This design comes from an exercise in tuning for small area and a short achievable clock period on the open sky130 flow, not from production work. At most, simulation tests tie the RTL to the original design; equivalence was not proved. Not every run is shown, and edits may drop behaviour that the tests do not exercise. For runs 2, 3 and 5 to 8, only the layout was checked, not whether the RTL still works. Power and IR drop assume default switching activity.

`flow/design.v`:
```
module byte_fifo
  #(parameter DATA_OUT_BYTE_W = 16,
    parameter DATA_IN_BYTES_W = 16,
    parameter FIFO_BYTE_W = 32,    
    parameter NUM_BYTES_IN_W = 
    (DATA_IN_BYTES_W>511) ? 10 :
    (DATA_IN_BYTES_W>255) ? 9 :
    (DATA_IN_BYTES_W>127) ? 8 :
    (DATA_IN_BYTES_W>63)  ? 7 :
    (DATA_IN_BYTES_W>31)  ? 6 :
    (DATA_IN_BYTES_W>15)  ? 5 :
    (DATA_IN_BYTES_W>7)   ? 4 :
    (DATA_IN_BYTES_W>3)   ? 3 :
    (DATA_IN_BYTES_W>1)   ? 2 : 1,
    parameter NUM_BYTES_TAKEN_W =
    (DATA_OUT_BYTE_W>511) ? 10 :
    (DATA_OUT_BYTE_W>255) ? 9 :
    (DATA_OUT_BYTE_W>127) ? 8 :
    (DATA_OUT_BYTE_W>63)  ? 7 :
    (DATA_OUT_BYTE_W>31)  ? 6 :
    (DATA_OUT_BYTE_W>15)  ? 5 :
    (DATA_OUT_BYTE_W>7)   ? 4 :
    (DATA_OUT_BYTE_W>3)   ? 3 :
    (DATA_OUT_BYTE_W>1)   ? 2 : 1,
    parameter ADD_W = 
    (FIFO_BYTE_W>511) ? 10 :
    (FIFO_BYTE_W>255) ? 9 :
    (FIFO_BYTE_W>127) ? 8 :
    (FIFO_BYTE_W>63)  ? 7 :
    (FIFO_BYTE_W>31)  ? 6 :
    (FIFO_BYTE_W>15)  ? 5 :
    (FIFO_BYTE_W>7)   ? 4 :
    (FIFO_BYTE_W>3)   ? 3 :
    (FIFO_BYTE_W>1)   ? 2 : 1
    ) 
   (
    input                     clk,
    input                     rst_n,
    input                     sync_rst,
    input                            input_data_valid,
    input [NUM_BYTES_TAKEN_W-1:0]    num_bytes_taken_from_fifo,
    input [(DATA_IN_BYTES_W*8)-1:0]  input_data,
    input [NUM_BYTES_IN_W-1:0]       num_bytes_in,
    output                           data_valid,
    output reg [ADD_W-1:0]           num_bytes,
    output [(DATA_OUT_BYTE_W*8)-1:0] data
    );
   reg [(FIFO_BYTE_W*8)-1:0]      data_fifo;   
   wire [ADD_W-1:0]               din_shl;
   reg [ADD_W-1:0]                num_bytes_i;
   wire [(FIFO_BYTE_W*8)-1:0]     data_shl;
   wire [(DATA_IN_BYTES_W*8)-1:0] input_data_mask;
   reg [(FIFO_BYTE_W*8)-1:0]      data_fifo_in;
   wire [(FIFO_BYTE_W*8)-1:0]     data_fifo_shr;
   always @(*)
     if (sync_rst) 
       num_bytes_i = {ADD_W{1'b0}};
     else 
       num_bytes_i = (num_bytes_in & {NUM_BYTES_IN_W{input_data_valid}}) - (num_bytes_taken_from_fifo & {NUM_BYTES_TAKEN_W{data_valid}}) + num_bytes; 
   always @(posedge clk or negedge rst_n)
     if (~rst_n)
       num_bytes <= 'b0;
     else if (input_data_valid | data_valid | sync_rst)            
       num_bytes <= num_bytes_i ;
   assign din_shl         = (num_bytes - ({1'b0,num_bytes_taken_from_fifo} & {NUM_BYTES_TAKEN_W{data_valid}}));
   assign input_data_mask = input_data_valid ? {(DATA_IN_BYTES_W*8){1'b1}} >> ((DATA_IN_BYTES_W-num_bytes_in)*8) : {FIFO_BYTE_W*8{1'b0}};
   assign data_shl        = (input_data & input_data_mask) << (din_shl*8);
   always @(*)
    if (sync_rst) 
      data_fifo_in = {(FIFO_BYTE_W*8){1'b0}};
    else 
      data_fifo_in = (data_fifo_shr | data_shl);  
   always @(posedge clk or negedge rst_n)
     if (~rst_n)
       data_fifo <= 'b0;
     else if (input_data_valid | data_valid | sync_rst)            
       data_fifo <= data_fifo_in ;
   assign data = data_fifo[(DATA_OUT_BYTE_W*8)-1:0];
   assign data_valid = (num_bytes_taken_from_fifo=={NUM_BYTES_TAKEN_W{1'b0}}) ? 1'b0: (num_bytes>=num_bytes_taken_from_fifo & num_bytes!={ADD_W{1'b0}});
   assign data_fifo_shr =   ~data_valid ? data_fifo : data_fifo >> (num_bytes_taken_from_fifo*8);
endmodule
```
`flow/run.sh`:
```
#!/bin/bash
# synth_recipe.tcl (not shown) runs the flow's synth.tcl, then flattens the netlist and writes it again
# the make line also repeats each setting of config.mk as NAME=value (left out here)
make -C /OpenROAD-flow-scripts/flow DESIGN_CONFIG=/design/flow/config.mk WORK_HOME=/design/flow/orfs CLKGATE_MAP_FILE= SYNTH_SCRIPT=/design/flow/synth_recipe.tcl finish
```
`flow/config.mk`:
```
export PLATFORM = sky130hd
export DESIGN_NAME = byte_fifo
export DESIGN_NICKNAME = byte_fifo
export VERILOG_FILES = /design/flow/design.v
export SDC_FILE = /design/flow/constraint.sdc
export NUM_CORES = 4
export LEC_CHECK = 0
export CAP_MARGIN = 20
export CORE_MARGIN = 2
export CORE_UTILIZATION = 30
export SLEW_MARGIN = 20
```
`flow/constraint.sdc`:
```
create_clock -name core_clock -period 5.5 [get_ports {clk}]
set_input_delay 1.1000 -clock core_clock [delete_from_list [all_inputs] [get_ports {clk}]]
set_output_delay 1.1000 -clock core_clock [all_outputs]
set_load 0.01 [all_outputs]
```
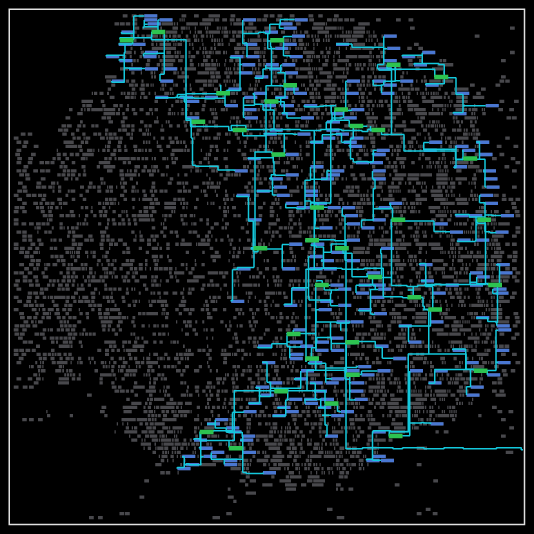
*Clock distribution, run 1*
(1.5 px per um)
flip-flops: drawn in blue, count 262. clock-net drivers: drawn in green, count 36. clock wires: drawn in cyan, length 5210 um.
There are 37 routed clock nets.

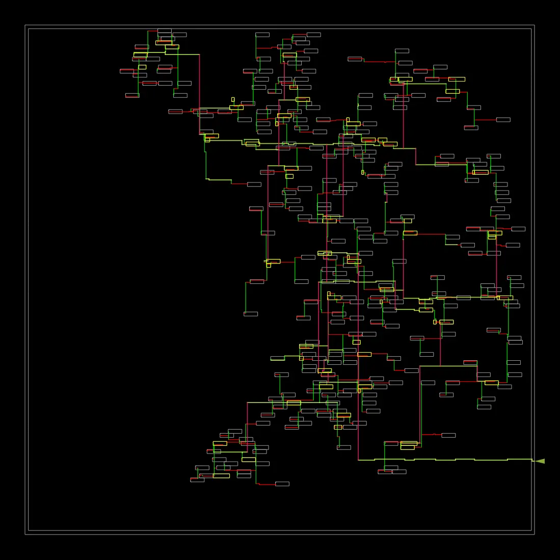
*The clock network, run 1*
reported clock group power: 2640 uW
Clock Skews: 0.0309 ns

==> impl_metrics.yaml, run 1 <==
placement:
  place_hpwl_um: 184000
  dpl-instance-area_um2: 42100
  gp_congestion: 1.09
  io_buffers: 276
  dpl.cell_count: 6171
  dpl_worst_slack_ns: -0.177
synth:
  yosys.cell_count.top_type: "nand2_1"
  post_synth_and_or_nand_nor_area_fraction: 0.160
  synth_area_leaders: "dfrtp_1 19%, mux4_2 15%, mux2i_1 7.0%"
  synthFlopType: "dfrtp_1"
  synth_compound_area_frac: 0.316
  ys_warn_count: 1
  synthAdderAreaFrac: 0.0104
  syn-cell-area_um2: 34400
  async_reset_ff_frac: 1.00
  syn_area_per_cell_um2: 7.99
  synth_top_area_frac: 0.191
  syn_nets: 4467
  synthTopCellsByCount: "634 x nand2_1, 379 x nor2_1, 313 x clkbuf_1, 306 x a21oi_1, 280 x o21ai_0"
  yosys.area.top_type: "dfrtp_1"
  synth-seq-area-share: 0.191
  synth.ff_latch_count: 262
  yosys.area_share.xor_xnor: 0.00331
  synth_top_family_by_area: "compound AO/OA/AOI/OAI gates"
  muxShareOfSynthArea: 0.237
  synth.distinct_cells: 91
  synth-edff-count: 0
  syn_inst: 4300
floorplanning:
  initial_core_util: 0.301
  die_y_um: 342
  die-area_um2: 117000
  fp.dieW_um: 342
  core_region_area_um2: 114000
  rows: 124
  io_pins: 277
  tap_cells: 1512
timing:
  fmax_mhz: 189
  max-slew-margin-rel: 0.244
  finalCritPeriodShare: 0.960
  timing.final.ws_setup_ns: 0.219
  slew_violations: 0
  hold_viol: 0
  hold_slack_ns: 0.544
  setup_viol: 0
  setup_tns_ns: 0
  tightest_slew_ns: 1.13
  fin_crit_ns: 5.28
  grt_setup_unrepaired: "false"
min_path:
  hp-class: "in -> async"
outcome:
  status: "timing/DRC/antenna clean"
power_and_ir_drop:
  power_density_nw_per_um2: 794
  pg_comb_uw: 28300
  maxPowerGroup: "combinational logic"
  peakVddDrop_mv: 0.654
  intPower_uw: 14100
  clock_power_share: 0.077
  p_seq_uw: 3570
  p_total_uw: 34500
  pwr-share-seq: 0.104
  p_leak_uw: 0.0167
  p_comb_frac: 0.820
  p_sw_frac: 0.591
routing:
  vias: 43300
  firstDrtPassIters: 7
  first_iter_violations: 8169
  top_layer: "met5"
  wl_um: 238000
  route.met3.wl_um: 38800
  drt-wirelength-per-cell_um: 38.1
  wl_met1_um: 95200
  met2_length_um: 92300
  route.detailed.drc: 0
  avgViaCountPerCell: 6.93
  ant_nets: 0
finish:
  largest_reg_flops: 256
  final_net_count: 4866
  final_common_cell: "nand2_1"
  buffers_excl_clock: 925
  areaGrowthSynthToFinish_pct: 26.3
  n_fill_cell: 11800
  clkbuf_count: 52
  final_util: 0.381
  layout_common_cells: "627 x nand2_1, 606 x buf_4, 373 x nor2_1"
  multi_input_cells: 3429
  clk_share: 0.0292
  final_area_um2: 43400
  seq_cells: 262
  diodes: 12
  nNonClkInverters: 45
  largest_class: "multi-input gates"
  drive_gt1_frac: 0.231
  multi_input_area_share: 0.582
  seqCellArea_um2: 6560
  multiInputGateArea_um2: 25300
  sh_seq_area: 0.151
cts:
  cts_root_buf: "clkbuf_16"
  path_clk_slew_ns: 0.06
  clk_latency_ns: 0.60
  cts_resized: 0
  numCtsBuffers: 36
  htree_num_levels: 2
  post_cts_buffers: 0
  cts_sinks: 262
  tritoncts: "built"
  cts_buffer_depth: 3
  postCtsHoldBufs: 0
setup_path:
  arrival_ns: 5.71
  critical_path.startpoint: "num_bytes_taken_from_fifo[4]"
  path_cells: "buf_4 -> inv_2 -> ha_1 -> nor3_1 -> nor2_1 -> nand2_8 -> nor2_4 -> ha_2 -> inv_1 -> fa_4 -> xnor2_2 -> buf_4 -> buf_4 -> mux2i_1 -> buf_4 -> nor2_1 -> a2111oi_0 -> o22ai_1"
  start_kind: "input port"
  endpoint: "data_fifo[222]$_DFFE_PN0P_"
  cpMostUsedCell: "buf_4"
  crit_slowest_cell: "a2111oi_0"
  ff2ff_path_depth: 17
  worst_setup_path_end_kind: "flip-flop"
  crit_family: "buffers and inverters"
  crit_type: "in -> reg"
  cp_num_cells: 18
  reg2reg_to: "data_fifo[222]$_DFFE_PN0P_"
  crit_buf_inv: 6
  rrSetupSlack_ns: 0.27
  critPathRequiredTime_ns: 5.93
  reg2reg_from: "num_bytes[1]$_DFFE_PN0P_"
grt:
  antenna_found_initial: 6
  grt-busiest-layer: "met1"
  use_met2: 0.532
  grt_pass1_wl_um: 329000
  grt_max_degree: 158
  met1_usage: 0.544
  track_usage: 0.393
  grt_pass1_vias: 39800
  overflow: 0
  use_met3: 0.167
flow_run:
  drv_cap: 0
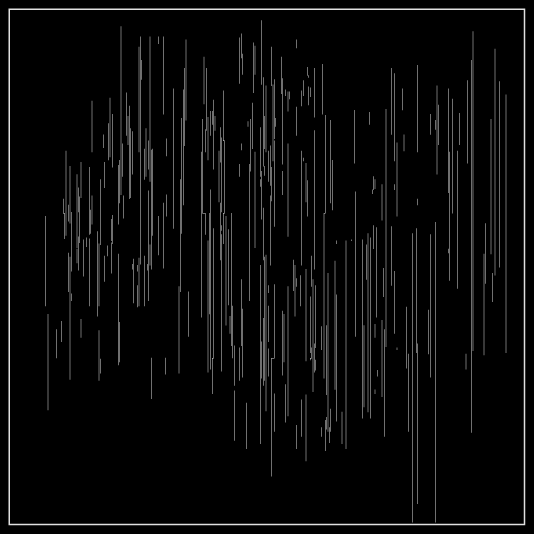
*Metal 4, run 1*
(1.5 px per um)
The longest straight run is 248 um. 212 nets have wire on it. The wires run mostly vertical. The layer holds 5.0% of the routed length. The layer carries 12000 um of wire.

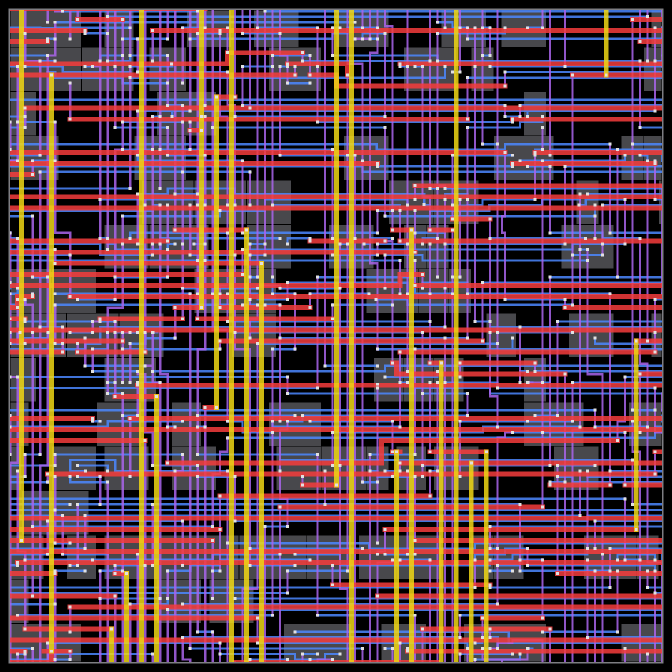
*Zoomed window, run 1*
Window x 66 to 106, y 237 to 277 um. Cells in grey, sequential cells in the stronger grey; small squares are vias.
M3: drawn in red. M4: drawn in yellow. M2: drawn in purple. M1: drawn in blue.
88 logic cells have their middle in the window. Most frequent: buf_4 (21), nand2_1 (7), a32oi_1 (6). Sequential cells in the window: 0.

### PDN straps and rails, run 1

(1.5 px per um) Pins as bars on the die edge. Tap cells in grey.
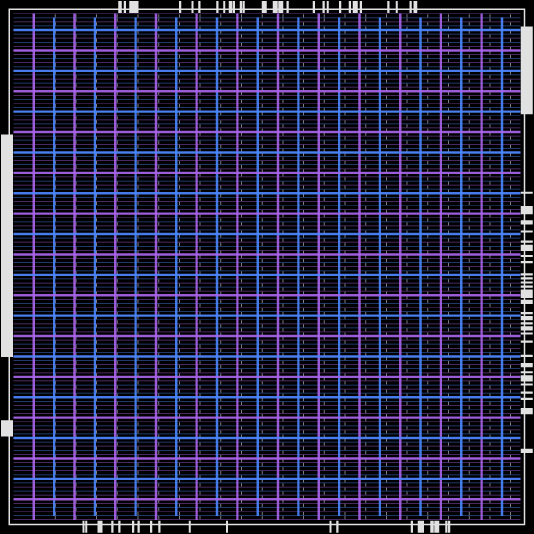

==> run 2: changes to the inputs <==
==> flow/design.v (replaced) <==
module byte_fifo
  (
   input              clk,
   input              rst_n,
   input              sync_rst,
   input              input_data_valid,
   input  [4:0]       num_bytes_taken_from_fifo,
   input  [127:0]     input_data,
   input  [4:0]       num_bytes_in,
   output             data_valid,
   output reg [5:0]   num_bytes,
   output [127:0]     data
   );
   reg [4:0]   rp;    
   reg [4:0]   wp;    
   reg [127:0] mem_lo;   
   reg [127:0] mem_hi;   
   reg [15:0]  rd_hi;    
   wire [4:0] t   = num_bytes_taken_from_fifo;
   wire [4:0] nin = input_data_valid ? num_bytes_in : 5'd0;
   assign data_valid = (t != 5'd0) && ({1'b0, t} <= num_bytes);
   wire [4:0] t_eff  = data_valid ? t : 5'd0;
   wire [4:0] rp_nxt = rp + t_eff;
   always @(posedge clk or negedge rst_n)
     if (~rst_n) begin
        num_bytes <= 6'd0;
        rp        <= 5'd0;
        wp        <= 5'd0;
     end else if (sync_rst) begin
        num_bytes <= 6'd0;
        rp        <= 5'd0;
        wp        <= 5'd0;
     end else begin
        num_bytes <= num_bytes - {1'b0, t_eff} + {1'b0, nin};
        rp        <= rp_nxt;
        wp        <= wp + nin;
     end
   genvar g, l;
   generate
      for (l = 0; l < 16; l = l + 1) begin : g_rdhi
         always @(posedge clk or negedge rst_n)
           if (~rst_n)
             rd_hi[l] <= 1'b0;
           else if (sync_rst)
             rd_hi[l] <= 1'b0;
           else
             rd_hi[l] <= rp_nxt[4] ^ (l < rp_nxt[3:0]);
      end
   endgenerate
   wire [127:0] rot_d [0:4];
   wire [15:0]  rot_m [0:4];
   wire [15:0]  therm;
   generate
      for (l = 0; l < 16; l = l + 1) begin : g_therm
         assign therm[l] = (nin > l);
      end
   endgenerate
   assign rot_d[0] = input_data;
   assign rot_m[0] = therm;
   generate
      for (g = 0; g < 4; g = g + 1) begin : g_wrot
         localparam integer S = 1 << g;
         assign rot_d[g+1] = wp[g] ? {rot_d[g][127-8*S:0], rot_d[g][127:128-8*S]} : rot_d[g];
         assign rot_m[g+1] = wp[g] ? {rot_m[g][15-S:0], rot_m[g][15:16-S]} : rot_m[g];
      end
   endgenerate
   generate
      for (l = 0; l < 16; l = l + 1) begin : g_lane
         wire hi = wp[4] ^ (l < wp[3:0]);
         always @(posedge clk) begin
            if (rot_m[4][l] & ~hi) mem_lo[8*l +: 8] <= rot_d[4][8*l +: 8];
            if (rot_m[4][l] &  hi) mem_hi[8*l +: 8] <= rot_d[4][8*l +: 8];
         end
      end
   endgenerate
   wire [127:0] sel;
   generate
      for (l = 0; l < 16; l = l + 1) begin : g_half
         assign sel[8*l +: 8] = rd_hi[l] ? mem_hi[8*l +: 8] : mem_lo[8*l +: 8];
      end
   endgenerate
   wire [127:0] rot_q [0:4];
   assign rot_q[0] = sel;
   generate
      for (g = 0; g < 4; g = g + 1) begin : g_rrot
         localparam integer S = 1 << g;
         assign rot_q[g+1] = rp[g] ? {rot_q[g][8*S-1:0], rot_q[g][127:8*S]} : rot_q[g];
      end
   endgenerate
   assign data = rot_q[4];
endmodule
--- a/flow/config.mk
+++ b/flow/config.mk
@@ -5,7 +5,9 @@
 export SDC_FILE = /design/flow/constraint.sdc
 export NUM_CORES = 4
 export LEC_CHECK = 0
+export ABC_CLOCK_PERIOD_IN_PS = 3000
 export CAP_MARGIN = 20
 export CORE_MARGIN = 2
 export CORE_UTILIZATION = 30
+export SETUP_SLACK_MARGIN = 2.0
 export SLEW_MARGIN = 20
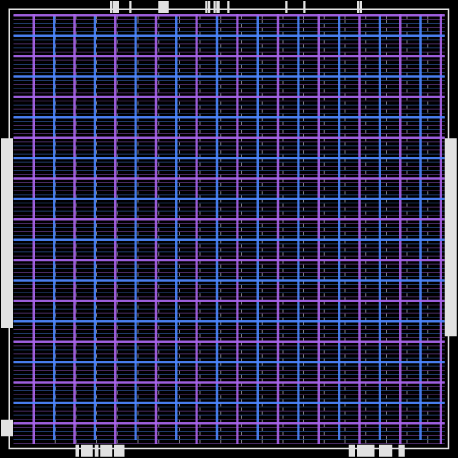
*PDN straps and rails, run 2*
(1.5 px per um) Pins as bars on the die edge. Tap cells in grey.
VSS: drawn in purple. VDD: drawn in blue.
21 straps on met4. 277 signal pins sit on the boundary. 106 met1 rails follow the rows.

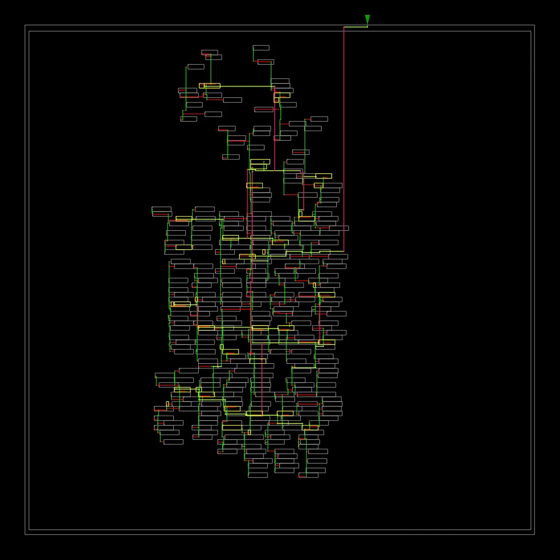
*The clock network, run 2*
CTS Buf Count: 24
reported clock group power: 1660 uW
Clock Skews: 0.00756 ns
clk sinks: 287

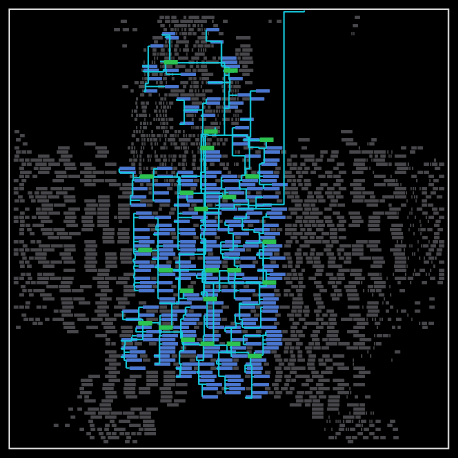
*Clock distribution, run 2*
(1.5 px per um)
clock wires: drawn in cyan, length 3010 um. clock-net drivers: drawn in green, count 24. flip-flops: drawn in blue, count 287.
There are 25 routed clock nets.

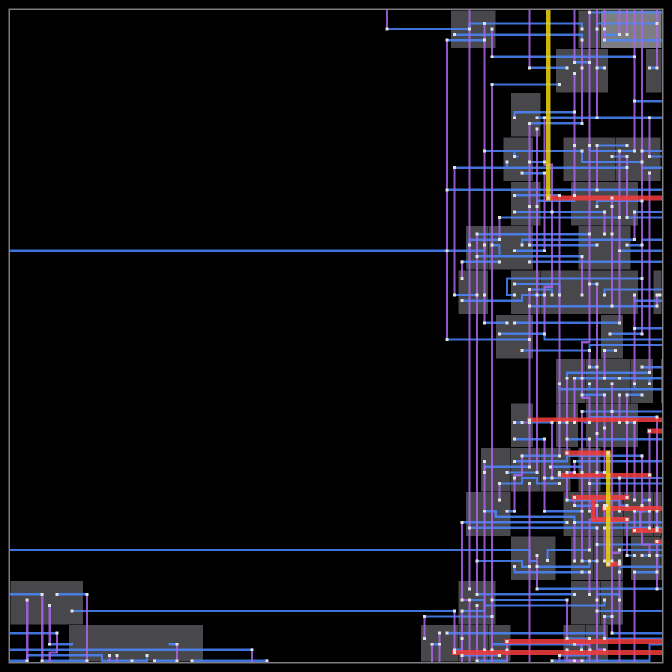
*Zoomed window, run 2*
Window x 53 to 93, y 199 to 239 um. Cells in grey, sequential cells in the stronger grey; small squares are vias.
M1: drawn in blue. M3: drawn in red. M2: drawn in purple. M4: drawn in yellow.
Sequential cells in the window: 0. 44 logic cells have their middle in the window. Most frequent: a21oi_1 (8), nor2_1 (6), nand2_1 (5).

==> run 2 against run 1 <==
Still clean. Clock-buffer cell count shrank 22. Fmax grew 36%. Utilization grew 0.47 points. Die area shrank 27%. Largest power group unchanged. Highest routed layer unchanged.
==> impl_metrics.yaml, run 2 <==
outcome:
  status: "timing/DRC/antenna clean"
floorplanning:
  fp.dieW_um: 292
  io_pins: 277
  core_region_area_um2: 82100
  die_y_um: 292
  tap_cells: 1070
  initial_core_util: 0.303
finish:
  nNonClkInverters: 158
  sh_seq_area: 0.269
  final_area_um2: 31600
  final_util: 0.385
  multi_input_cells: 1100
  multi_input_area_share: 0.510
  final_net_count: 2123
  drive_gt1_frac: 0.604
  largest_class: "multi-input gates"
  multiInputGateArea_um2: 16100
  layout_common_cells: "385 x mux4_2, 256 x edfxtp_1, 138 x mux2_4, 138 x clkdlybuf4s50_1, 135 x mux2_2"
grt:
  use_met2: 0.260
  overflow: 0
  grt_pass1_wl_um: 116000
  use_met3: 0.0266
min_path:
  hp-class: "reg -> reg"
routing:
  firstDrtPassIters: 8
  route.met3.wl_um: 7060
  vias: 17600
  drt-wirelength-per-cell_um: 26.3
  route.detailed.drc: 0
  top_layer: "met5"
  wl_met1_um: 38500
  first_iter_violations: 1884
  wl_um: 80100
cts:
  cts_root_buf: "clkbuf_16"
  cts_resized: 953
  postCtsHoldBufs: 0
  post_cts_buffers: 44
  htree_num_levels: 1
  tritoncts: "built"
  cts_buffer_depth: 3
  path_clk_slew_ns: 0.06
synth:
  muxShareOfSynthArea: 0.527
  ys_warn_count: 1
  synth-seq-area-share: 0.340
  syn_inst: 1707
  synth.distinct_cells: 58
  async_reset_ff_frac: 0.108
  synthTopCellsByCount: "385 x mux4_2, 273 x mux2_2, 256 x edfxtp_1, 156 x inv_1, 135 x mux2i_1"
  synth_area_leaders: "mux4_2 35%, edfxtp_1 31%, mux2_2 12%"
  yosys.area_share.xor_xnor: 0.00770
  syn-cell-area_um2: 24900
  yosys.cell_count.top_type: "mux4_2"
setup_path:
  rrSetupSlack_ns: 2.14
  start_kind: "flip-flop"
  reg2reg_to: "rd_hi[12]$_DFF_PN0_"
  cpMostUsedCell: "buf_6"
  crit_type: "reg -> out"
  crit_family: "multiplexers"
  reg2reg_from: "num_bytes[3]$_DFF_PN0_"
  ff2ff_path_depth: 16
  critical_path.startpoint: "rp[1]$_DFF_PN0_"
timing:
  hold_slack_ns: 0.725
  setup_tns_ns: 0
  tightest_slew_ns: 1.06
  max-slew-margin-rel: 0.292
  timing.final.ws_setup_ns: 1.61
  fin_crit_ns: 3.89
power_and_ir_drop:
  p_sw_frac: 0.405
  clock_power_share: 0.084
  p_comb_frac: 0.746
  pg_comb_uw: 14800
  pwr-share-seq: 0.170
  power_density_nw_per_um2: 626
  maxPowerGroup: "combinational logic"
  p_total_uw: 19800
placement:
  dpl-instance-area_um2: 28800
  dpl.cell_count: 2940
  dpl_worst_slack_ns: 0.535
  place_hpwl_um: 63400
flow_run:
  drv_cap: 0
==> run 3: changes to the inputs <==
--- a/flow/config.mk
+++ b/flow/config.mk
@@ -5,7 +5,6 @@
 export SDC_FILE = /design/flow/constraint.sdc
 export NUM_CORES = 4
 export LEC_CHECK = 0
-export ABC_CLOCK_PERIOD_IN_PS = 3000
 export CAP_MARGIN = 20
 export CORE_MARGIN = 2
 export CORE_UTILIZATION = 30
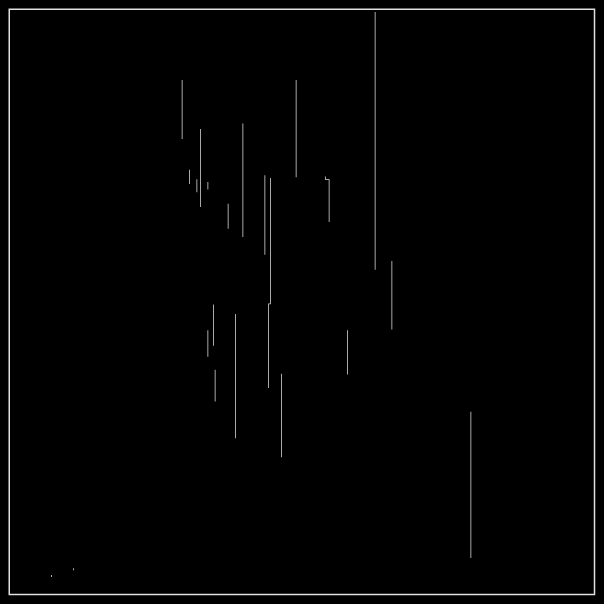
*Metal 4, run 3*
(2 px per um)
The layer holds 0.98% of the routed length. The longest straight run is 129 um. The layer carries 781 um of wire. 15 nets have wire on it. The wires run mostly vertical.
routed wire length: 80100 um
via count: 17600

==> run 3 against run 2 <==
Wire length unchanged. Utilization unchanged. Clock skew unchanged. Die area unchanged. Flip-flop and latch count unchanged. First-iteration DRC count unchanged. Global-route usage unchanged. Critical path depth unchanged. Area after synthesis unchanged. Non-clock buffer count unchanged. Final area unchanged. Register-to-register slack about the same. Largest cell class unchanged.
==> impl_metrics.yaml, run 3 <==
finish:
  final_area_um2: 31600
  multi_input_area_share: 0.510
  final_util: 0.385
  diodes: 1
  clk_share: 0.0240
  nNonClkInverters: 158
  finalNonFillerCells: 3040
  multiInputGateArea_um2: 16100
  drive_gt1_frac: 0.604
  buffers_excl_clock: 384
  buf_share: 0.136
  top_regs: "mem_hi x128, mem_lo x128, rd_hi x16"
  largest_class: "multi-input gates"
  n_fill_cell: 7559
  multi_input_cells: 1100
  final_common_cell: "mux4_2"
  seqCellArea_um2: 8520
  clkbuf_count: 30
  areaGrowthSynthToFinish_pct: 27.3
  layout_common_cells: "385 x mux4_2, 256 x edfxtp_1, 138 x mux2_4, 138 x clkdlybuf4s50_1, 135 x mux2_2"
  final_net_count: 2123
  sh_seq_area: 0.269
  seq_cells: 287
cts:
  cts_buffer_depth: 3
  postCtsHoldBufs: 0
  cts_root_buf: "clkbuf_16"
  numCtsBuffers: 24
  cts_resized: 953
  tritoncts: "built"
  cts_sinks: 287
  post_cts_buffers: 44
  clk_latency_ns: 0.55
  path_clk_slew_ns: 0.06
  htree_num_levels: 1
timing:
  tightest_slew_ns: 1.06
  setup_viol: 0
  setup_tns_ns: 0
  fmax_mhz: 257
  grt_setup_unrepaired: "true"
  slew_violations: 0
  fin_crit_ns: 3.89
  max-slew-margin-rel: 0.292
  hold_slack_ns: 0.725
  clock_skew_ns: 0.00756
  timing.final.ws_setup_ns: 1.61
  finalCritPeriodShare: 0.707
  hold_viol: 0
grt:
  grt_pass1_vias: 16700
  track_usage: 0.183
  overflow: 0
  grt_pass1_wl_um: 116000
  grt_max_degree: 148
  use_met3: 0.0266
  antenna_found_initial: 2
  use_met2: 0.260
  met1_usage: 0.298
  grt-busiest-layer: "met1"
min_path:
  hold_depth: 2
  hold_start: "num_bytes[0]$_DFF_PN0_"
  min_to: "num_bytes[0]$_DFF_PN0_"
  hp-class: "reg -> reg"
power_and_ir_drop:
  pwr-share-seq: 0.170
  pg_clk_uw: 1660
  p_sw_uw: 8020
  maxPowerGroup: "combinational logic"
  clock_power_share: 0.084
  p_sw_frac: 0.405
  p_leak_uw: 0.0110
  peakVddDrop_mv: 0.333
  p_comb_frac: 0.746
  intPower_uw: 11800
  power_density_nw_per_um2: 626
  p_total_uw: 19800
  p_seq_uw: 3380
  pg_comb_uw: 14800
setup_path:
  arrival_ns: 2.79
  slowest_delay_ns: 0.52
  endpoint: "data[97]"
  critical_path.startpoint: "rp[1]$_DFF_PN0_"
  ff2ff_path_depth: 16
  reg2reg_to: "rd_hi[12]$_DFF_PN0_"
  rrSetupSlack_ns: 2.14
  cp_num_cells: 9
  crit_slowest_cell: "mux4_2"
  path_cells: "buf_8 -> buf_6 -> buf_12 -> buf_16 -> mux2i_4 -> mux2_4 -> mux4_2 -> inv_2 -> buf_6"
  crit_family: "multiplexers"
  crit_buf_inv: 6
  crit_fanout: 6
  critPathRequiredTime_ns: 4.40
  crit_type: "reg -> out"
  start_kind: "flip-flop"
  cpMostUsedCell: "buf_6"
  reg2reg_from: "num_bytes[3]$_DFF_PN0_"
  worst_setup_path_end_kind: "output port"
placement:
  io_buffers: 276
  gp_congestion: 0.932
  place_hpwl_um: 63400
  dpl_worst_slack_ns: 0.535
  dpl-instance-area_um2: 28800
  dpl.cell_count: 2940
synth:
  async_reset_ff_frac: 0.108
  syn_nets: 1875
  yosys.area.top_type: "mux4_2"
  post_synth_and_or_nand_nor_area_fraction: 0.0257
  synth_compound_area_frac: 0.0308
  synth.distinct_cells: 58
  syn-cell-area_um2: 24900
  synthTopCellsByCount: "385 x mux4_2, 273 x mux2_2, 256 x edfxtp_1, 156 x inv_1, 135 x mux2i_1"
  synthAdderAreaFrac: 0.0152
  muxShareOfSynthArea: 0.527
  synth_top_family_by_area: "multiplexers"
  synth_area_leaders: "mux4_2 35%, edfxtp_1 31%, mux2_2 12%"
  synth-edff-count: 256
  syn_area_per_cell_um2: 14.6
  synth-seq-area-share: 0.340
  synthFlopType: "edfxtp_1"
  synth.ff_latch_count: 287
  syn_inst: 1707
  synth_top_area_frac: 0.349
  yosys.area_share.xor_xnor: 0.00770
  yosys.cell_count.top_type: "mux4_2"
  ys_warn_count: 1
floorplanning:
  rows: 105
  core_region_area_um2: 82100
  initial_core_util: 0.303
  io_pins: 277
  die_y_um: 292
  die-area_um2: 85200
  tap_cells: 1070
  fp.dieW_um: 292
routing:
  ant_nets: 0
  wl_met1_um: 38500
  met2_length_um: 33600
  avgViaCountPerCell: 5.79
  top_layer: "met5"
  route.met3.wl_um: 7060
  first_iter_violations: 1884
  route.detailed.drc: 0
  drt-wirelength-per-cell_um: 26.3
  firstDrtPassIters: 8
outcome:
  status: "timing/DRC/antenna clean"
flow_run:
  drv_cap: 0
==> run 4: changes to the inputs <==
--- a/flow/design.v
+++ b/flow/design.v
@@ -15,12 +15,10 @@
    reg [4:0]   wp;    
    reg [127:0] mem_lo;   
    reg [127:0] mem_hi;   
-   reg [15:0]  rd_hi;    
    wire [4:0] t   = num_bytes_taken_from_fifo;
    wire [4:0] nin = input_data_valid ? num_bytes_in : 5'd0;
    assign data_valid = (t != 5'd0) && ({1'b0, t} <= num_bytes);
-   wire [4:0] t_eff  = data_valid ? t : 5'd0;
-   wire [4:0] rp_nxt = rp + t_eff;
+   wire [4:0] t_eff = data_valid ? t : 5'd0;
    always @(posedge clk or negedge rst_n)
      if (~rst_n) begin
         num_bytes <= 6'd0;
@@ -32,24 +30,13 @@
         wp        <= 5'd0;
      end else begin
         num_bytes <= num_bytes - {1'b0, t_eff} + {1'b0, nin};
-        rp        <= rp_nxt;
+        rp        <= rp + t_eff;
         wp        <= wp + nin;
      end
-   genvar g, l;
-   generate
-      for (l = 0; l < 16; l = l + 1) begin : g_rdhi
-         always @(posedge clk or negedge rst_n)
-           if (~rst_n)
-             rd_hi[l] <= 1'b0;
-           else if (sync_rst)
-             rd_hi[l] <= 1'b0;
-           else
-             rd_hi[l] <= rp_nxt[4] ^ (l < rp_nxt[3:0]);
-      end
-   endgenerate
    wire [127:0] rot_d [0:4];
    wire [15:0]  rot_m [0:4];
    wire [15:0]  therm;
+   genvar g, l;
    generate
       for (l = 0; l < 16; l = l + 1) begin : g_therm
          assign therm[l] = (nin > l);
@@ -76,7 +63,8 @@
    wire [127:0] sel;
    generate
       for (l = 0; l < 16; l = l + 1) begin : g_half
-         assign sel[8*l +: 8] = rd_hi[l] ? mem_hi[8*l +: 8] : mem_lo[8*l +: 8];
+         wire hi = rp[4] ^ (l < rp[3:0]);
+         assign sel[8*l +: 8] = hi ? mem_hi[8*l +: 8] : mem_lo[8*l +: 8];
       end
    endgenerate
    wire [127:0] rot_q [0:4];
--- a/flow/config.mk
+++ b/flow/config.mk
@@ -8,5 +8,4 @@
 export CAP_MARGIN = 20
 export CORE_MARGIN = 2
 export CORE_UTILIZATION = 30
-export SETUP_SLACK_MARGIN = 2.0
 export SLEW_MARGIN = 20
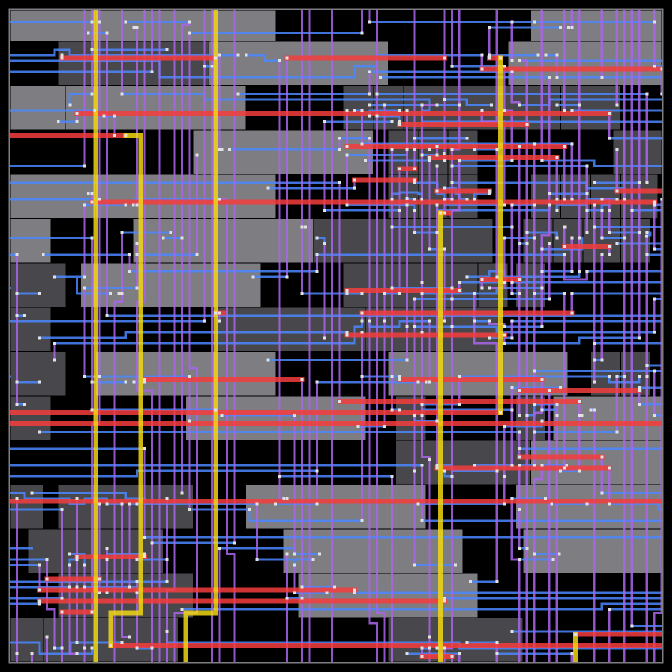
*Zoomed window, run 4*
Window x 55 to 95, y 204 to 244 um. Cells in grey, sequential cells in the stronger grey; small squares are vias.
M4: drawn in yellow. M1: drawn in blue. M2: drawn in purple. M3: drawn in red.
Most frequent: edfxtp_1 (19), nand3_1 (8), mux4_2 (8). Sequential cells in the window: 19. Netlist names of flops here include `mem_lo` (10), `mem_hi` (9). 54 logic cells have their middle in the window.

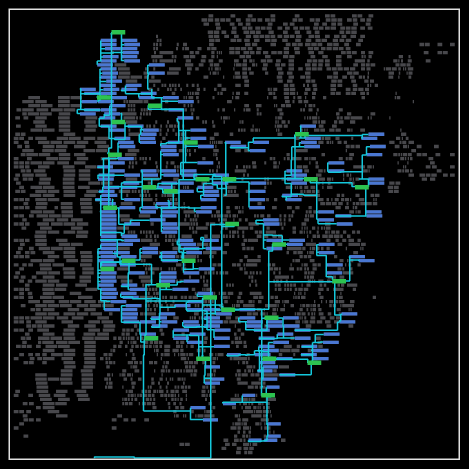
*Clock distribution, run 4*
(1.5 px per um)
flip-flops: drawn in blue, count 272. clock-net drivers: drawn in green, count 29. clock wires: drawn in cyan, length 3750 um.
There are 30 routed clock nets.
power share of the clock group: 0.092
worst skew pair latency: 0.59 ns
Clock Skews: 0.0168 ns
reported clock group power: 2210 uW

==> run 4 against run 3 <==
Die area increased by 5.0%. Utilization down 1.7 points. Wire length increased by 51%. Register-to-register slack got worse by 0.50 ns. Still clean. Worst hold slack worse by 0.022 ns. Flip-flop and latch count is 15 lower. Clock-buffer cell count is 1 higher. Largest cell class unchanged. Combinational power increased by 24%. Critical path type unchanged. Global-route usage up 8.1 points. Critical path depth fell by 2. Clock power grew 33%.
==> impl_metrics.yaml, run 4 <==
finish:
  finalNonFillerCells: 3639
  multi_input_area_share: 0.536
  clk_share: 0.0332
  final_util: 0.368
  multiInputGateArea_um2: 17100
  final_net_count: 2629
  sh_seq_area: 0.255
  areaGrowthSynthToFinish_pct: 21.9
  diodes: 0
timing:
  finalCritPeriodShare: 0.989
  hold_viol: 0
  fin_crit_ns: 5.44
  slew_violations: 0
  max-slew-margin-rel: 0.264
  grt_setup_unrepaired: "false"
  tightest_slew_ns: 1.10
  timing.final.ws_setup_ns: 0.0607
routing:
  drt-wirelength-per-cell_um: 33.2
  top_layer: "met4"
  wl_met1_um: 48100
  route.detailed.drc: 0
  avgViaCountPerCell: 6.43
  first_iter_violations: 3211
setup_path:
  endpoint: "data[118]"
  critical_path.startpoint: "rp[3]$_DFF_PN0_"
  cpMostUsedCell: "mux2_2"
  rrSetupSlack_ns: 1.64
  crit_family: "multiplexers"
  worst_setup_path_end_kind: "output port"
  reg2reg_from: "num_bytes[1]$_DFF_PN0_"
  ff2ff_path_depth: 17
  arrival_ns: 4.34
  crit_buf_inv: 1
  cp_num_cells: 7
  path_cells: "or4_1 -> nand2_8 -> mux4_1 -> mux2_2 -> mux2_2 -> mux2_2 -> clkdlybuf4s50_1"
  start_kind: "flip-flop"
  slowest_delay_ns: 0.70
  crit_slowest_cell: "mux4_1"
synth:
  synthFlopType: "edfxtp_1"
  synth-seq-area-share: 0.310
  async_reset_ff_frac: 0.0588
  syn_area_per_cell_um2: 11.7
  muxShareOfSynthArea: 0.397
  synth_area_leaders: "edfxtp_1 29%, mux4_2 26%, mux2_2 7.1%"
  syn_nets: 2408
  post_synth_and_or_nand_nor_area_fraction: 0.0951
  syn_inst: 2240
  synth-edff-count: 256
  synth_top_area_frac: 0.294
  yosys.area_share.xor_xnor: 0.0105
  syn-cell-area_um2: 26100
  ys_warn_count: 1
  synthAdderAreaFrac: 0.0152
  synth_compound_area_frac: 0.131
  synth.ff_latch_count: 272
cts:
  post_cts_buffers: 0
  cts_buffer_depth: 3
  cts_resized: 1
  htree_num_levels: 1
  path_clk_slew_ns: 0.06
  postCtsHoldBufs: 0
  tritoncts: "built"
  cts_root_buf: "clkbuf_16"
  cts_sinks: 272
  numCtsBuffers: 29
placement:
  dpl_worst_slack_ns: 0.508
  dpl.cell_count: 3578
  gp_congestion: 1.02
  dpl-instance-area_um2: 30600
  place_hpwl_um: 96000
min_path:
  min_to: "num_bytes[0]$_DFF_PN0_"
  hold_depth: 2
  hold_start: "num_bytes[0]$_DFF_PN0_"
grt:
  track_usage: 0.264
  grt_pass1_wl_um: 170000
  grt-busiest-layer: "met2"
  use_met2: 0.413
flow_run:
  drv_cap: 0
power_and_ir_drop:
  power_density_nw_per_um2: 750
  p_seq_uw: 3390
  p_comb_frac: 0.766
  p_sw_frac: 0.491
  intPower_uw: 12200
  pg_comb_uw: 18300
floorplanning:
  io_pins: 277
outcome:
  status: "timing/DRC/antenna clean"
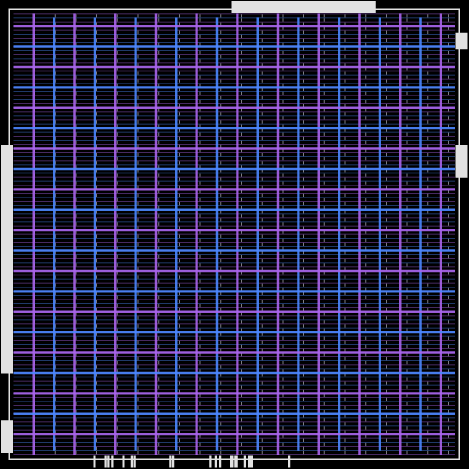
*PDN straps and rails, run 4*
(1.5 px per um) Pins as bars on the die edge. Tap cells in grey.
VDD: drawn in blue. VSS: drawn in purple.
21 straps on met5. 109 met1 rails follow the rows. The core has 108 rows. 1155 tap cells. 277 signal pins sit on the boundary.
Worst VDD drop: 0.484 mV
die height: 299 um
Die X: 299 um
core box area: 86500 um^2

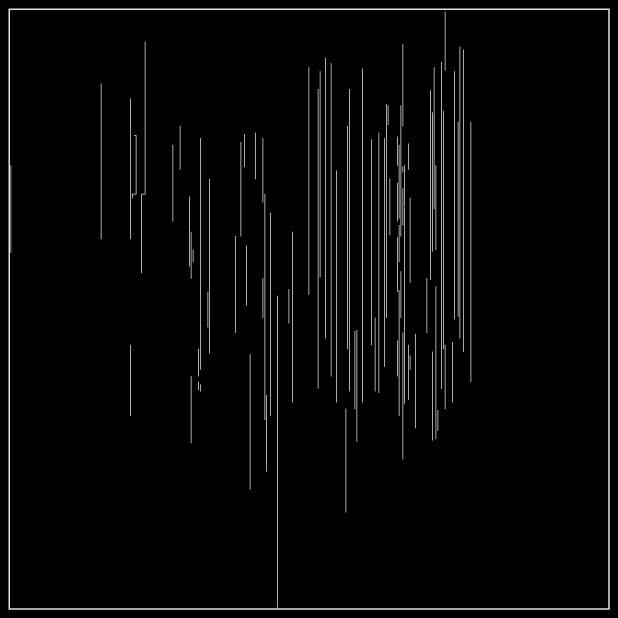
*Metal 4, run 4*
(2 px per um)
72 nets have wire on it. The layer holds 4.6% of the routed length. The wires run mostly vertical.
via count: 23400
routed wire length: 121000 um

### The clock network, run 4

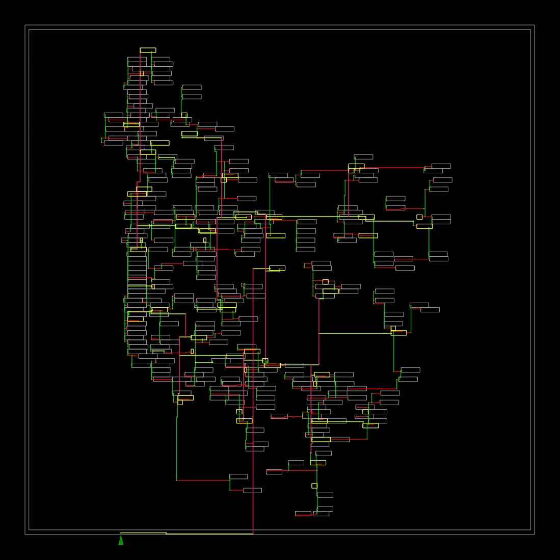

==> run 5: changes to the inputs <==
==> flow/design.v (replaced) <==
module byte_fifo
  (
   input              clk,
   input              rst_n,
   input              sync_rst,
   input              input_data_valid,
   input  [4:0]       num_bytes_taken_from_fifo,
   input  [127:0]     input_data,
   input  [4:0]       num_bytes_in,
   output             data_valid,
   output reg [5:0]   num_bytes,
   output [127:0]     data
   );
   reg [3:0]   rp;       
   reg [3:0]   wp;       
   reg [127:0] mem_a;    
   reg [127:0] mem_b;    
   wire [4:0] t   = num_bytes_taken_from_fifo;
   wire [4:0] nin = input_data_valid ? num_bytes_in : 5'd0;
   assign data_valid = (t != 5'd0) && ({1'b0, t} <= num_bytes);
   wire [4:0] t_eff = data_valid ? t : 5'd0;
   always @(posedge clk or negedge rst_n)
     if (~rst_n) begin
        num_bytes <= 6'd0;
        rp        <= 4'd0;
        wp        <= 4'd0;
     end else if (sync_rst) begin
        num_bytes <= 6'd0;
        rp        <= 4'd0;
        wp        <= 4'd0;
     end else begin
        num_bytes <= num_bytes - {1'b0, t_eff} + {1'b0, nin};
        rp        <= rp + t_eff[3:0];
        wp        <= wp + nin[3:0];
     end
   wire [127:0] rot_d [0:4];
   assign rot_d[0] = input_data;
   genvar g, l;
   generate
      for (g = 0; g < 4; g = g + 1) begin : g_wrot
         localparam integer S = 1 << g;
         assign rot_d[g+1] = wp[g] ? {rot_d[g][127-8*S:0], rot_d[g][127:128-8*S]} : rot_d[g];
      end
   endgenerate
   generate
      for (l = 0; l < 16; l = l + 1) begin : g_lane
         localparam [3:0] L = l;
         wire [3:0] p     = L - rp;
         wire       empty = (num_bytes <= {2'b00, p});
         wire       full  = (num_bytes > {2'b01, p});
         wire       rd    = data_valid & ({1'b0, p} < t);
         wire [7:0] din   = rot_d[4][8*l +: 8];
         always @(posedge clk) begin
            if (rd | empty) mem_a[8*l +: 8] <= full ? mem_b[8*l +: 8] : din;
            if (rd | ~full) mem_b[8*l +: 8] <= din;
         end
      end
   endgenerate
   wire [127:0] rot_q [0:4];
   assign rot_q[0] = mem_a;
   generate
      for (g = 0; g < 4; g = g + 1) begin : g_rrot
         localparam integer S = 1 << g;
         assign rot_q[g+1] = rp[g] ? {rot_q[g][8*S-1:0], rot_q[g][127:8*S]} : rot_q[g];
      end
   endgenerate
   assign data = rot_q[4];
endmodule
--- a/flow/config.mk
+++ b/flow/config.mk
@@ -8,4 +8,5 @@
 export CAP_MARGIN = 20
 export CORE_MARGIN = 2
 export CORE_UTILIZATION = 30
+export SETUP_SLACK_MARGIN = 2
 export SLEW_MARGIN = 20
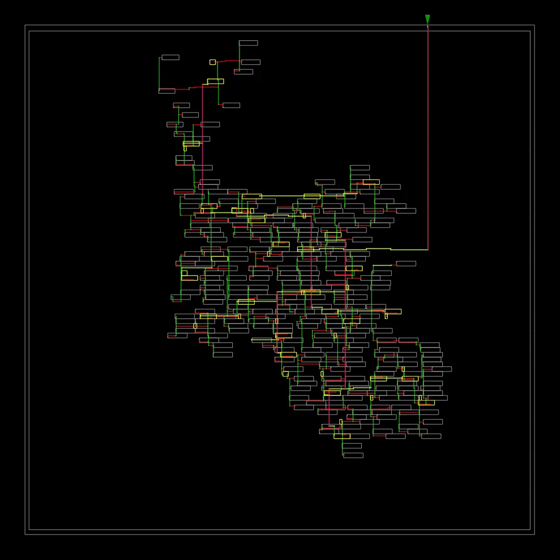
*The clock network, run 5*
clk sinks: 270
CTS Buf Count: 26
reported clock group power: 1660 uW
Seq cells: 270

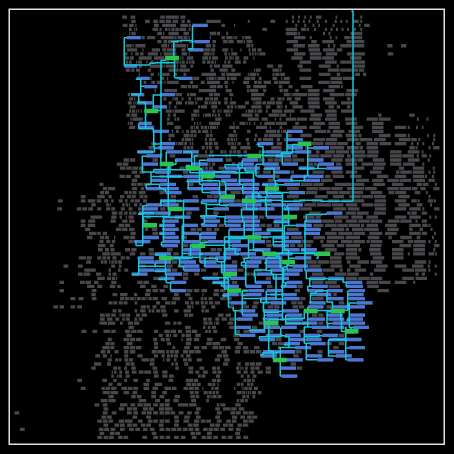
*Clock distribution, run 5*
(1.5 px per um)
clock-net drivers: drawn in green, count 26. flip-flops: drawn in blue, count 270. clock wires: drawn in cyan, length 3200 um.
There are 27 routed clock nets.

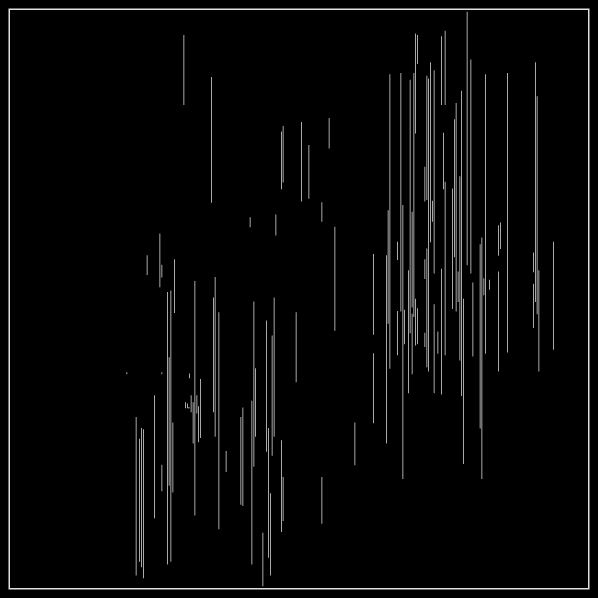
*Metal 4, run 5*
(2 px per um)
The layer holds 6.0% of the routed length. The layer carries 6100 um of wire. The wires run mostly vertical. The longest straight run is 152 um.
routed wire length: 102000 um
via count: 20000

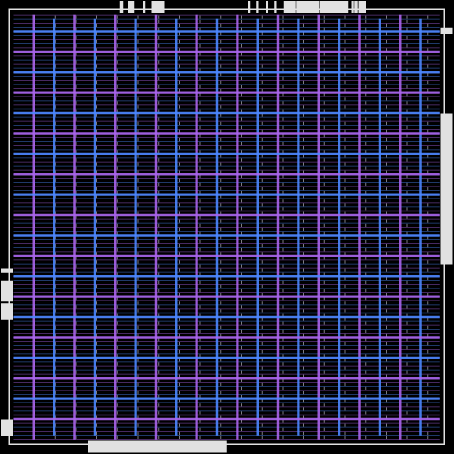
*PDN straps and rails, run 5*
(1.5 px per um) Pins as bars on the die edge. Tap cells in grey.
VSS: drawn in purple. VDD: drawn in blue.
20 straps on met4. 20 straps on met5. The core has 104 rows.
Die X: 289 um
Worst VDD drop: 0.326 mV
die height: 289 um
core box area: 80400 um^2

==> run 5 against run 4 <==
Non-clock buffer count up 9. Fmax rose by 36%. Synthesized cell count fell by 20%. Highest routed layer is now met5. Still clean on timing, DRC and antenna.
==> impl_metrics.yaml, run 5 <==
outcome:
  status: "timing/DRC/antenna clean"
finish:
  final_util: 0.381
  multiInputGateArea_um2: 15800
  final_net_count: 2307
  diodes: 1
  multi_input_area_share: 0.515
  sh_seq_area: 0.263
  clk_share: 0.0252
  finalNonFillerCells: 3156
  areaGrowthSynthToFinish_pct: 25.7
routing:
  drt-wirelength-per-cell_um: 32.4
  wl_met1_um: 38100
  first_iter_violations: 2665
  top_layer: "met5"
  route.detailed.drc: 0
  avgViaCountPerCell: 6.33
synth:
  yosys.cell_count.top_type: "mux2_2"
  syn-cell-area_um2: 24400
  async_reset_ff_frac: 0.0519
  muxShareOfSynthArea: 0.419
  synthTopCellsByCount: "292 x mux2_2, 256 x edfxtp_1, 256 x mux4_2, 99 x o22ai_1, 91 x a221oi_1"
  synth-seq-area-share: 0.330
  syn_inst: 1782
  synthFlopType: "edfxtp_1"
  syn_area_per_cell_um2: 13.7
  synth_top_family_by_area: "multiplexers"
  synth-edff-count: 256
  synthAdderAreaFrac: 0.0478
  synth_area_leaders: "edfxtp_1 32%, mux4_2 24%, mux2_2 13%"
  post_synth_and_or_nand_nor_area_fraction: 0.0291
  syn_nets: 2013
  synth_compound_area_frac: 0.122
  ys_warn_count: 1
  synth_top_area_frac: 0.315
  yosys.area_share.xor_xnor: 0.00970
timing:
  tightest_slew_ns: 1.13
  timing.final.ws_setup_ns: 1.51
  fin_crit_ns: 3.99
  max-slew-margin-rel: 0.250
  slew_violations: 0
  grt_setup_unrepaired: "true"
  fmax_mhz: 250
  clock_skew_ns: 0.0247
  finalCritPeriodShare: 0.726
  hold_viol: 0
power_and_ir_drop:
  p_sw_frac: 0.453
  pg_comb_uw: 16700
  p_seq_uw: 5260
  power_density_nw_per_um2: 772
  p_comb_frac: 0.708
  intPower_uw: 12900
  clock_power_share: 0.070
cts:
  tritoncts: "built"
  path_clk_slew_ns: 0.07
  postCtsHoldBufs: 0
  cts_root_buf: "clkbuf_16"
  cts_resized: 183
  cts_buffer_depth: 3
  post_cts_buffers: 38
  clk_latency_ns: 0.56
  htree_num_levels: 1
flow_run:
  drv_cap: 0
setup_path:
  slowest_delay_ns: 0.52
  crit_family: "multiplexers"
  rrSetupSlack_ns: 1.79
  crit_buf_inv: 5
  endpoint: "data[51]"
  path_cells: "clkbuf_16 -> buf_8 -> buf_16 -> mux4_2 -> buf_6 -> mux4_2 -> buf_6"
  critical_path.startpoint: "rp[0]$_DFF_PN0_"
  crit_slowest_cell: "dfrtp_4"
  reg2reg_from: "num_bytes[4]$_DFF_PN0_"
  ff2ff_path_depth: 17
  crit_fanout: 5
  arrival_ns: 2.89
  start_kind: "flip-flop"
  worst_setup_path_end_kind: "output port"
  cp_num_cells: 7
grt:
  track_usage: 0.235
  grt_pass1_wl_um: 143000
  grt-busiest-layer: "met2"
  grt_max_degree: 76
  use_met2: 0.385
min_path:
  hold_depth: 1
  hold_start: "mem_b[21]$_DFFE_PP_"
  min_to: "mem_a[21]$_DFFE_PP_"
placement:
  dpl_worst_slack_ns: 0.464
  place_hpwl_um: 78600
  dpl.cell_count: 3006
  gp_congestion: 0.946
  dpl-instance-area_um2: 28300
floorplanning:
  io_pins: 277
### Zoomed window, run 5

Window x 52 to 92, y 197 to 237 um. Cells in grey, sequential cells in the stronger grey; small squares are vias.
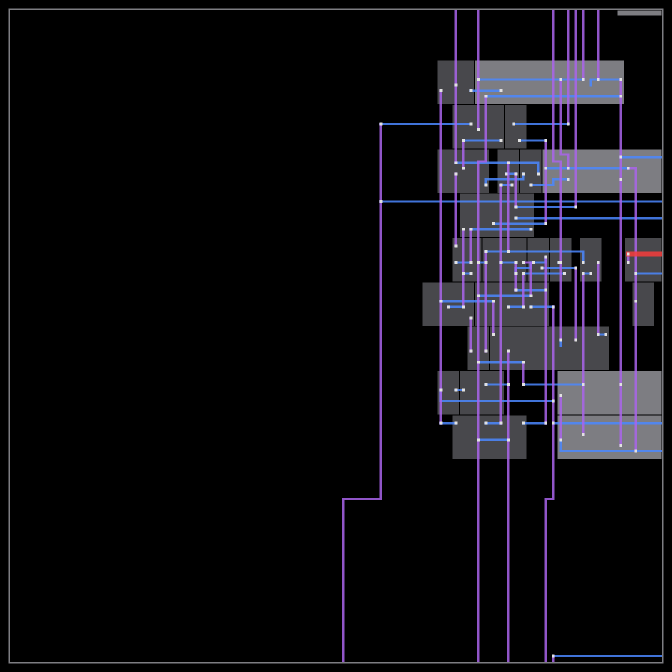

==> run 6: changes to the inputs <==
--- a/flow/config.mk
+++ b/flow/config.mk
@@ -8,5 +8,5 @@
 export CAP_MARGIN = 20
 export CORE_MARGIN = 2
 export CORE_UTILIZATION = 30
-export SETUP_SLACK_MARGIN = 2
+export SETUP_SLACK_MARGIN = 3
 export SLEW_MARGIN = 20
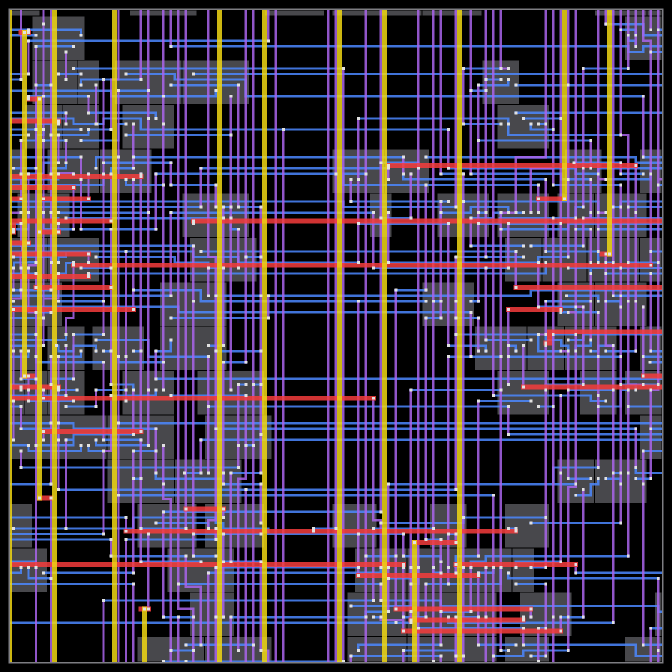
*Zoomed window, run 6*
Window x 52 to 92, y 197 to 237 um. Cells in grey, sequential cells in the stronger grey; small squares are vias.
M1: drawn in blue. M3: drawn in red. M4: drawn in yellow. M2: drawn in purple.
Sequential cells in the window: 0. 77 logic cells have their middle in the window. Most frequent: a221oi_1 (23), mux2_2 (15), o22ai_1 (12).

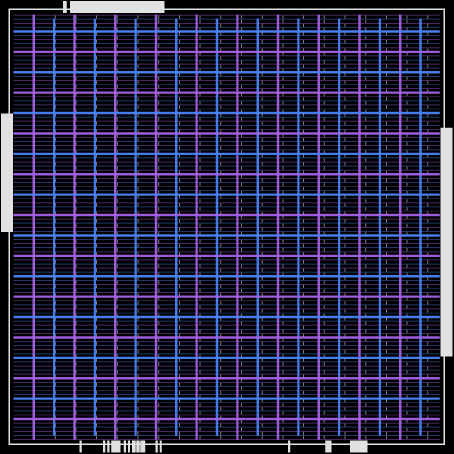
*PDN straps and rails, run 6*
(1.5 px per um) Pins as bars on the die edge. Tap cells in grey.
VSS: drawn in purple. VDD: drawn in blue.
1060 tap cells. 20 straps on met4. 105 met1 rails follow the rows. 277 signal pins sit on the boundary. 20 straps on met5.
Worst VDD drop: 0.416 mV

==> run 6 against run 5 <==
First-iteration DRC count increased by 18%. Largest cell class unchanged. Area after synthesis unchanged. Utilization increased by 5.3 points. Total power increased by 21%. Non-clock buffer count increased by 110. Worst setup slack better by 0.076 ns. Largest power group unchanged. Combinational power increased by about 30%.
==> impl_metrics.yaml, run 6 <==
power_and_ir_drop:
  intPower_uw: 16500
  power_density_nw_per_um2: 821
  clock_power_share: 0.062
  p_sw_frac: 0.424
  pg_comb_uw: 21700
  p_comb_frac: 0.757
  pwr-share-seq: 0.181
  p_seq_uw: 5190
timing:
  hold_slack_ns: 0.539
  tightest_slew_ns: 1.07
  grt_setup_unrepaired: "true"
  setup_tns_ns: 0
  slew_violations: 0
  fin_crit_ns: 3.92
  timing.final.ws_setup_ns: 1.58
  fmax_mhz: 255
  max-slew-margin-rel: 0.285
  finalCritPeriodShare: 0.712
  hold_viol: 0
synth:
  post_synth_and_or_nand_nor_area_fraction: 0.0291
  syn-cell-area_um2: 24400
  synthFlopType: "edfxtp_1"
  syn_area_per_cell_um2: 13.7
  synthAdderAreaFrac: 0.0478
  synth-seq-area-share: 0.330
  synth-edff-count: 256
  synth_compound_area_frac: 0.122
  yosys.cell_count.top_type: "mux2_2"
  synth_top_family_by_area: "multiplexers"
  synth.ff_latch_count: 270
  syn_nets: 2013
  ys_warn_count: 1
  synthTopCellsByCount: "292 x mux2_2, 256 x edfxtp_1, 256 x mux4_2, 99 x o22ai_1, 91 x a221oi_1"
  syn_inst: 1782
  async_reset_ff_frac: 0.0519
  synth_top_area_frac: 0.315
  synth_area_leaders: "edfxtp_1 32%, mux4_2 24%, mux2_2 13%"
  yosys.area_share.xor_xnor: 0.00970
  muxShareOfSynthArea: 0.419
cts:
  path_clk_slew_ns: 0.07
  tritoncts: "built"
  post_cts_buffers: 160
  cts_buffer_depth: 3
  numCtsBuffers: 26
  cts_sinks: 270
  htree_num_levels: 1
  cts_resized: 897
  postCtsHoldBufs: 0
  cts_root_buf: "clkbuf_16"
setup_path:
  critical_path.startpoint: "rp[0]$_DFF_PN0_"
  path_cells: "buf_12 -> buf_8 -> mux4_2 -> mux4_2 -> clkdlybuf4s15_2"
  reg2reg_from: "num_bytes[4]$_DFF_PN0_"
  crit_type: "reg -> out"
  start_kind: "flip-flop"
  cp_num_cells: 5
  crit_buf_inv: 3
  crit_fanout: 9
  endpoint: "data[77]"
  crit_slowest_cell: "mux4_2"
  ff2ff_path_depth: 16
  arrival_ns: 2.82
  slowest_delay_ns: 0.59
  critPathRequiredTime_ns: 4.40
  crit_family: "multiplexers"
  rrSetupSlack_ns: 1.84
  worst_setup_path_end_kind: "output port"
finish:
  finalNonFillerCells: 3273
  multi_input_cells: 1285
  nNonClkInverters: 74
  multi_input_area_share: 0.507
  final_util: 0.434
  areaGrowthSynthToFinish_pct: 43.0
  diodes: 0
  seq_cells: 270
  buf_share: 0.190
  sh_seq_area: 0.232
  buffers_excl_clock: 539
  multiInputGateArea_um2: 17700
  clk_share: 0.0235
  final_net_count: 2427
  seqCellArea_um2: 8080
  n_fill_cell: 7054
routing:
  route.detailed.drc: 0
  avgViaCountPerCell: 6.26
  wl_um: 105000
  route.met3.wl_um: 10600
  wl_met1_um: 40300
  vias: 20500
  firstDrtPassIters: 6
  top_layer: "met4"
  ant_nets: 0
  drt-wirelength-per-cell_um: 32.0
  met2_length_um: 49100
  first_iter_violations: 3138
grt:
  grt_pass1_wl_um: 145000
  antenna_found_initial: 4
  grt_max_degree: 88
  met1_usage: 0.320
  use_met3: 0.0413
  grt-busiest-layer: "met2"
  overflow: 0
  use_met2: 0.392
  grt_pass1_vias: 19700
  track_usage: 0.239
min_path:
  hp-class: "reg -> reg"
  hold_depth: 1
  hold_start: "mem_b[38]$_DFFE_PP_"
  min_to: "mem_a[38]$_DFFE_PP_"
floorplanning:
  initial_core_util: 0.303
  die-area_um2: 83500
  die_y_um: 289
  tap_cells: 1060
  fp.dieW_um: 289
  core_region_area_um2: 80400
  io_pins: 277
flow_run:
  drv_cap: 0
placement:
  place_hpwl_um: 76500
  dpl.cell_count: 2985
  dpl_worst_slack_ns: 0.464
  dpl-instance-area_um2: 29300
  gp_congestion: 0.949
outcome:
  status: "timing/DRC/antenna clean"
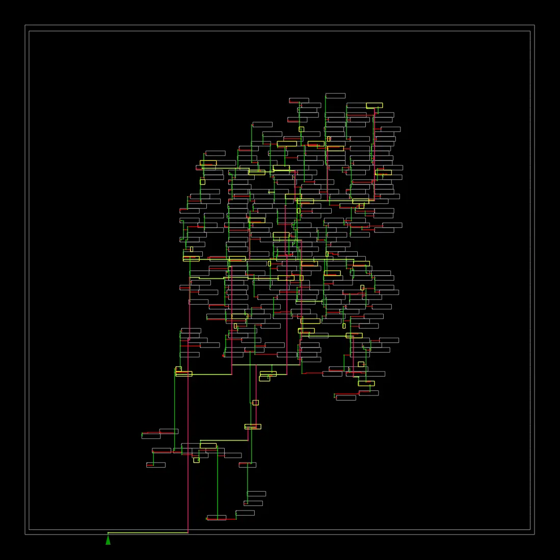
*The clock network, run 6*
clock buffers: 29
reported clock group power: 1760 uW
worst skew pair latency: 0.56 ns
Clock Skews: 0.00938 ns

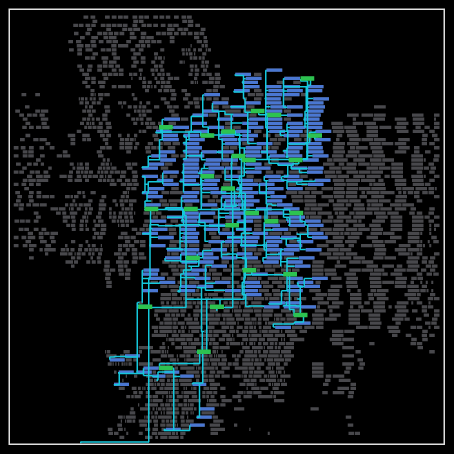
*Clock distribution, run 6*
(1.5 px per um)
clock wires: drawn in cyan, length 3340 um. flip-flops: drawn in blue, count 270. clock-net drivers: drawn in green, count 26.
There are 27 routed clock nets.

### Metal 4, run 6

(2 px per um)
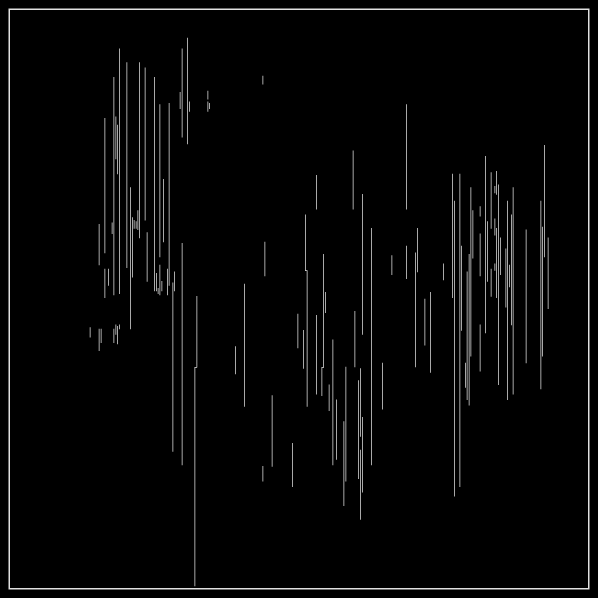

==> run 7: changes to the inputs <==
--- a/flow/design.v
+++ b/flow/design.v
@@ -17,8 +17,11 @@
    reg [127:0] mem_b;    
    wire [4:0] t   = num_bytes_taken_from_fifo;
    wire [4:0] nin = input_data_valid ? num_bytes_in : 5'd0;
-   assign data_valid = (t != 5'd0) && ({1'b0, t} <= num_bytes);
-   wire [4:0] t_eff = data_valid ? t : 5'd0;
+   wire [6:0] left = {1'b0, num_bytes} - {2'b00, t};
+   assign data_valid = (t != 5'd0) && !left[6];
+   wire [5:0] cnt_keep = num_bytes + {1'b0, nin};
+   wire [5:0] cnt_take = num_bytes + {1'b0, nin} - {1'b0, t};
+   wire [4:0] rp_take  = {1'b0, rp} + t;    
    always @(posedge clk or negedge rst_n)
      if (~rst_n) begin
         num_bytes <= 6'd0;
@@ -29,26 +32,37 @@
         rp        <= 4'd0;
         wp        <= 4'd0;
      end else begin
-        num_bytes <= num_bytes - {1'b0, t_eff} + {1'b0, nin};
-        rp        <= rp + t_eff[3:0];
-        wp        <= wp + nin[3:0];
+        num_bytes <= data_valid ? cnt_take : cnt_keep;
+        if (data_valid)
+          rp <= rp_take[3:0];
+        wp <= wp + nin[3:0];
      end
+   wire [15:0] ge_rp, lt_wp, lt_re;
+   genvar g, l;
+   generate
+      for (l = 0; l < 16; l = l + 1) begin : g_therm
+         assign ge_rp[l] = (rp <= l);
+         assign lt_wp[l] = (wp > l);
+         assign lt_re[l] = (rp_take[3:0] > l);
+      end
+   endgenerate
+   wire        wrap_w = (wp < rp);
+   wire [15:0] extra  = wrap_w ? (ge_rp | lt_wp) : (ge_rp & lt_wp);
+   wire [15:0] rd_int = rp_take[4] ? (ge_rp | lt_re) : (ge_rp & lt_re);
    wire [127:0] rot_d [0:4];
    assign rot_d[0] = input_data;
-   genvar g, l;
    generate
       for (g = 0; g < 4; g = g + 1) begin : g_wrot
          localparam integer S = 1 << g;
          assign rot_d[g+1] = wp[g] ? {rot_d[g][127-8*S:0], rot_d[g][127:128-8*S]} : rot_d[g];
       end
    endgenerate
+   wire ge16 = num_bytes[5] | num_bytes[4];
    generate
       for (l = 0; l < 16; l = l + 1) begin : g_lane
-         localparam [3:0] L = l;
-         wire [3:0] p     = L - rp;
-         wire       empty = (num_bytes <= {2'b00, p});
-         wire       full  = (num_bytes > {2'b01, p});
-         wire       rd    = data_valid & ({1'b0, p} < t);
+         wire       empty = ~ge16 & ~extra[l];
+         wire       full  = num_bytes[5] | (num_bytes[4] & extra[l]);
+         wire       rd    = data_valid & rd_int[l];
          wire [7:0] din   = rot_d[4][8*l +: 8];
          always @(posedge clk) begin
             if (rd | empty) mem_a[8*l +: 8] <= full ? mem_b[8*l +: 8] : din;
--- a/flow/config.mk
+++ b/flow/config.mk
@@ -8,5 +8,5 @@
 export CAP_MARGIN = 20
 export CORE_MARGIN = 2
 export CORE_UTILIZATION = 30
-export SETUP_SLACK_MARGIN = 3
+export SETUP_SLACK_MARGIN = 2
 export SLEW_MARGIN = 20
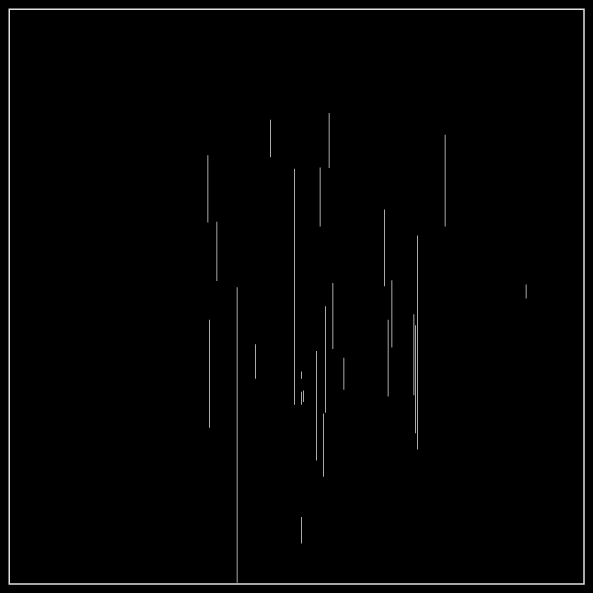
*Metal 4, run 7*
(2 px per um)
The longest straight run is 148 um. The layer carries 1050 um of wire.

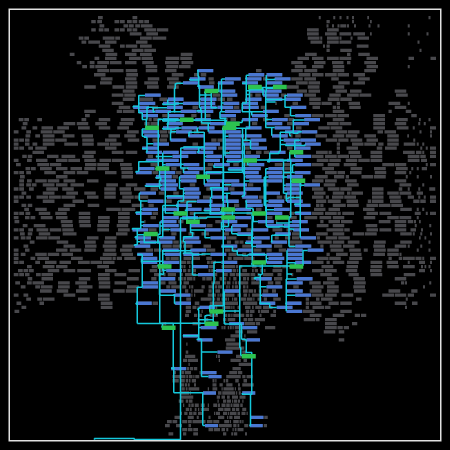
*Clock distribution, run 7*
(1.5 px per um)
flip-flops: drawn in blue, count 270. clock wires: drawn in cyan, length 3440 um. clock-net drivers: drawn in green, count 26.
There are 27 routed clock nets.
Clock Skews: 0.0127 ns
power share of the clock group: 0.079

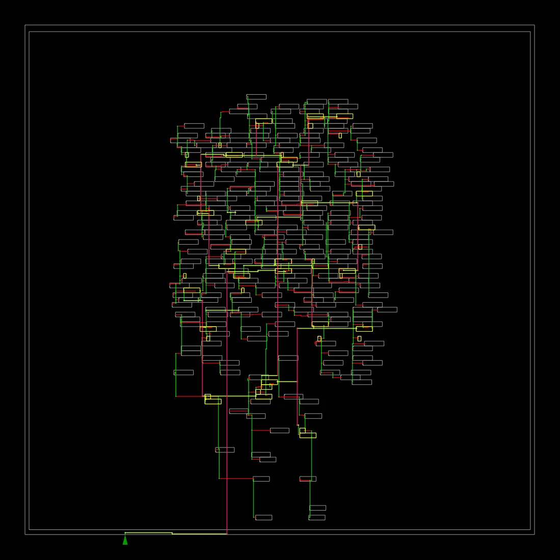
*The clock network, run 7*
clock buffers: 26
reported clock group power: 1720 uW

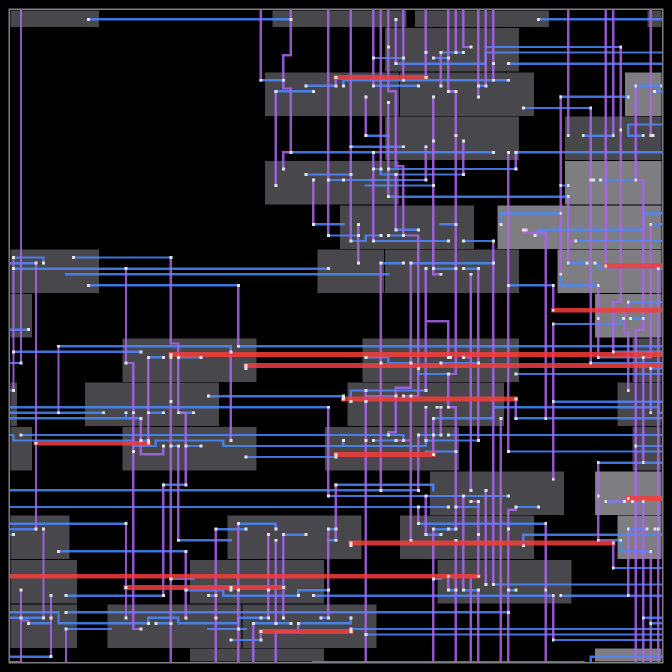
*Zoomed window, run 7*
Window x 52 to 92, y 195 to 235 um. Cells in grey, sequential cells in the stronger grey; small squares are vias.
M3: drawn in red. M1: drawn in blue. M2: drawn in purple.
28 logic cells have their middle in the window. Sequential cells in the window: 3. Netlist names of flops here include `mem_b` (3). Most frequent: mux4_2 (19), mux4_1 (3), edfxtp_1 (3).

==> run 7 against run 6 <==
Clock-buffer cell count decreased by 3. First-iteration DRC count decreased by 36%. Critical path depth rose by 2. Die area fell by 1.7%. Via count decreased by 17%. Final area down 14%. Global-route usage decreased by 5.4 points. Sequential power about the same. Worst setup slack got worse by 0.0075 ns. Fmax decreased by 0.19%. Synthesized cell count down 24%. Critical endpoint is now data[58]. Largest cell class unchanged. Largest power group unchanged.
==> impl_metrics.yaml, run 7 <==
finish:
  multi_input_area_share: 0.527
  seqCellArea_um2: 8070
  final_net_count: 1797
  areaGrowthSynthToFinish_pct: 24.9
  multiInputGateArea_um2: 15800
  buf_share: 0.130
  final_util: 0.379
  largest_class: "multi-input gates"
  finalNonFillerCells: 2700
  n_fill_cell: 7190
  final_area_um2: 29900
  nNonClkInverters: 14
  sh_seq_area: 0.270
  buffers_excl_clock: 391
  layout_common_cells: "493 x mux4_2, 256 x edfxtp_1, 138 x clkdlybuf4s50_1"
  drive_gt1_frac: 0.606
  clk_share: 0.0266
  diodes: 0
  seq_cells: 270
  top_regs: "mem_a x128, mem_b x128, num_bytes x6"
  multi_input_cells: 928
routing:
  drt-wirelength-per-cell_um: 29.5
  ant_nets: 0
  wl_um: 79800
  route.met3.wl_um: 8300
  wl_met1_um: 36800
  first_iter_violations: 2000
  firstDrtPassIters: 7
  top_layer: "met4"
  met2_length_um: 33600
  route.detailed.drc: 0
  avgViaCountPerCell: 6.27
  vias: 16900
synth:
  post_synth_and_or_nand_nor_area_fraction: 0.0213
  synth_top_area_frac: 0.463
  synthTopCellsByCount: "493 x mux4_2, 256 x edfxtp_1, 95 x mux2_2, 68 x clkbuf_1, 38 x buf_2"
  synth.ff_latch_count: 270
  muxShareOfSynthArea: 0.550
  syn_area_per_cell_um2: 17.6
  synthFlopType: "edfxtp_1"
  synth_area_leaders: "mux4_2 46%, edfxtp_1 32%, mux2_2 4.5%"
  ys_warn_count: 1
  syn_inst: 1358
  synth_compound_area_frac: 0.0388
  syn-cell-area_um2: 24000
  syn_nets: 1524
  yosys.area_share.xor_xnor: 0.00512
  async_reset_ff_frac: 0.0519
  yosys.area.top_type: "mux4_2"
  yosys.cell_count.top_type: "mux4_2"
  synth_top_family_by_area: "multiplexers"
  synth-edff-count: 256
  synthAdderAreaFrac: 0.0184
  synth-seq-area-share: 0.335
  synth.distinct_cells: 53
timing:
  hold_slack_ns: 0.541
  setup_tns_ns: 0
  slew_violations: 0
  setup_viol: 0
  hold_viol: 0
  tightest_slew_ns: 0.935
  fmax_mhz: 255
  fin_crit_ns: 3.92
  timing.final.ws_setup_ns: 1.58
  grt_setup_unrepaired: "true"
  max-slew-margin-rel: 0.377
  finalCritPeriodShare: 0.713
grt:
  use_met3: 0.0285
  grt-busiest-layer: "met1"
  antenna_found_initial: 4
  grt_max_degree: 139
  met1_usage: 0.309
  grt_pass1_vias: 15400
  grt_pass1_wl_um: 112000
  use_met2: 0.254
  track_usage: 0.185
  overflow: 0
placement:
  dpl_worst_slack_ns: 1.00
  io_buffers: 276
  dpl-instance-area_um2: 27700
  place_hpwl_um: 60700
  gp_congestion: 0.881
  dpl.cell_count: 2567
min_path:
  hp-class: "reg -> reg"
  hold_start: "mem_b[99]$_DFFE_PP_"
  min_to: "mem_a[99]$_DFFE_PP_"
  hold_depth: 1
setup_path:
  reg2reg_to: "mem_a[110]$_DFFE_PP_"
  crit_buf_inv: 5
  critPathRequiredTime_ns: 4.40
  cp_num_cells: 7
  ff2ff_path_depth: 14
  slowest_delay_ns: 0.57
  endpoint: "data[58]"
  crit_family: "multiplexers"
  arrival_ns: 2.82
  rrSetupSlack_ns: 2.00
  crit_fanout: 7
  worst_setup_path_end_kind: "output port"
  crit_type: "reg -> out"
  critical_path.startpoint: "rp[0]$_DFFE_PN0P_"
  path_cells: "buf_12 -> buf_12 -> buf_16 -> mux4_2 -> buf_6 -> mux4_2 -> buf_6"
  start_kind: "flip-flop"
  crit_slowest_cell: "mux4_2"
  reg2reg_from: "rp[0]$_DFFE_PN0P_"
flow_run:
  drv_cap: 0
cts:
  tritoncts: "built"
  post_cts_buffers: 22
  numCtsBuffers: 26
  path_clk_slew_ns: 0.07
  htree_num_levels: 1
  cts_resized: 120
  cts_sinks: 270
  postCtsHoldBufs: 0
  cts_root_buf: "clkbuf_16"
  clk_latency_ns: 0.56
  cts_buffer_depth: 3
power_and_ir_drop:
  p_seq_uw: 5220
  p_total_uw: 21700
  pg_comb_uw: 14800
  power_density_nw_per_um2: 727
  intPower_uw: 12600
  p_sw_uw: 9180
  p_comb_frac: 0.681
  p_leak_uw: 0.00998
  p_sw_frac: 0.422
  peakVddDrop_mv: 0.321
  pwr-share-seq: 0.240
  maxPowerGroup: "combinational logic"
floorplanning:
  die_y_um: 287
  initial_core_util: 0.303
  fp.dieW_um: 287
  tap_cells: 1050
  die-area_um2: 82100
  rows: 103
  core_region_area_um2: 79000
  io_pins: 277
outcome:
  status: "timing/DRC/antenna clean"
### PDN straps and rails, run 7

(1.5 px per um) Pins as bars on the die edge. Tap cells in grey.
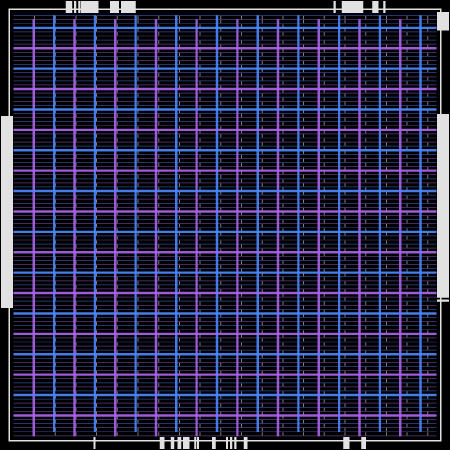

==> run 8: changes to the inputs <==
--- a/flow/config.mk
+++ b/flow/config.mk
@@ -8,5 +8,5 @@
 export CAP_MARGIN = 20
 export CORE_MARGIN = 2
 export CORE_UTILIZATION = 30
-export SETUP_SLACK_MARGIN = 2
+export SETUP_SLACK_MARGIN = 1.5
 export SLEW_MARGIN = 20
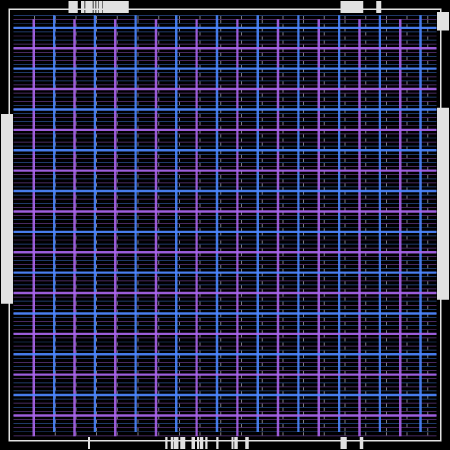
*PDN straps and rails, run 8*
(1.5 px per um) Pins as bars on the die edge. Tap cells in grey.
VSS: drawn in purple. VDD: drawn in blue.
The core has 103 rows. 277 signal pins sit on the boundary. 104 met1 rails follow the rows. 20 straps on met5.
Worst VDD drop: 0.384 mV
die height: 287 um
Die X: 287 um
core box area: 79000 um^2

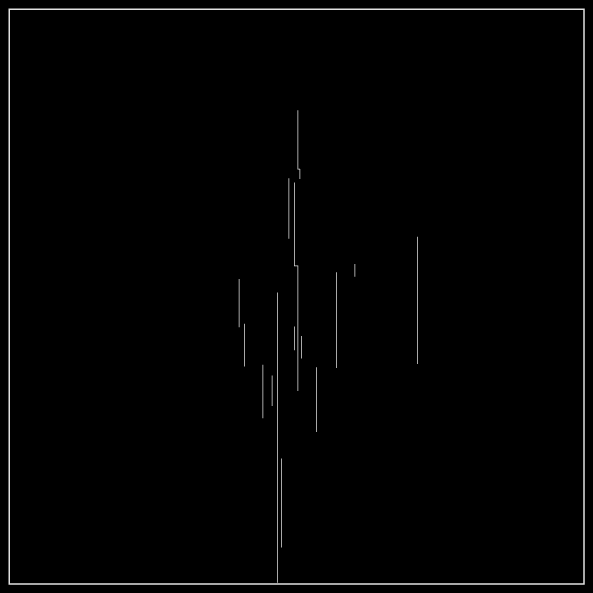
*Metal 4, run 8*
(2 px per um)
The layer holds 0.79% of the routed length. The layer carries 618 um of wire. The longest straight run is 145 um.
via count: 16500
routed wire length: 77900 um

==> run 8 against run 7 <==
Sequential power decreased by 0.8%. Clock power about the same. Wire length decreased by 2.3%. Fmax decreased by 3.8%. Critical endpoint is now data[56]. Largest power group unchanged. Highest routed layer unchanged.
==> impl_metrics.yaml, run 8 <==
finish:
  buf_share: 0.123
  finalNonFillerCells: 2635
  nNonClkInverters: 13
  multi_input_area_share: 0.524
  final_area_um2: 29100
  drive_gt1_frac: 0.481
  top_regs: "mem_a x128, mem_b x128, num_bytes x6"
  sh_seq_area: 0.277
  diodes: 0
  areaGrowthSynthToFinish_pct: 21.4
setup_path:
  path_cells: "buf_12 -> buf_8 -> mux4_2 -> mux4_2 -> clkdlybuf4s50_1"
  crit_family: "multiplexers"
  rrSetupSlack_ns: 1.73
  reg2reg_to: "mem_b[25]$_DFFE_PP_"
  crit_type: "reg -> out"
  critPathRequiredTime_ns: 4.40
  arrival_ns: 2.98
  ff2ff_path_depth: 9
  crit_fanout: 11
  crit_buf_inv: 3
  reg2reg_from: "rp[1]$_DFFE_PN0P_"
  start_kind: "flip-flop"
synth:
  yosys.cell_count.top_type: "mux4_2"
  synth_area_leaders: "mux4_2 46%, edfxtp_1 32%, mux2_2 4.5%"
  synth_top_area_frac: 0.463
  synth_top_family_by_area: "multiplexers"
  synth-edff-count: 256
  synthAdderAreaFrac: 0.0184
  post_synth_and_or_nand_nor_area_fraction: 0.0213
  syn-cell-area_um2: 24000
  synth-seq-area-share: 0.335
  syn_inst: 1358
  synth_compound_area_frac: 0.0388
  synth.distinct_cells: 53
grt:
  grt_pass1_vias: 15500
  track_usage: 0.183
routing:
  route.met3.wl_um: 8840
  firstDrtPassIters: 6
  ant_nets: 0
  met2_length_um: 32100
  route.detailed.drc: 0
  drt-wirelength-per-cell_um: 29.6
placement:
  io_buffers: 276
  dpl_worst_slack_ns: 0.871
  dpl.cell_count: 2569
  dpl-instance-area_um2: 27700
timing:
  fin_crit_ns: 4.08
  fmax_mhz: 245
  hold_viol: 0
  tightest_slew_ns: 1.12
power_and_ir_drop:
  p_leak_uw: 0.00957
  p_sw_uw: 8760
  pg_clk_uw: 1740
  p_sw_frac: 0.410
  pg_comb_uw: 14400
cts:
  path_clk_slew_ns: 0.07
  cts_sinks: 270
  htree_num_levels: 1
  post_cts_buffers: 11
floorplanning:
  tap_cells: 1050
outcome:
  status: "timing/DRC/antenna clean"
min_path:
  hold_depth: 1
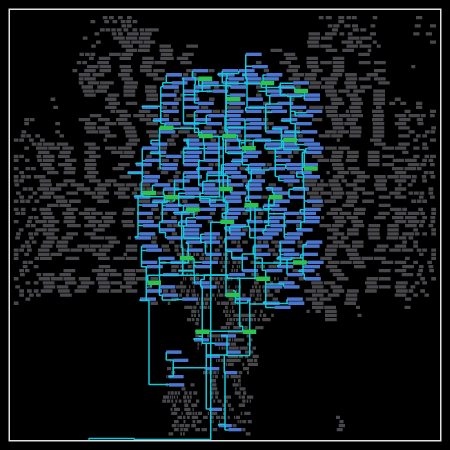
*Clock distribution, run 8*
(1.5 px per um)
clock wires: drawn in cyan, length 3370 um. clock-net drivers: drawn in green, count 24. flip-flops: drawn in blue, count 270.
There are 25 routed clock nets.

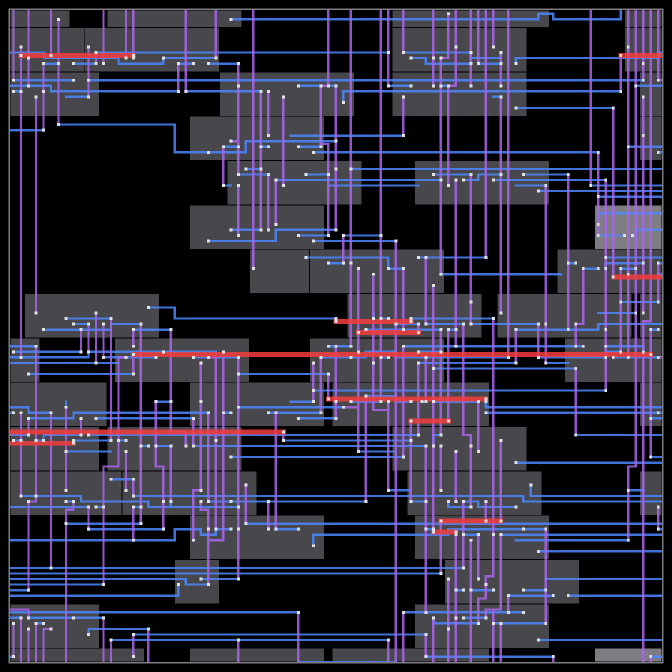
*Zoomed window, run 8*
Window x 52 to 92, y 195 to 235 um. Cells in grey, sequential cells in the stronger grey; small squares are vias.
M3: drawn in red. M1: drawn in blue. M2: drawn in purple.
Most frequent: mux4_2 (31). 34 logic cells have their middle in the window. Sequential cells in the window: 0.

### The clock network, run 8

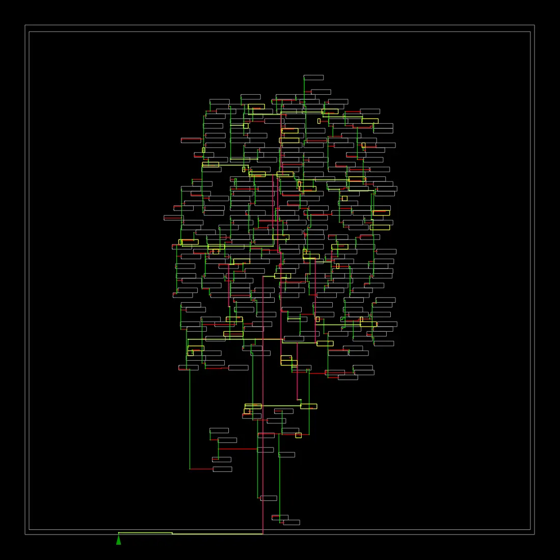

==> run 9: changes to the inputs <==
==> flow/design.v (replaced) <==
module byte_fifo
  (
   input              clk,
   input              rst_n,
   input              sync_rst,
   input              input_data_valid,
   input  [4:0]       num_bytes_taken_from_fifo,
   input  [127:0]     input_data,
   input  [4:0]       num_bytes_in,
   output             data_valid,
   output reg [5:0]   num_bytes,
   output [127:0]     data
   );
   reg [3:0]   rp;       
   reg [3:0]   wp;       
   reg [3:0]   rp_lo;    
   reg [3:0]   rp_hi;    
   reg [3:0]   wp_lo;    
   reg [3:0]   wp_hi;    
   reg [127:0] mem_a;    
   reg [127:0] mem_b;    
   wire [4:0] t   = num_bytes_taken_from_fifo;
   wire [4:0] nin = input_data_valid ? num_bytes_in : 5'd0;
   wire [6:0] left = {1'b0, num_bytes} - {2'b00, t};
   assign data_valid = (t != 5'd0) && !left[6];
   wire [5:0] cnt_keep = num_bytes + {1'b0, nin};
   wire [5:0] cnt_take = num_bytes + {1'b0, nin} - {1'b0, t};
   wire [4:0] rp_take  = {1'b0, rp} + t;    
   wire [3:0] rp_nxt = sync_rst ? 4'd0 : data_valid ? rp_take[3:0] : rp;
   wire [3:0] wp_nxt = sync_rst ? 4'd0 : wp + nin[3:0];
   function [3:0] onehot2;
      input [1:0] v;
      onehot2 = 4'b0001 << v;
   endfunction
   always @(posedge clk or negedge rst_n)
     if (~rst_n) begin
        num_bytes <= 6'd0;
        rp        <= 4'd0;
        wp        <= 4'd0;
        rp_lo     <= 4'b0001;
        rp_hi     <= 4'b0001;
        wp_lo     <= 4'b0001;
        wp_hi     <= 4'b0001;
     end else begin
        num_bytes <= sync_rst ? 6'd0 : data_valid ? cnt_take : cnt_keep;
        rp        <= rp_nxt;
        wp        <= wp_nxt;
        rp_lo     <= onehot2(rp_nxt[1:0]);
        rp_hi     <= onehot2(rp_nxt[3:2]);
        wp_lo     <= onehot2(wp_nxt[1:0]);
        wp_hi     <= onehot2(wp_nxt[3:2]);
     end
   wire [15:0] ge_rp, lt_wp, lt_re;
   genvar g, l, i;
   generate
      for (l = 0; l < 16; l = l + 1) begin : g_therm
         assign ge_rp[l] = (rp <= l);
         assign lt_wp[l] = (wp > l);
         assign lt_re[l] = (rp_take[3:0] > l);
      end
   endgenerate
   wire        wrap_w = (wp < rp);
   wire [15:0] extra  = wrap_w ? (ge_rp | lt_wp) : (ge_rp & lt_wp);
   wire [15:0] rd_int = rp_take[4] ? (ge_rp | lt_re) : (ge_rp & lt_re);
   wire [127:0] wr1, wr2;
   generate
      for (l = 0; l < 16; l = l + 1) begin : g_wrot
         wire [7:0] s1 [0:3];
         wire [7:0] s2 [0:3];
         for (i = 0; i < 4; i = i + 1) begin : g_way
            assign s1[i] = input_data[8*((l - i + 16) % 16) +: 8] & {8{wp_lo[i]}};
            assign s2[i] = wr1[8*((l - 4*i + 16) % 16) +: 8] & {8{wp_hi[i]}};
         end
         assign wr1[8*l +: 8] = s1[0] | s1[1] | s1[2] | s1[3];
         assign wr2[8*l +: 8] = s2[0] | s2[1] | s2[2] | s2[3];
      end
   endgenerate
   wire ge16 = num_bytes[5] | num_bytes[4];
   generate
      for (l = 0; l < 16; l = l + 1) begin : g_lane
         wire       empty = ~ge16 & ~extra[l];
         wire       full  = num_bytes[5] | (num_bytes[4] & extra[l]);
         wire       load  = data_valid & rd_int[l] | empty;
         wire [7:0] din   = wr2[8*l +: 8];
         always @(posedge clk) begin
            mem_a[8*l +: 8] <= (din & {8{load & ~full}})
                             | (mem_b[8*l +: 8] & {8{load & full}})
                             | (mem_a[8*l +: 8] & {8{~load}});
            if (load | ~full) mem_b[8*l +: 8] <= din;
         end
      end
   endgenerate
   wire [127:0] rd1, rd2;
   generate
      for (l = 0; l < 16; l = l + 1) begin : g_rrot
         wire [7:0] s1 [0:3];
         wire [7:0] s2 [0:3];
         for (i = 0; i < 4; i = i + 1) begin : g_way
            assign s1[i] = mem_a[8*((l + i) % 16) +: 8] & {8{rp_lo[i]}};
            assign s2[i] = rd1[8*((l + 4*i) % 16) +: 8] & {8{rp_hi[i]}};
         end
         assign rd1[8*l +: 8] = s1[0] | s1[1] | s1[2] | s1[3];
         assign rd2[8*l +: 8] = s2[0] | s2[1] | s2[2] | s2[3];
      end
   endgenerate
   assign data = rd2;
endmodule
--- a/flow/config.mk
+++ b/flow/config.mk
@@ -8,5 +8,5 @@
 export CAP_MARGIN = 20
 export CORE_MARGIN = 2
 export CORE_UTILIZATION = 30
-export SETUP_SLACK_MARGIN = 1.5
+export SETUP_SLACK_MARGIN = 2
 export SLEW_MARGIN = 20
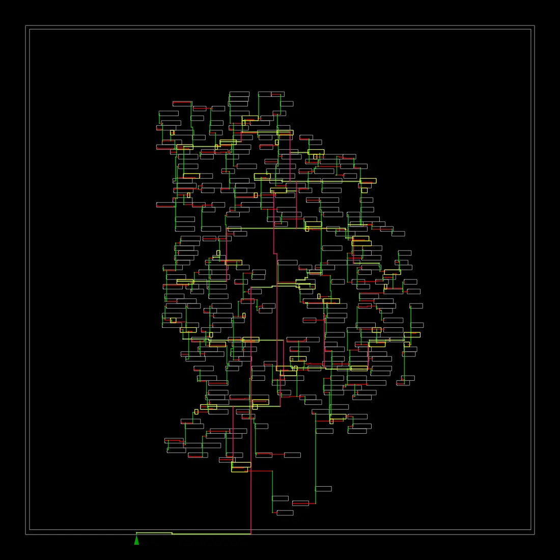
*The clock network, run 9*
reported clock group power: 1960 uW
worst skew pair latency: 0.58 ns
clk sinks: 286

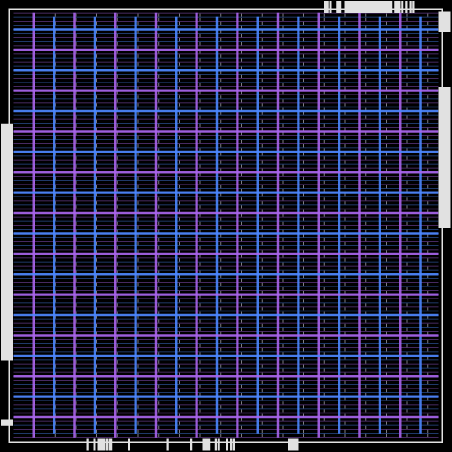
*PDN straps and rails, run 9*
(1.5 px per um) Pins as bars on the die edge. Tap cells in grey.
VDD: drawn in blue. VSS: drawn in purple.
20 straps on met5. 105 met1 rails follow the rows. 277 signal pins sit on the boundary. 20 straps on met4. 1060 tap cells.

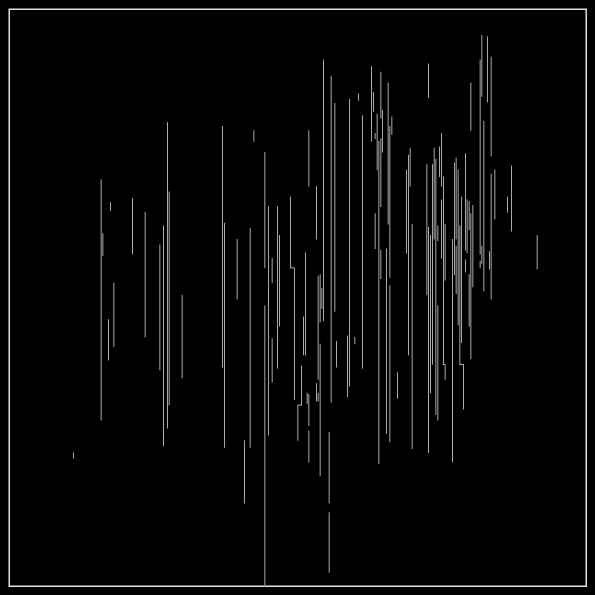
*Metal 4, run 9*
(2 px per um)
98 nets have wire on it. The wires run mostly vertical. The layer holds 4.9% of the routed length. The longest straight run is 163 um. The layer carries 5850 um of wire.
via count: 28200
routed wire length: 119000 um

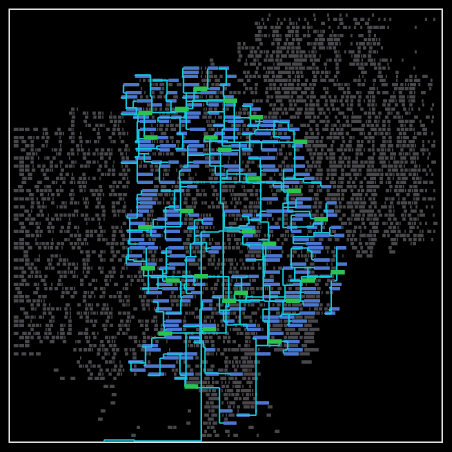
*Clock distribution, run 9*
(1.5 px per um)
flip-flops: drawn in blue, count 286. clock-net drivers: drawn in green, count 28. clock wires: drawn in cyan, length 3750 um.
There are 29 routed clock nets.
power share of the clock group: 0.084
Clock Skews: 0.0183 ns

==> run 9 against run 8 <==
Die area rose by 0.76%. Clock-buffer cell count rose by 6. Worst setup slack improved by 0.50 ns. Clock skew grew 0.0069 ns. Wire length rose by 53%. Critical path type unchanged. Cell count increased by 64%.
==> impl_metrics.yaml, run 9 <==
timing:
  hold_viol: 0
  setup_viol: 0
  slew_violations: 0
  max-slew-margin-rel: 0.220
  fmax_mhz: 279
  hold_slack_ns: 0.488
  fin_crit_ns: 3.58
  timing.final.ws_setup_ns: 1.92
  tightest_slew_ns: 1.17
  setup_tns_ns: 0
  grt_setup_unrepaired: "true"
synth:
  synth_top_family_by_area: "compound AO/OA/AOI/OAI gates"
  synth-edff-count: 128
  syn-cell-area_um2: 24100
  synth_top_area_frac: 0.295
  yosys.area.top_type: "a22oi_1"
  yosys.cell_count.top_type: "a22oi_1"
  syn_inst: 3023
  syn_area_per_cell_um2: 7.99
  synthTopCellsByCount: "950 x a22oi_1, 600 x nand2_1, 212 x clkbuf_1, 128 x dfxtp_1, 128 x edfxtp_1"
  synthFlopType: "edfxtp_1"
  ys_warn_count: 1
  yosys.area_share.xor_xnor: 0.00503
  synth-seq-area-share: 0.297
  synth_compound_area_frac: 0.458
  synth.distinct_cells: 84
  synth.ff_latch_count: 286
  muxShareOfSynthArea: 0.0129
  synthAdderAreaFrac: 0.0235
  synth_area_leaders: "a22oi_1 30%, edfxtp_1 16%, dfxtp_1 11%"
  async_reset_ff_frac: 0.105
  post_synth_and_or_nand_nor_area_fraction: 0.135
setup_path:
  ff2ff_path_depth: 7
  crit_type: "reg -> out"
  reg2reg_from: "wp_lo[2]$_DFF_PN0_"
  cp_num_cells: 9
  critPathRequiredTime_ns: 4.40
  crit_fanout: 20
  rrSetupSlack_ns: 2.15
  path_cells: "buf_8 -> buf_16 -> a22oi_2 -> nand2_2 -> buf_6 -> buf_4 -> a22oi_2 -> nand2_1 -> buf_6"
  reg2reg_to: "mem_a[113]$_DFF_P_"
  crit_family: "buffers and inverters"
  arrival_ns: 2.48
  start_kind: "flip-flop"
  crit_slowest_cell: "dfrtp_4"
  slowest_delay_ns: 0.54
  crit_buf_inv: 5
  endpoint: "data[19]"
  critical_path.startpoint: "rp_lo[2]$_DFF_PN0_"
  worst_setup_path_end_kind: "output port"
power_and_ir_drop:
  p_sw_uw: 12500
  p_comb_frac: 0.683
  intPower_uw: 10800
  pg_comb_uw: 15900
  maxPowerGroup: "combinational logic"
  p_total_uw: 23300
  p_seq_uw: 5420
  pwr-share-seq: 0.233
  peakVddDrop_mv: 0.403
  p_leak_uw: 0.0124
  p_sw_frac: 0.536
  power_density_nw_per_um2: 743
grt:
  met1_usage: 0.392
  antenna_found_initial: 2
  overflow: 0
  grt-busiest-layer: "met1"
  use_met2: 0.384
  grt_pass1_wl_um: 169000
  track_usage: 0.269
  grt_max_degree: 82
  grt_pass1_vias: 24200
flow_run:
  drv_cap: 0
finish:
  final_area_um2: 31400
  seq_cells: 286
  final_common_cell: "a22oi_1"
  diodes: 0
  sh_seq_area: 0.230
  buf_share: 0.145
  final_net_count: 3403
  top_regs: "mem_a x128, mem_b x128, num_bytes x6"
  areaGrowthSynthToFinish_pct: 29.9
  layout_common_cells: "768 x a22oi_1, 485 x nand2_1, 182 x a22oi_2"
  clkbuf_count: 33
  n_fill_cell: 8146
  clk_share: 0.0289
  seqCellArea_um2: 7230
  finalNonFillerCells: 4315
  buffers_excl_clock: 481
  drive_gt1_frac: 0.229
  final_util: 0.391
  multi_input_area_share: 0.537
  multiInputGateArea_um2: 16800
  multi_input_cells: 2309
  nNonClkInverters: 127
  largest_class: "multi-input gates"
min_path:
  hold_depth: 2
  hold_start: "mem_b[57]$_DFFE_PP_"
  hp-class: "reg -> reg"
  min_to: "mem_a[57]$_DFF_P_"
routing:
  avgViaCountPerCell: 6.55
  wl_met1_um: 50500
  ant_nets: 0
  drt-wirelength-per-cell_um: 27.6
  firstDrtPassIters: 7
  route.detailed.drc: 0
  route.met3.wl_um: 13200
  top_layer: "met5"
  met2_length_um: 49500
cts:
  cts_resized: 303
  path_clk_slew_ns: 0.07
  post_cts_buffers: 101
  htree_num_levels: 1
  postCtsHoldBufs: 0
  cts_buffer_depth: 3
  cts_root_buf: "clkbuf_16"
  tritoncts: "built"
  numCtsBuffers: 28
floorplanning:
  fp.dieW_um: 288
  die_y_um: 288
  core_region_area_um2: 80200
  tap_cells: 1060
  initial_core_util: 0.301
  io_pins: 277
  rows: 104
placement:
  dpl-instance-area_um2: 27600
  dpl.cell_count: 4113
  gp_congestion: 0.989
  io_buffers: 276
  place_hpwl_um: 84200
  dpl_worst_slack_ns: 0.821
outcome:
  status: "timing/DRC/antenna clean"
### Zoomed window, run 9

Window x 52 to 92, y 196 to 236 um. Cells in grey, sequential cells in the stronger grey; small squares are vias.
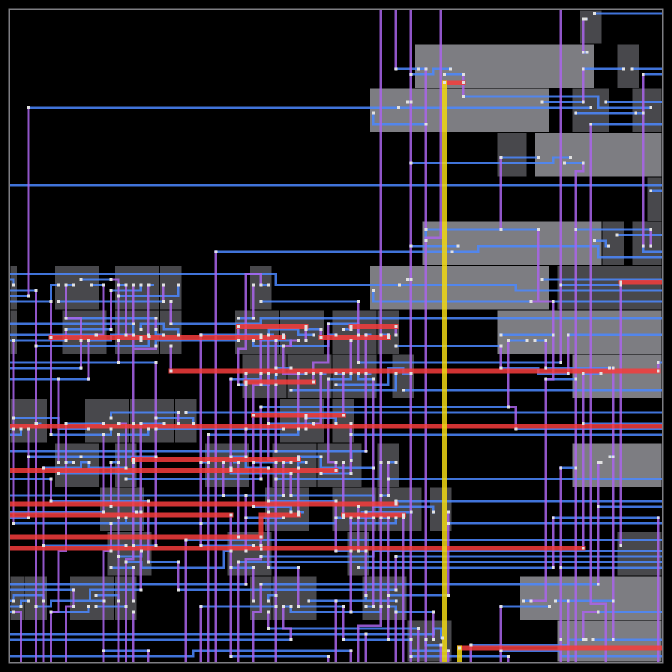

==> run 10: changes to the inputs <==
--- a/flow/config.mk
+++ b/flow/config.mk
@@ -8,5 +8,5 @@
 export CAP_MARGIN = 20
 export CORE_MARGIN = 2
 export CORE_UTILIZATION = 30
-export SETUP_SLACK_MARGIN = 2
+export SETUP_SLACK_MARGIN = 1.5
 export SLEW_MARGIN = 20
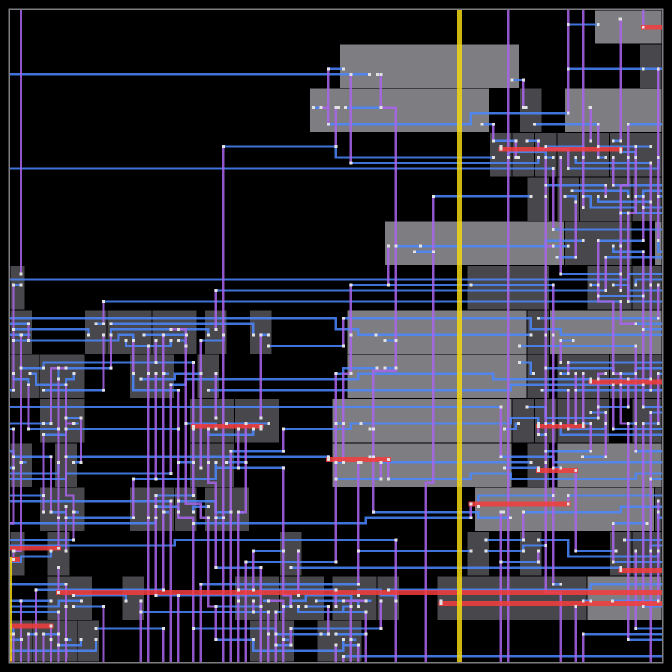
*Zoomed window, run 10*
Window x 52 to 92, y 196 to 236 um. Cells in grey, sequential cells in the stronger grey; small squares are vias.
M4: drawn in yellow. M2: drawn in purple. M3: drawn in red. M1: drawn in blue.
Most frequent: nand2_1 (20), a22oi_1 (19), edfxtp_1 (8). 73 logic cells have their middle in the window. Netlist names of flops here include `mem_b` (8), `mem_a` (5). Sequential cells in the window: 13.

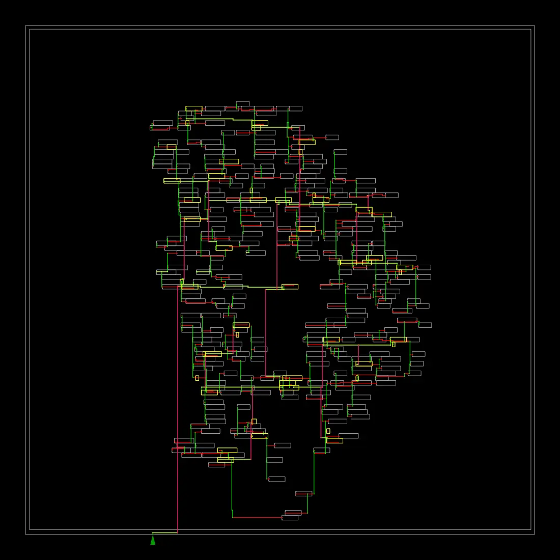
*The clock network, run 10*
Seq cells: 286
CTS Buf Count: 28
worst skew pair latency: 0.59 ns

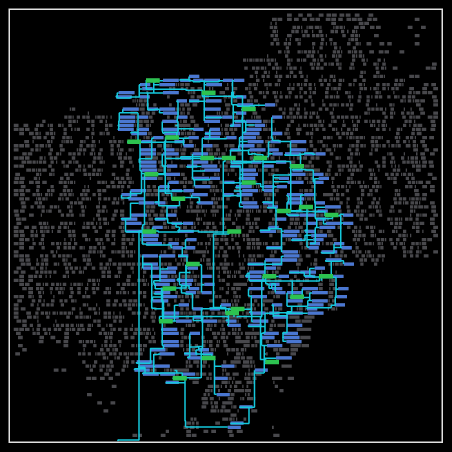
*Clock distribution, run 10*
(1.5 px per um)
clock wires: drawn in cyan, length 3670 um. clock-net drivers: drawn in green, count 28. flip-flops: drawn in blue, count 286.
There are 29 routed clock nets.
power share of the clock group: 0.094
Clock Skews: 0.0363 ns
reported clock group power: 2040 uW

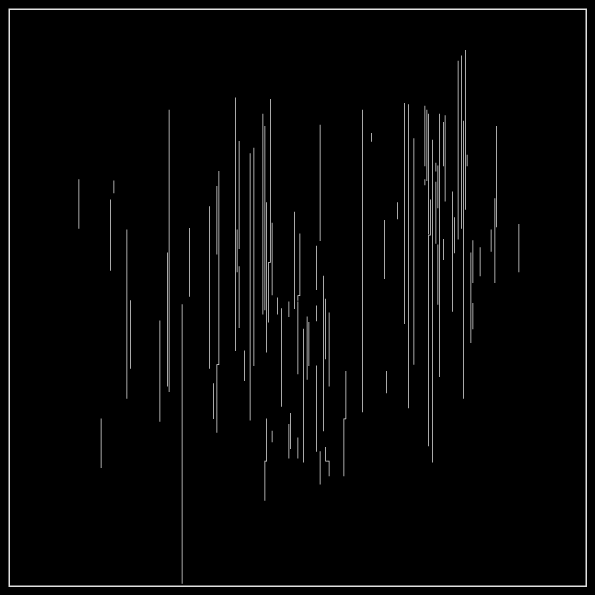
*Metal 4, run 10*
(2 px per um)
The layer holds 4.1% of the routed length. The layer carries 4540 um of wire. The wires run mostly vertical. The longest straight run is 161 um. 68 nets have wire on it.

==> run 10 against run 9 <==
Flip-flop and latch count stayed put. Worst setup slack worse by 0.35 ns. Fmax down 8.8%. Critical path depth fell by 3. Critical endpoint is now data[35]. Sequential power is essentially flat. Register-to-register slack got worse by 0.41 ns. Sequential share of layout area rose by 1.9 points. Die area unchanged. Total power decreased by 7.5%. Non-clock buffer count decreased by 129. Clock power increased by 4%.
==> impl_metrics.yaml, run 10 <==
outcome:
  status: "timing/DRC/antenna clean"
floorplanning:
  core_region_area_um2: 80200
  fp.dieW_um: 288
  io_pins: 277
  initial_core_util: 0.301
  rows: 104
  tap_cells: 1060
  die-area_um2: 82800
  die_y_um: 288
synth:
  synth_area_leaders: "a22oi_1 30%, edfxtp_1 16%, dfxtp_1 11%"
  synth-seq-area-share: 0.297
  synth_compound_area_frac: 0.458
  yosys.area.top_type: "a22oi_1"
  ys_warn_count: 1
  synth.distinct_cells: 84
  muxShareOfSynthArea: 0.0129
  synthAdderAreaFrac: 0.0235
  synthFlopType: "edfxtp_1"
  syn_area_per_cell_um2: 7.99
  yosys.cell_count.top_type: "a22oi_1"
  synth-edff-count: 128
  syn_nets: 3193
  synth_top_family_by_area: "compound AO/OA/AOI/OAI gates"
  post_synth_and_or_nand_nor_area_fraction: 0.135
  synth.ff_latch_count: 286
  async_reset_ff_frac: 0.105
  synthTopCellsByCount: "950 x a22oi_1, 600 x nand2_1, 212 x clkbuf_1, 128 x dfxtp_1, 128 x edfxtp_1"
  syn_inst: 3023
  yosys.area_share.xor_xnor: 0.00503
  syn-cell-area_um2: 24100
  synth_top_area_frac: 0.295
setup_path:
  crit_family: "buffers and inverters"
  critPathRequiredTime_ns: 4.40
  slowest_delay_ns: 0.61
  path_cells: "buf_4 -> a22oi_1 -> nand2_1 -> a22oi_1 -> nand2_1 -> clkdlybuf4s50_1"
  cp_num_cells: 6
  rrSetupSlack_ns: 1.74
  arrival_ns: 2.83
  start_kind: "flip-flop"
  reg2reg_to: "mem_b[46]$_DFFE_PP_"
  endpoint: "data[35]"
  critical_path.startpoint: "rp_lo[1]$_DFF_PN0_"
  crit_slowest_cell: "dfrtp_4"
  crit_type: "reg -> out"
  crit_fanout: 28
  crit_buf_inv: 2
  worst_setup_path_end_kind: "output port"
  ff2ff_path_depth: 7
  reg2reg_from: "rp[2]$_DFF_PN0_"
timing:
  slew_violations: 0
  tightest_slew_ns: 1.18
  timing.final.ws_setup_ns: 1.57
  setup_tns_ns: 0
  hold_viol: 0
  fin_crit_ns: 3.93
  setup_viol: 0
  max-slew-margin-rel: 0.216
  fmax_mhz: 255
  hold_slack_ns: 0.493
  grt_setup_unrepaired: "false"
  finalCritPeriodShare: 0.714
power_and_ir_drop:
  p_sw_frac: 0.528
  peakVddDrop_mv: 0.374
  p_comb_frac: 0.655
  pwr-share-seq: 0.251
  intPower_uw: 10200
  p_leak_uw: 0.0114
  p_seq_uw: 5400
  p_total_uw: 21500
  pg_comb_uw: 14100
  p_sw_uw: 11400
  power_density_nw_per_um2: 744
  maxPowerGroup: "combinational logic"
grt:
  track_usage: 0.255
  grt_max_degree: 120
  grt_pass1_wl_um: 161000
  grt-busiest-layer: "met1"
  met1_usage: 0.384
  overflow: 0
  use_met2: 0.360
  antenna_found_initial: 1
  use_met3: 0.0429
  grt_pass1_vias: 23000
placement:
  dpl_worst_slack_ns: 0.498
  gp_congestion: 0.985
  dpl-instance-area_um2: 27600
  dpl.cell_count: 4118
  io_buffers: 276
  place_hpwl_um: 83800
finish:
  buffers_excl_clock: 352
  seqCellArea_um2: 7220
  largest_class: "multi-input gates"
  n_fill_cell: 8335
  multi_input_cells: 2309
  drive_gt1_frac: 0.0621
  multi_input_area_share: 0.533
  clkbuf_count: 40
  multiInputGateArea_um2: 15400
  nNonClkInverters: 127
  buf_share: 0.122
  final_common_cell: "a22oi_1"
  final_util: 0.361
  final_area_um2: 29000
  clk_share: 0.0334
  sh_seq_area: 0.249
  layout_common_cells: "950 x a22oi_1, 593 x nand2_1, 270 x clkdlybuf4s50_1"
  top_regs: "mem_a x128, mem_b x128, num_bytes x6"
  diodes: 0
  areaGrowthSynthToFinish_pct: 20.0
  finalNonFillerCells: 4186
  final_net_count: 3274
routing:
  firstDrtPassIters: 7
  ant_nets: 0
  wl_met1_um: 49400
  drt-wirelength-per-cell_um: 26.7
  route.met3.wl_um: 11800
  route.detailed.drc: 0
  vias: 27100
  met2_length_um: 45800
  top_layer: "met5"
  avgViaCountPerCell: 6.47
  first_iter_violations: 4242
  wl_um: 112000
cts:
  cts_resized: 14
  post_cts_buffers: 10
  cts_root_buf: "clkbuf_16"
  cts_sinks: 286
  htree_num_levels: 1
  postCtsHoldBufs: 0
  path_clk_slew_ns: 0.06
  cts_buffer_depth: 3
  tritoncts: "built"
min_path:
  hold_start: "mem_b[63]$_DFFE_PP_"
  min_to: "mem_a[63]$_DFF_P_"
  hp-class: "reg -> reg"
  hold_depth: 2
flow_run:
  drv_cap: 0
### PDN straps and rails, run 10

(1.5 px per um) Pins as bars on the die edge. Tap cells in grey.
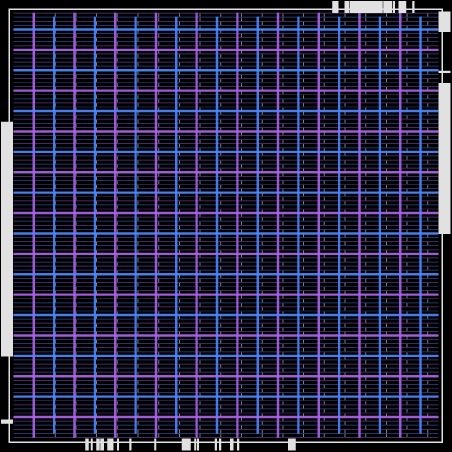

==> run 11: changes to the inputs <==
--- a/flow/config.mk
+++ b/flow/config.mk
@@ -8,5 +8,5 @@
 export CAP_MARGIN = 20
 export CORE_MARGIN = 2
 export CORE_UTILIZATION = 30
-export SETUP_SLACK_MARGIN = 1.5
+export SETUP_SLACK_MARGIN = 2.5
 export SLEW_MARGIN = 20
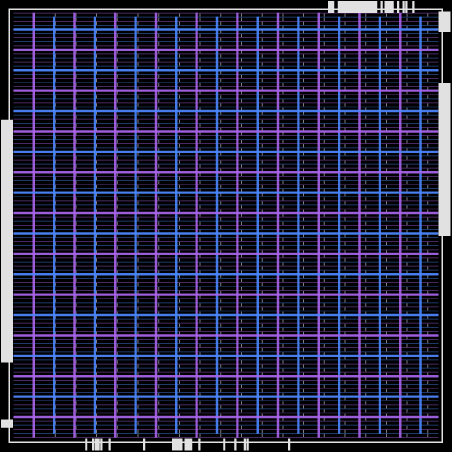
*PDN straps and rails, run 11*
(1.5 px per um) Pins as bars on the die edge. Tap cells in grey.
VSS: drawn in purple. VDD: drawn in blue.
20 straps on met5. 277 signal pins sit on the boundary. 20 straps on met4. 105 met1 rails follow the rows.
Die X: 288 um
core box area: 80200 um^2
Worst VDD drop: 0.445 mV

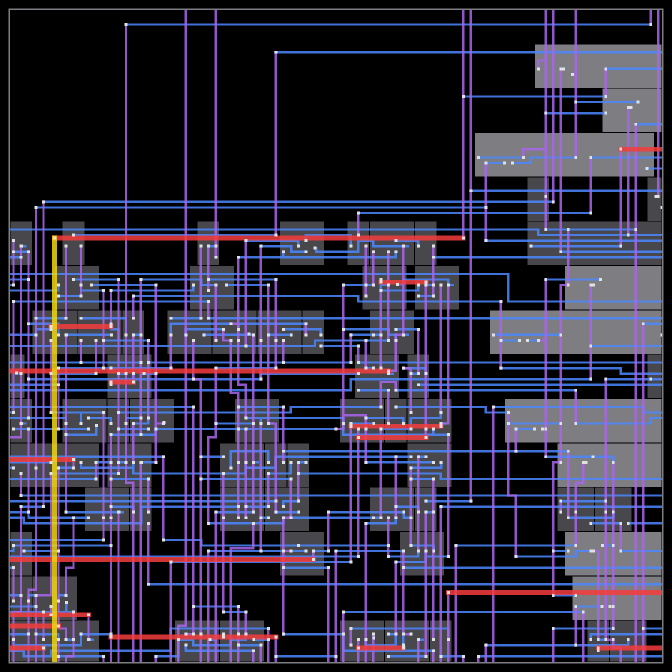
*Zoomed window, run 11*
Window x 52 to 92, y 196 to 236 um. Cells in grey, sequential cells in the stronger grey; small squares are vias.
M2: drawn in purple. M3: drawn in red. M4: drawn in yellow. M1: drawn in blue.
Netlist names of flops here include `mem_b` (7). Most frequent: a22oi_1 (34), nand2_1 (16), edfxtp_1 (7). Sequential cells in the window: 7. 65 logic cells have their middle in the window.

==> run 11 against run 10 <==
Worst hold slack worse by 0.0069 ns. Utilization is 7.8 points higher. Worst setup slack better by 0.21 ns. Critical path depth is 4 higher. Die area stayed put. Clock power is 2% lower. Synthesized cell count stayed put. Fmax is 5.7% higher. Sequential power is 2% higher. Global-route usage is 2.3 points higher. Final area is 21% higher. Sequential share of layout area is 4.4 points lower. Critical endpoint is now data[94]. Largest power group unchanged. Highest routed layer unchanged.
==> impl_metrics.yaml, run 11 <==
outcome:
  status: "timing/DRC/antenna clean"
setup_path:
  crit_family: "buffers and inverters"
  reg2reg_to: "mem_a[54]$_DFF_P_"
  worst_setup_path_end_kind: "output port"
  reg2reg_from: "rp[2]$_DFF_PN0_"
  rrSetupSlack_ns: 2.45
  critical_path.startpoint: "rp_lo[0]$_DFF_PN1_"
  critPathRequiredTime_ns: 4.40
  arrival_ns: 2.61
  endpoint: "data[94]"
  crit_buf_inv: 6
  crit_type: "reg -> out"
  start_kind: "flip-flop"
  cp_num_cells: 10
  crit_fanout: 8
  crit_slowest_cell: "dfstp_4"
  ff2ff_path_depth: 11
  path_cells: "buf_12 -> buf_12 -> buf_16 -> a22oi_2 -> nand2_2 -> buf_4 -> buf_6 -> a22oi_2 -> nand2_1 -> buf_2"
  slowest_delay_ns: 0.74
synth:
  synth.ff_latch_count: 286
  yosys.area_share.xor_xnor: 0.00503
  synth_area_leaders: "a22oi_1 30%, edfxtp_1 16%, dfxtp_1 11%"
  synth_top_area_frac: 0.295
  synth-edff-count: 128
  muxShareOfSynthArea: 0.0129
  synthAdderAreaFrac: 0.0235
  synth_top_family_by_area: "compound AO/OA/AOI/OAI gates"
  yosys.area.top_type: "a22oi_1"
  yosys.cell_count.top_type: "a22oi_1"
  synth_compound_area_frac: 0.458
  synthFlopType: "edfxtp_1"
  syn_nets: 3193
  syn_inst: 3023
  syn-cell-area_um2: 24100
  synth.distinct_cells: 84
  async_reset_ff_frac: 0.105
  syn_area_per_cell_um2: 7.99
  post_synth_and_or_nand_nor_area_fraction: 0.135
  synthTopCellsByCount: "950 x a22oi_1, 600 x nand2_1, 212 x clkbuf_1, 128 x dfxtp_1, 128 x edfxtp_1"
  ys_warn_count: 1
  synth-seq-area-share: 0.297
power_and_ir_drop:
  p_seq_uw: 5530
  intPower_uw: 13000
  pwr-share-seq: 0.203
  p_total_uw: 27300
  power_density_nw_per_um2: 775
  p_sw_uw: 14300
  p_comb_frac: 0.724
  pg_comb_uw: 19700
  maxPowerGroup: "combinational logic"
  p_sw_frac: 0.524
  p_leak_uw: 0.0137
cts:
  cts_resized: 781
  htree_num_levels: 1
  clk_latency_ns: 0.59
  cts_sinks: 286
  numCtsBuffers: 29
  tritoncts: "built"
  path_clk_slew_ns: 0.06
  post_cts_buffers: 162
  postCtsHoldBufs: 0
  cts_buffer_depth: 3
  cts_root_buf: "clkbuf_16"
finish:
  largest_class: "multi-input gates"
  finalNonFillerCells: 4467
  seq_cells: 286
  buffers_excl_clock: 626
  multiInputGateArea_um2: 18500
  sh_seq_area: 0.205
  clk_share: 0.0264
  final_net_count: 3554
  final_util: 0.439
  multi_input_cells: 2314
  final_area_um2: 35200
  multi_input_area_share: 0.526
  clkbuf_count: 45
  n_fill_cell: 7694
  drive_gt1_frac: 0.349
  diodes: 0
  final_common_cell: "a22oi_1"
  layout_common_cells: "624 x a22oi_1, 454 x nand2_1, 326 x a22oi_2"
  top_regs: "mem_a x128, mem_b x128, num_bytes x6"
  nNonClkInverters: 127
  seqCellArea_um2: 7230
  areaGrowthSynthToFinish_pct: 45.7
  buf_share: 0.190
grt:
  grt_pass1_vias: 25400
  grt_max_degree: 120
  use_met3: 0.0552
  met1_usage: 0.399
  grt_pass1_wl_um: 175000
  overflow: 0
  track_usage: 0.278
  antenna_found_initial: 5
  grt-busiest-layer: "met2"
  use_met2: 0.401
placement:
  place_hpwl_um: 84400
  dpl.cell_count: 4113
  io_buffers: 276
  gp_congestion: 0.952
  dpl_worst_slack_ns: 0.817
  dpl-instance-area_um2: 28200
timing:
  fmax_mhz: 269
  setup_viol: 0
  grt_setup_unrepaired: "true"
  fin_crit_ns: 3.71
  setup_tns_ns: 0
  timing.final.ws_setup_ns: 1.79
  hold_viol: 0
  tightest_slew_ns: 1.14
  finalCritPeriodShare: 0.675
  hold_slack_ns: 0.486
  max-slew-margin-rel: 0.242
  slew_violations: 0
floorplanning:
  die-area_um2: 82800
  initial_core_util: 0.301
  rows: 104
  tap_cells: 1060
  io_pins: 277
min_path:
  hold_start: "mem_b[70]$_DFFE_PP_"
  hp-class: "reg -> reg"
  min_to: "mem_a[70]$_DFF_P_"
  hold_depth: 2
routing:
  first_iter_violations: 4566
  met2_length_um: 53300
  route.met3.wl_um: 15800
  top_layer: "met5"
  avgViaCountPerCell: 6.73
  route.detailed.drc: 0
  drt-wirelength-per-cell_um: 28.8
  firstDrtPassIters: 7
  wl_met1_um: 51600
  ant_nets: 0
flow_run:
  drv_cap: 0
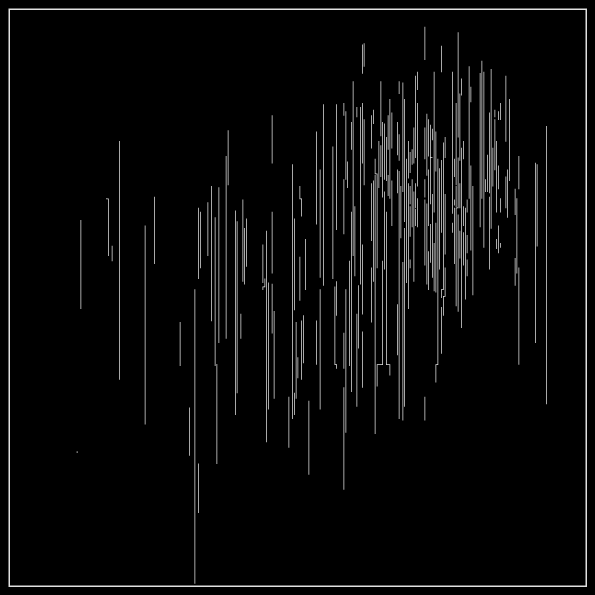
*Metal 4, run 11*
(2 px per um)
The layer holds 6.0% of the routed length. The layer carries 7680 um of wire. The wires run mostly vertical. The longest straight run is 147 um. 161 nets have wire on it.
routed wire length: 129000 um
via count: 30100

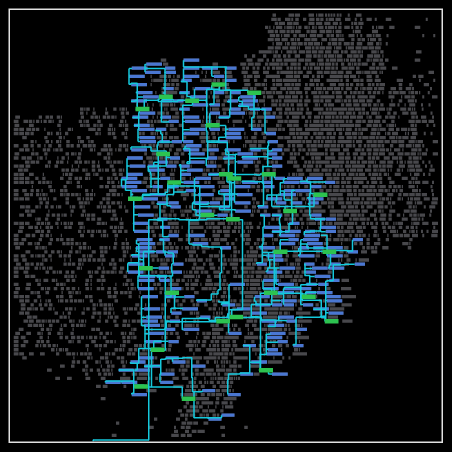
*Clock distribution, run 11*
(1.5 px per um)
clock-net drivers: drawn in green, count 29. flip-flops: drawn in blue, count 286. clock wires: drawn in cyan, length 3770 um.
There are 30 routed clock nets.
power share of the clock group: 0.073
reported clock group power: 2000 uW
Clock Skews: 0.0248 ns

[re-timing with driven ports]
Ports are ideal in the flow. The routed layouts listed here were re-timed in OpenROAD.
Step 1, drivers: a clkbuf_16 drives clk and a buf_2 each remaining input, both assumed.
Step 2 also shifts input and output timing later by t, the mid clock arrival at the registers, as if the neighbouring blocks saw the same clock.
Three values: ideal ports, drivers, drivers and shift; two values: the first two.
run | t, ns | slack for setup (ns) | latest minus earliest clock arrival (ns) | worst register clock-pin slew, ns
run 1 | 0.657 | 0.219 / 0.172 / -0.485 | 0.031 / 0.031 | 0.06 / 0.06
run 2 | 0.599 | 1.611 / 1.555 / 1.420 | 0.012 / 0.013 | 0.07 / 0.07
run 3 | 0.599 | 1.611 / 1.555 / 1.420 | 0.012 / 0.013 | 0.07 / 0.07
run 4 | 0.642 | 0.061 / 0.001 / 0.502 | 0.024 / 0.024 | 0.07 / 0.07
run 5 | 0.613 | 1.508 / 1.448 / 1.142 | 0.029 / 0.029 | 0.07 / 0.07
run 6 | 0.615 | 1.584 / 1.525 / 1.159 | 0.012 / 0.011 | 0.07 / 0.07
run 7 | 0.613 | 1.577 / 1.516 / 1.467 | 0.017 / 0.017 | 0.07 / 0.07
run 8 | 0.597 | 1.420 / 1.364 / 1.081 | 0.014 / 0.014 | 0.07 / 0.07
run 9 | 0.626 | 1.920 / 1.859 / 1.537 | 0.024 / 0.024 | 0.07 / 0.07
run 10 | 0.638 | 1.574 / 1.511 / 1.312 | 0.036 / 0.036 | 0.07 / 0.07
run 11 | 0.636 | 1.786 / 1.725 / 1.798 | 0.025 / 0.024 | 0.07 / 0.07
Met with ideal ports but missed after step 2: setup timing in run 1. The setup slack of run 1, which loses most, moves by -0.047 ns with the drivers and by -0.704 ns with both steps.
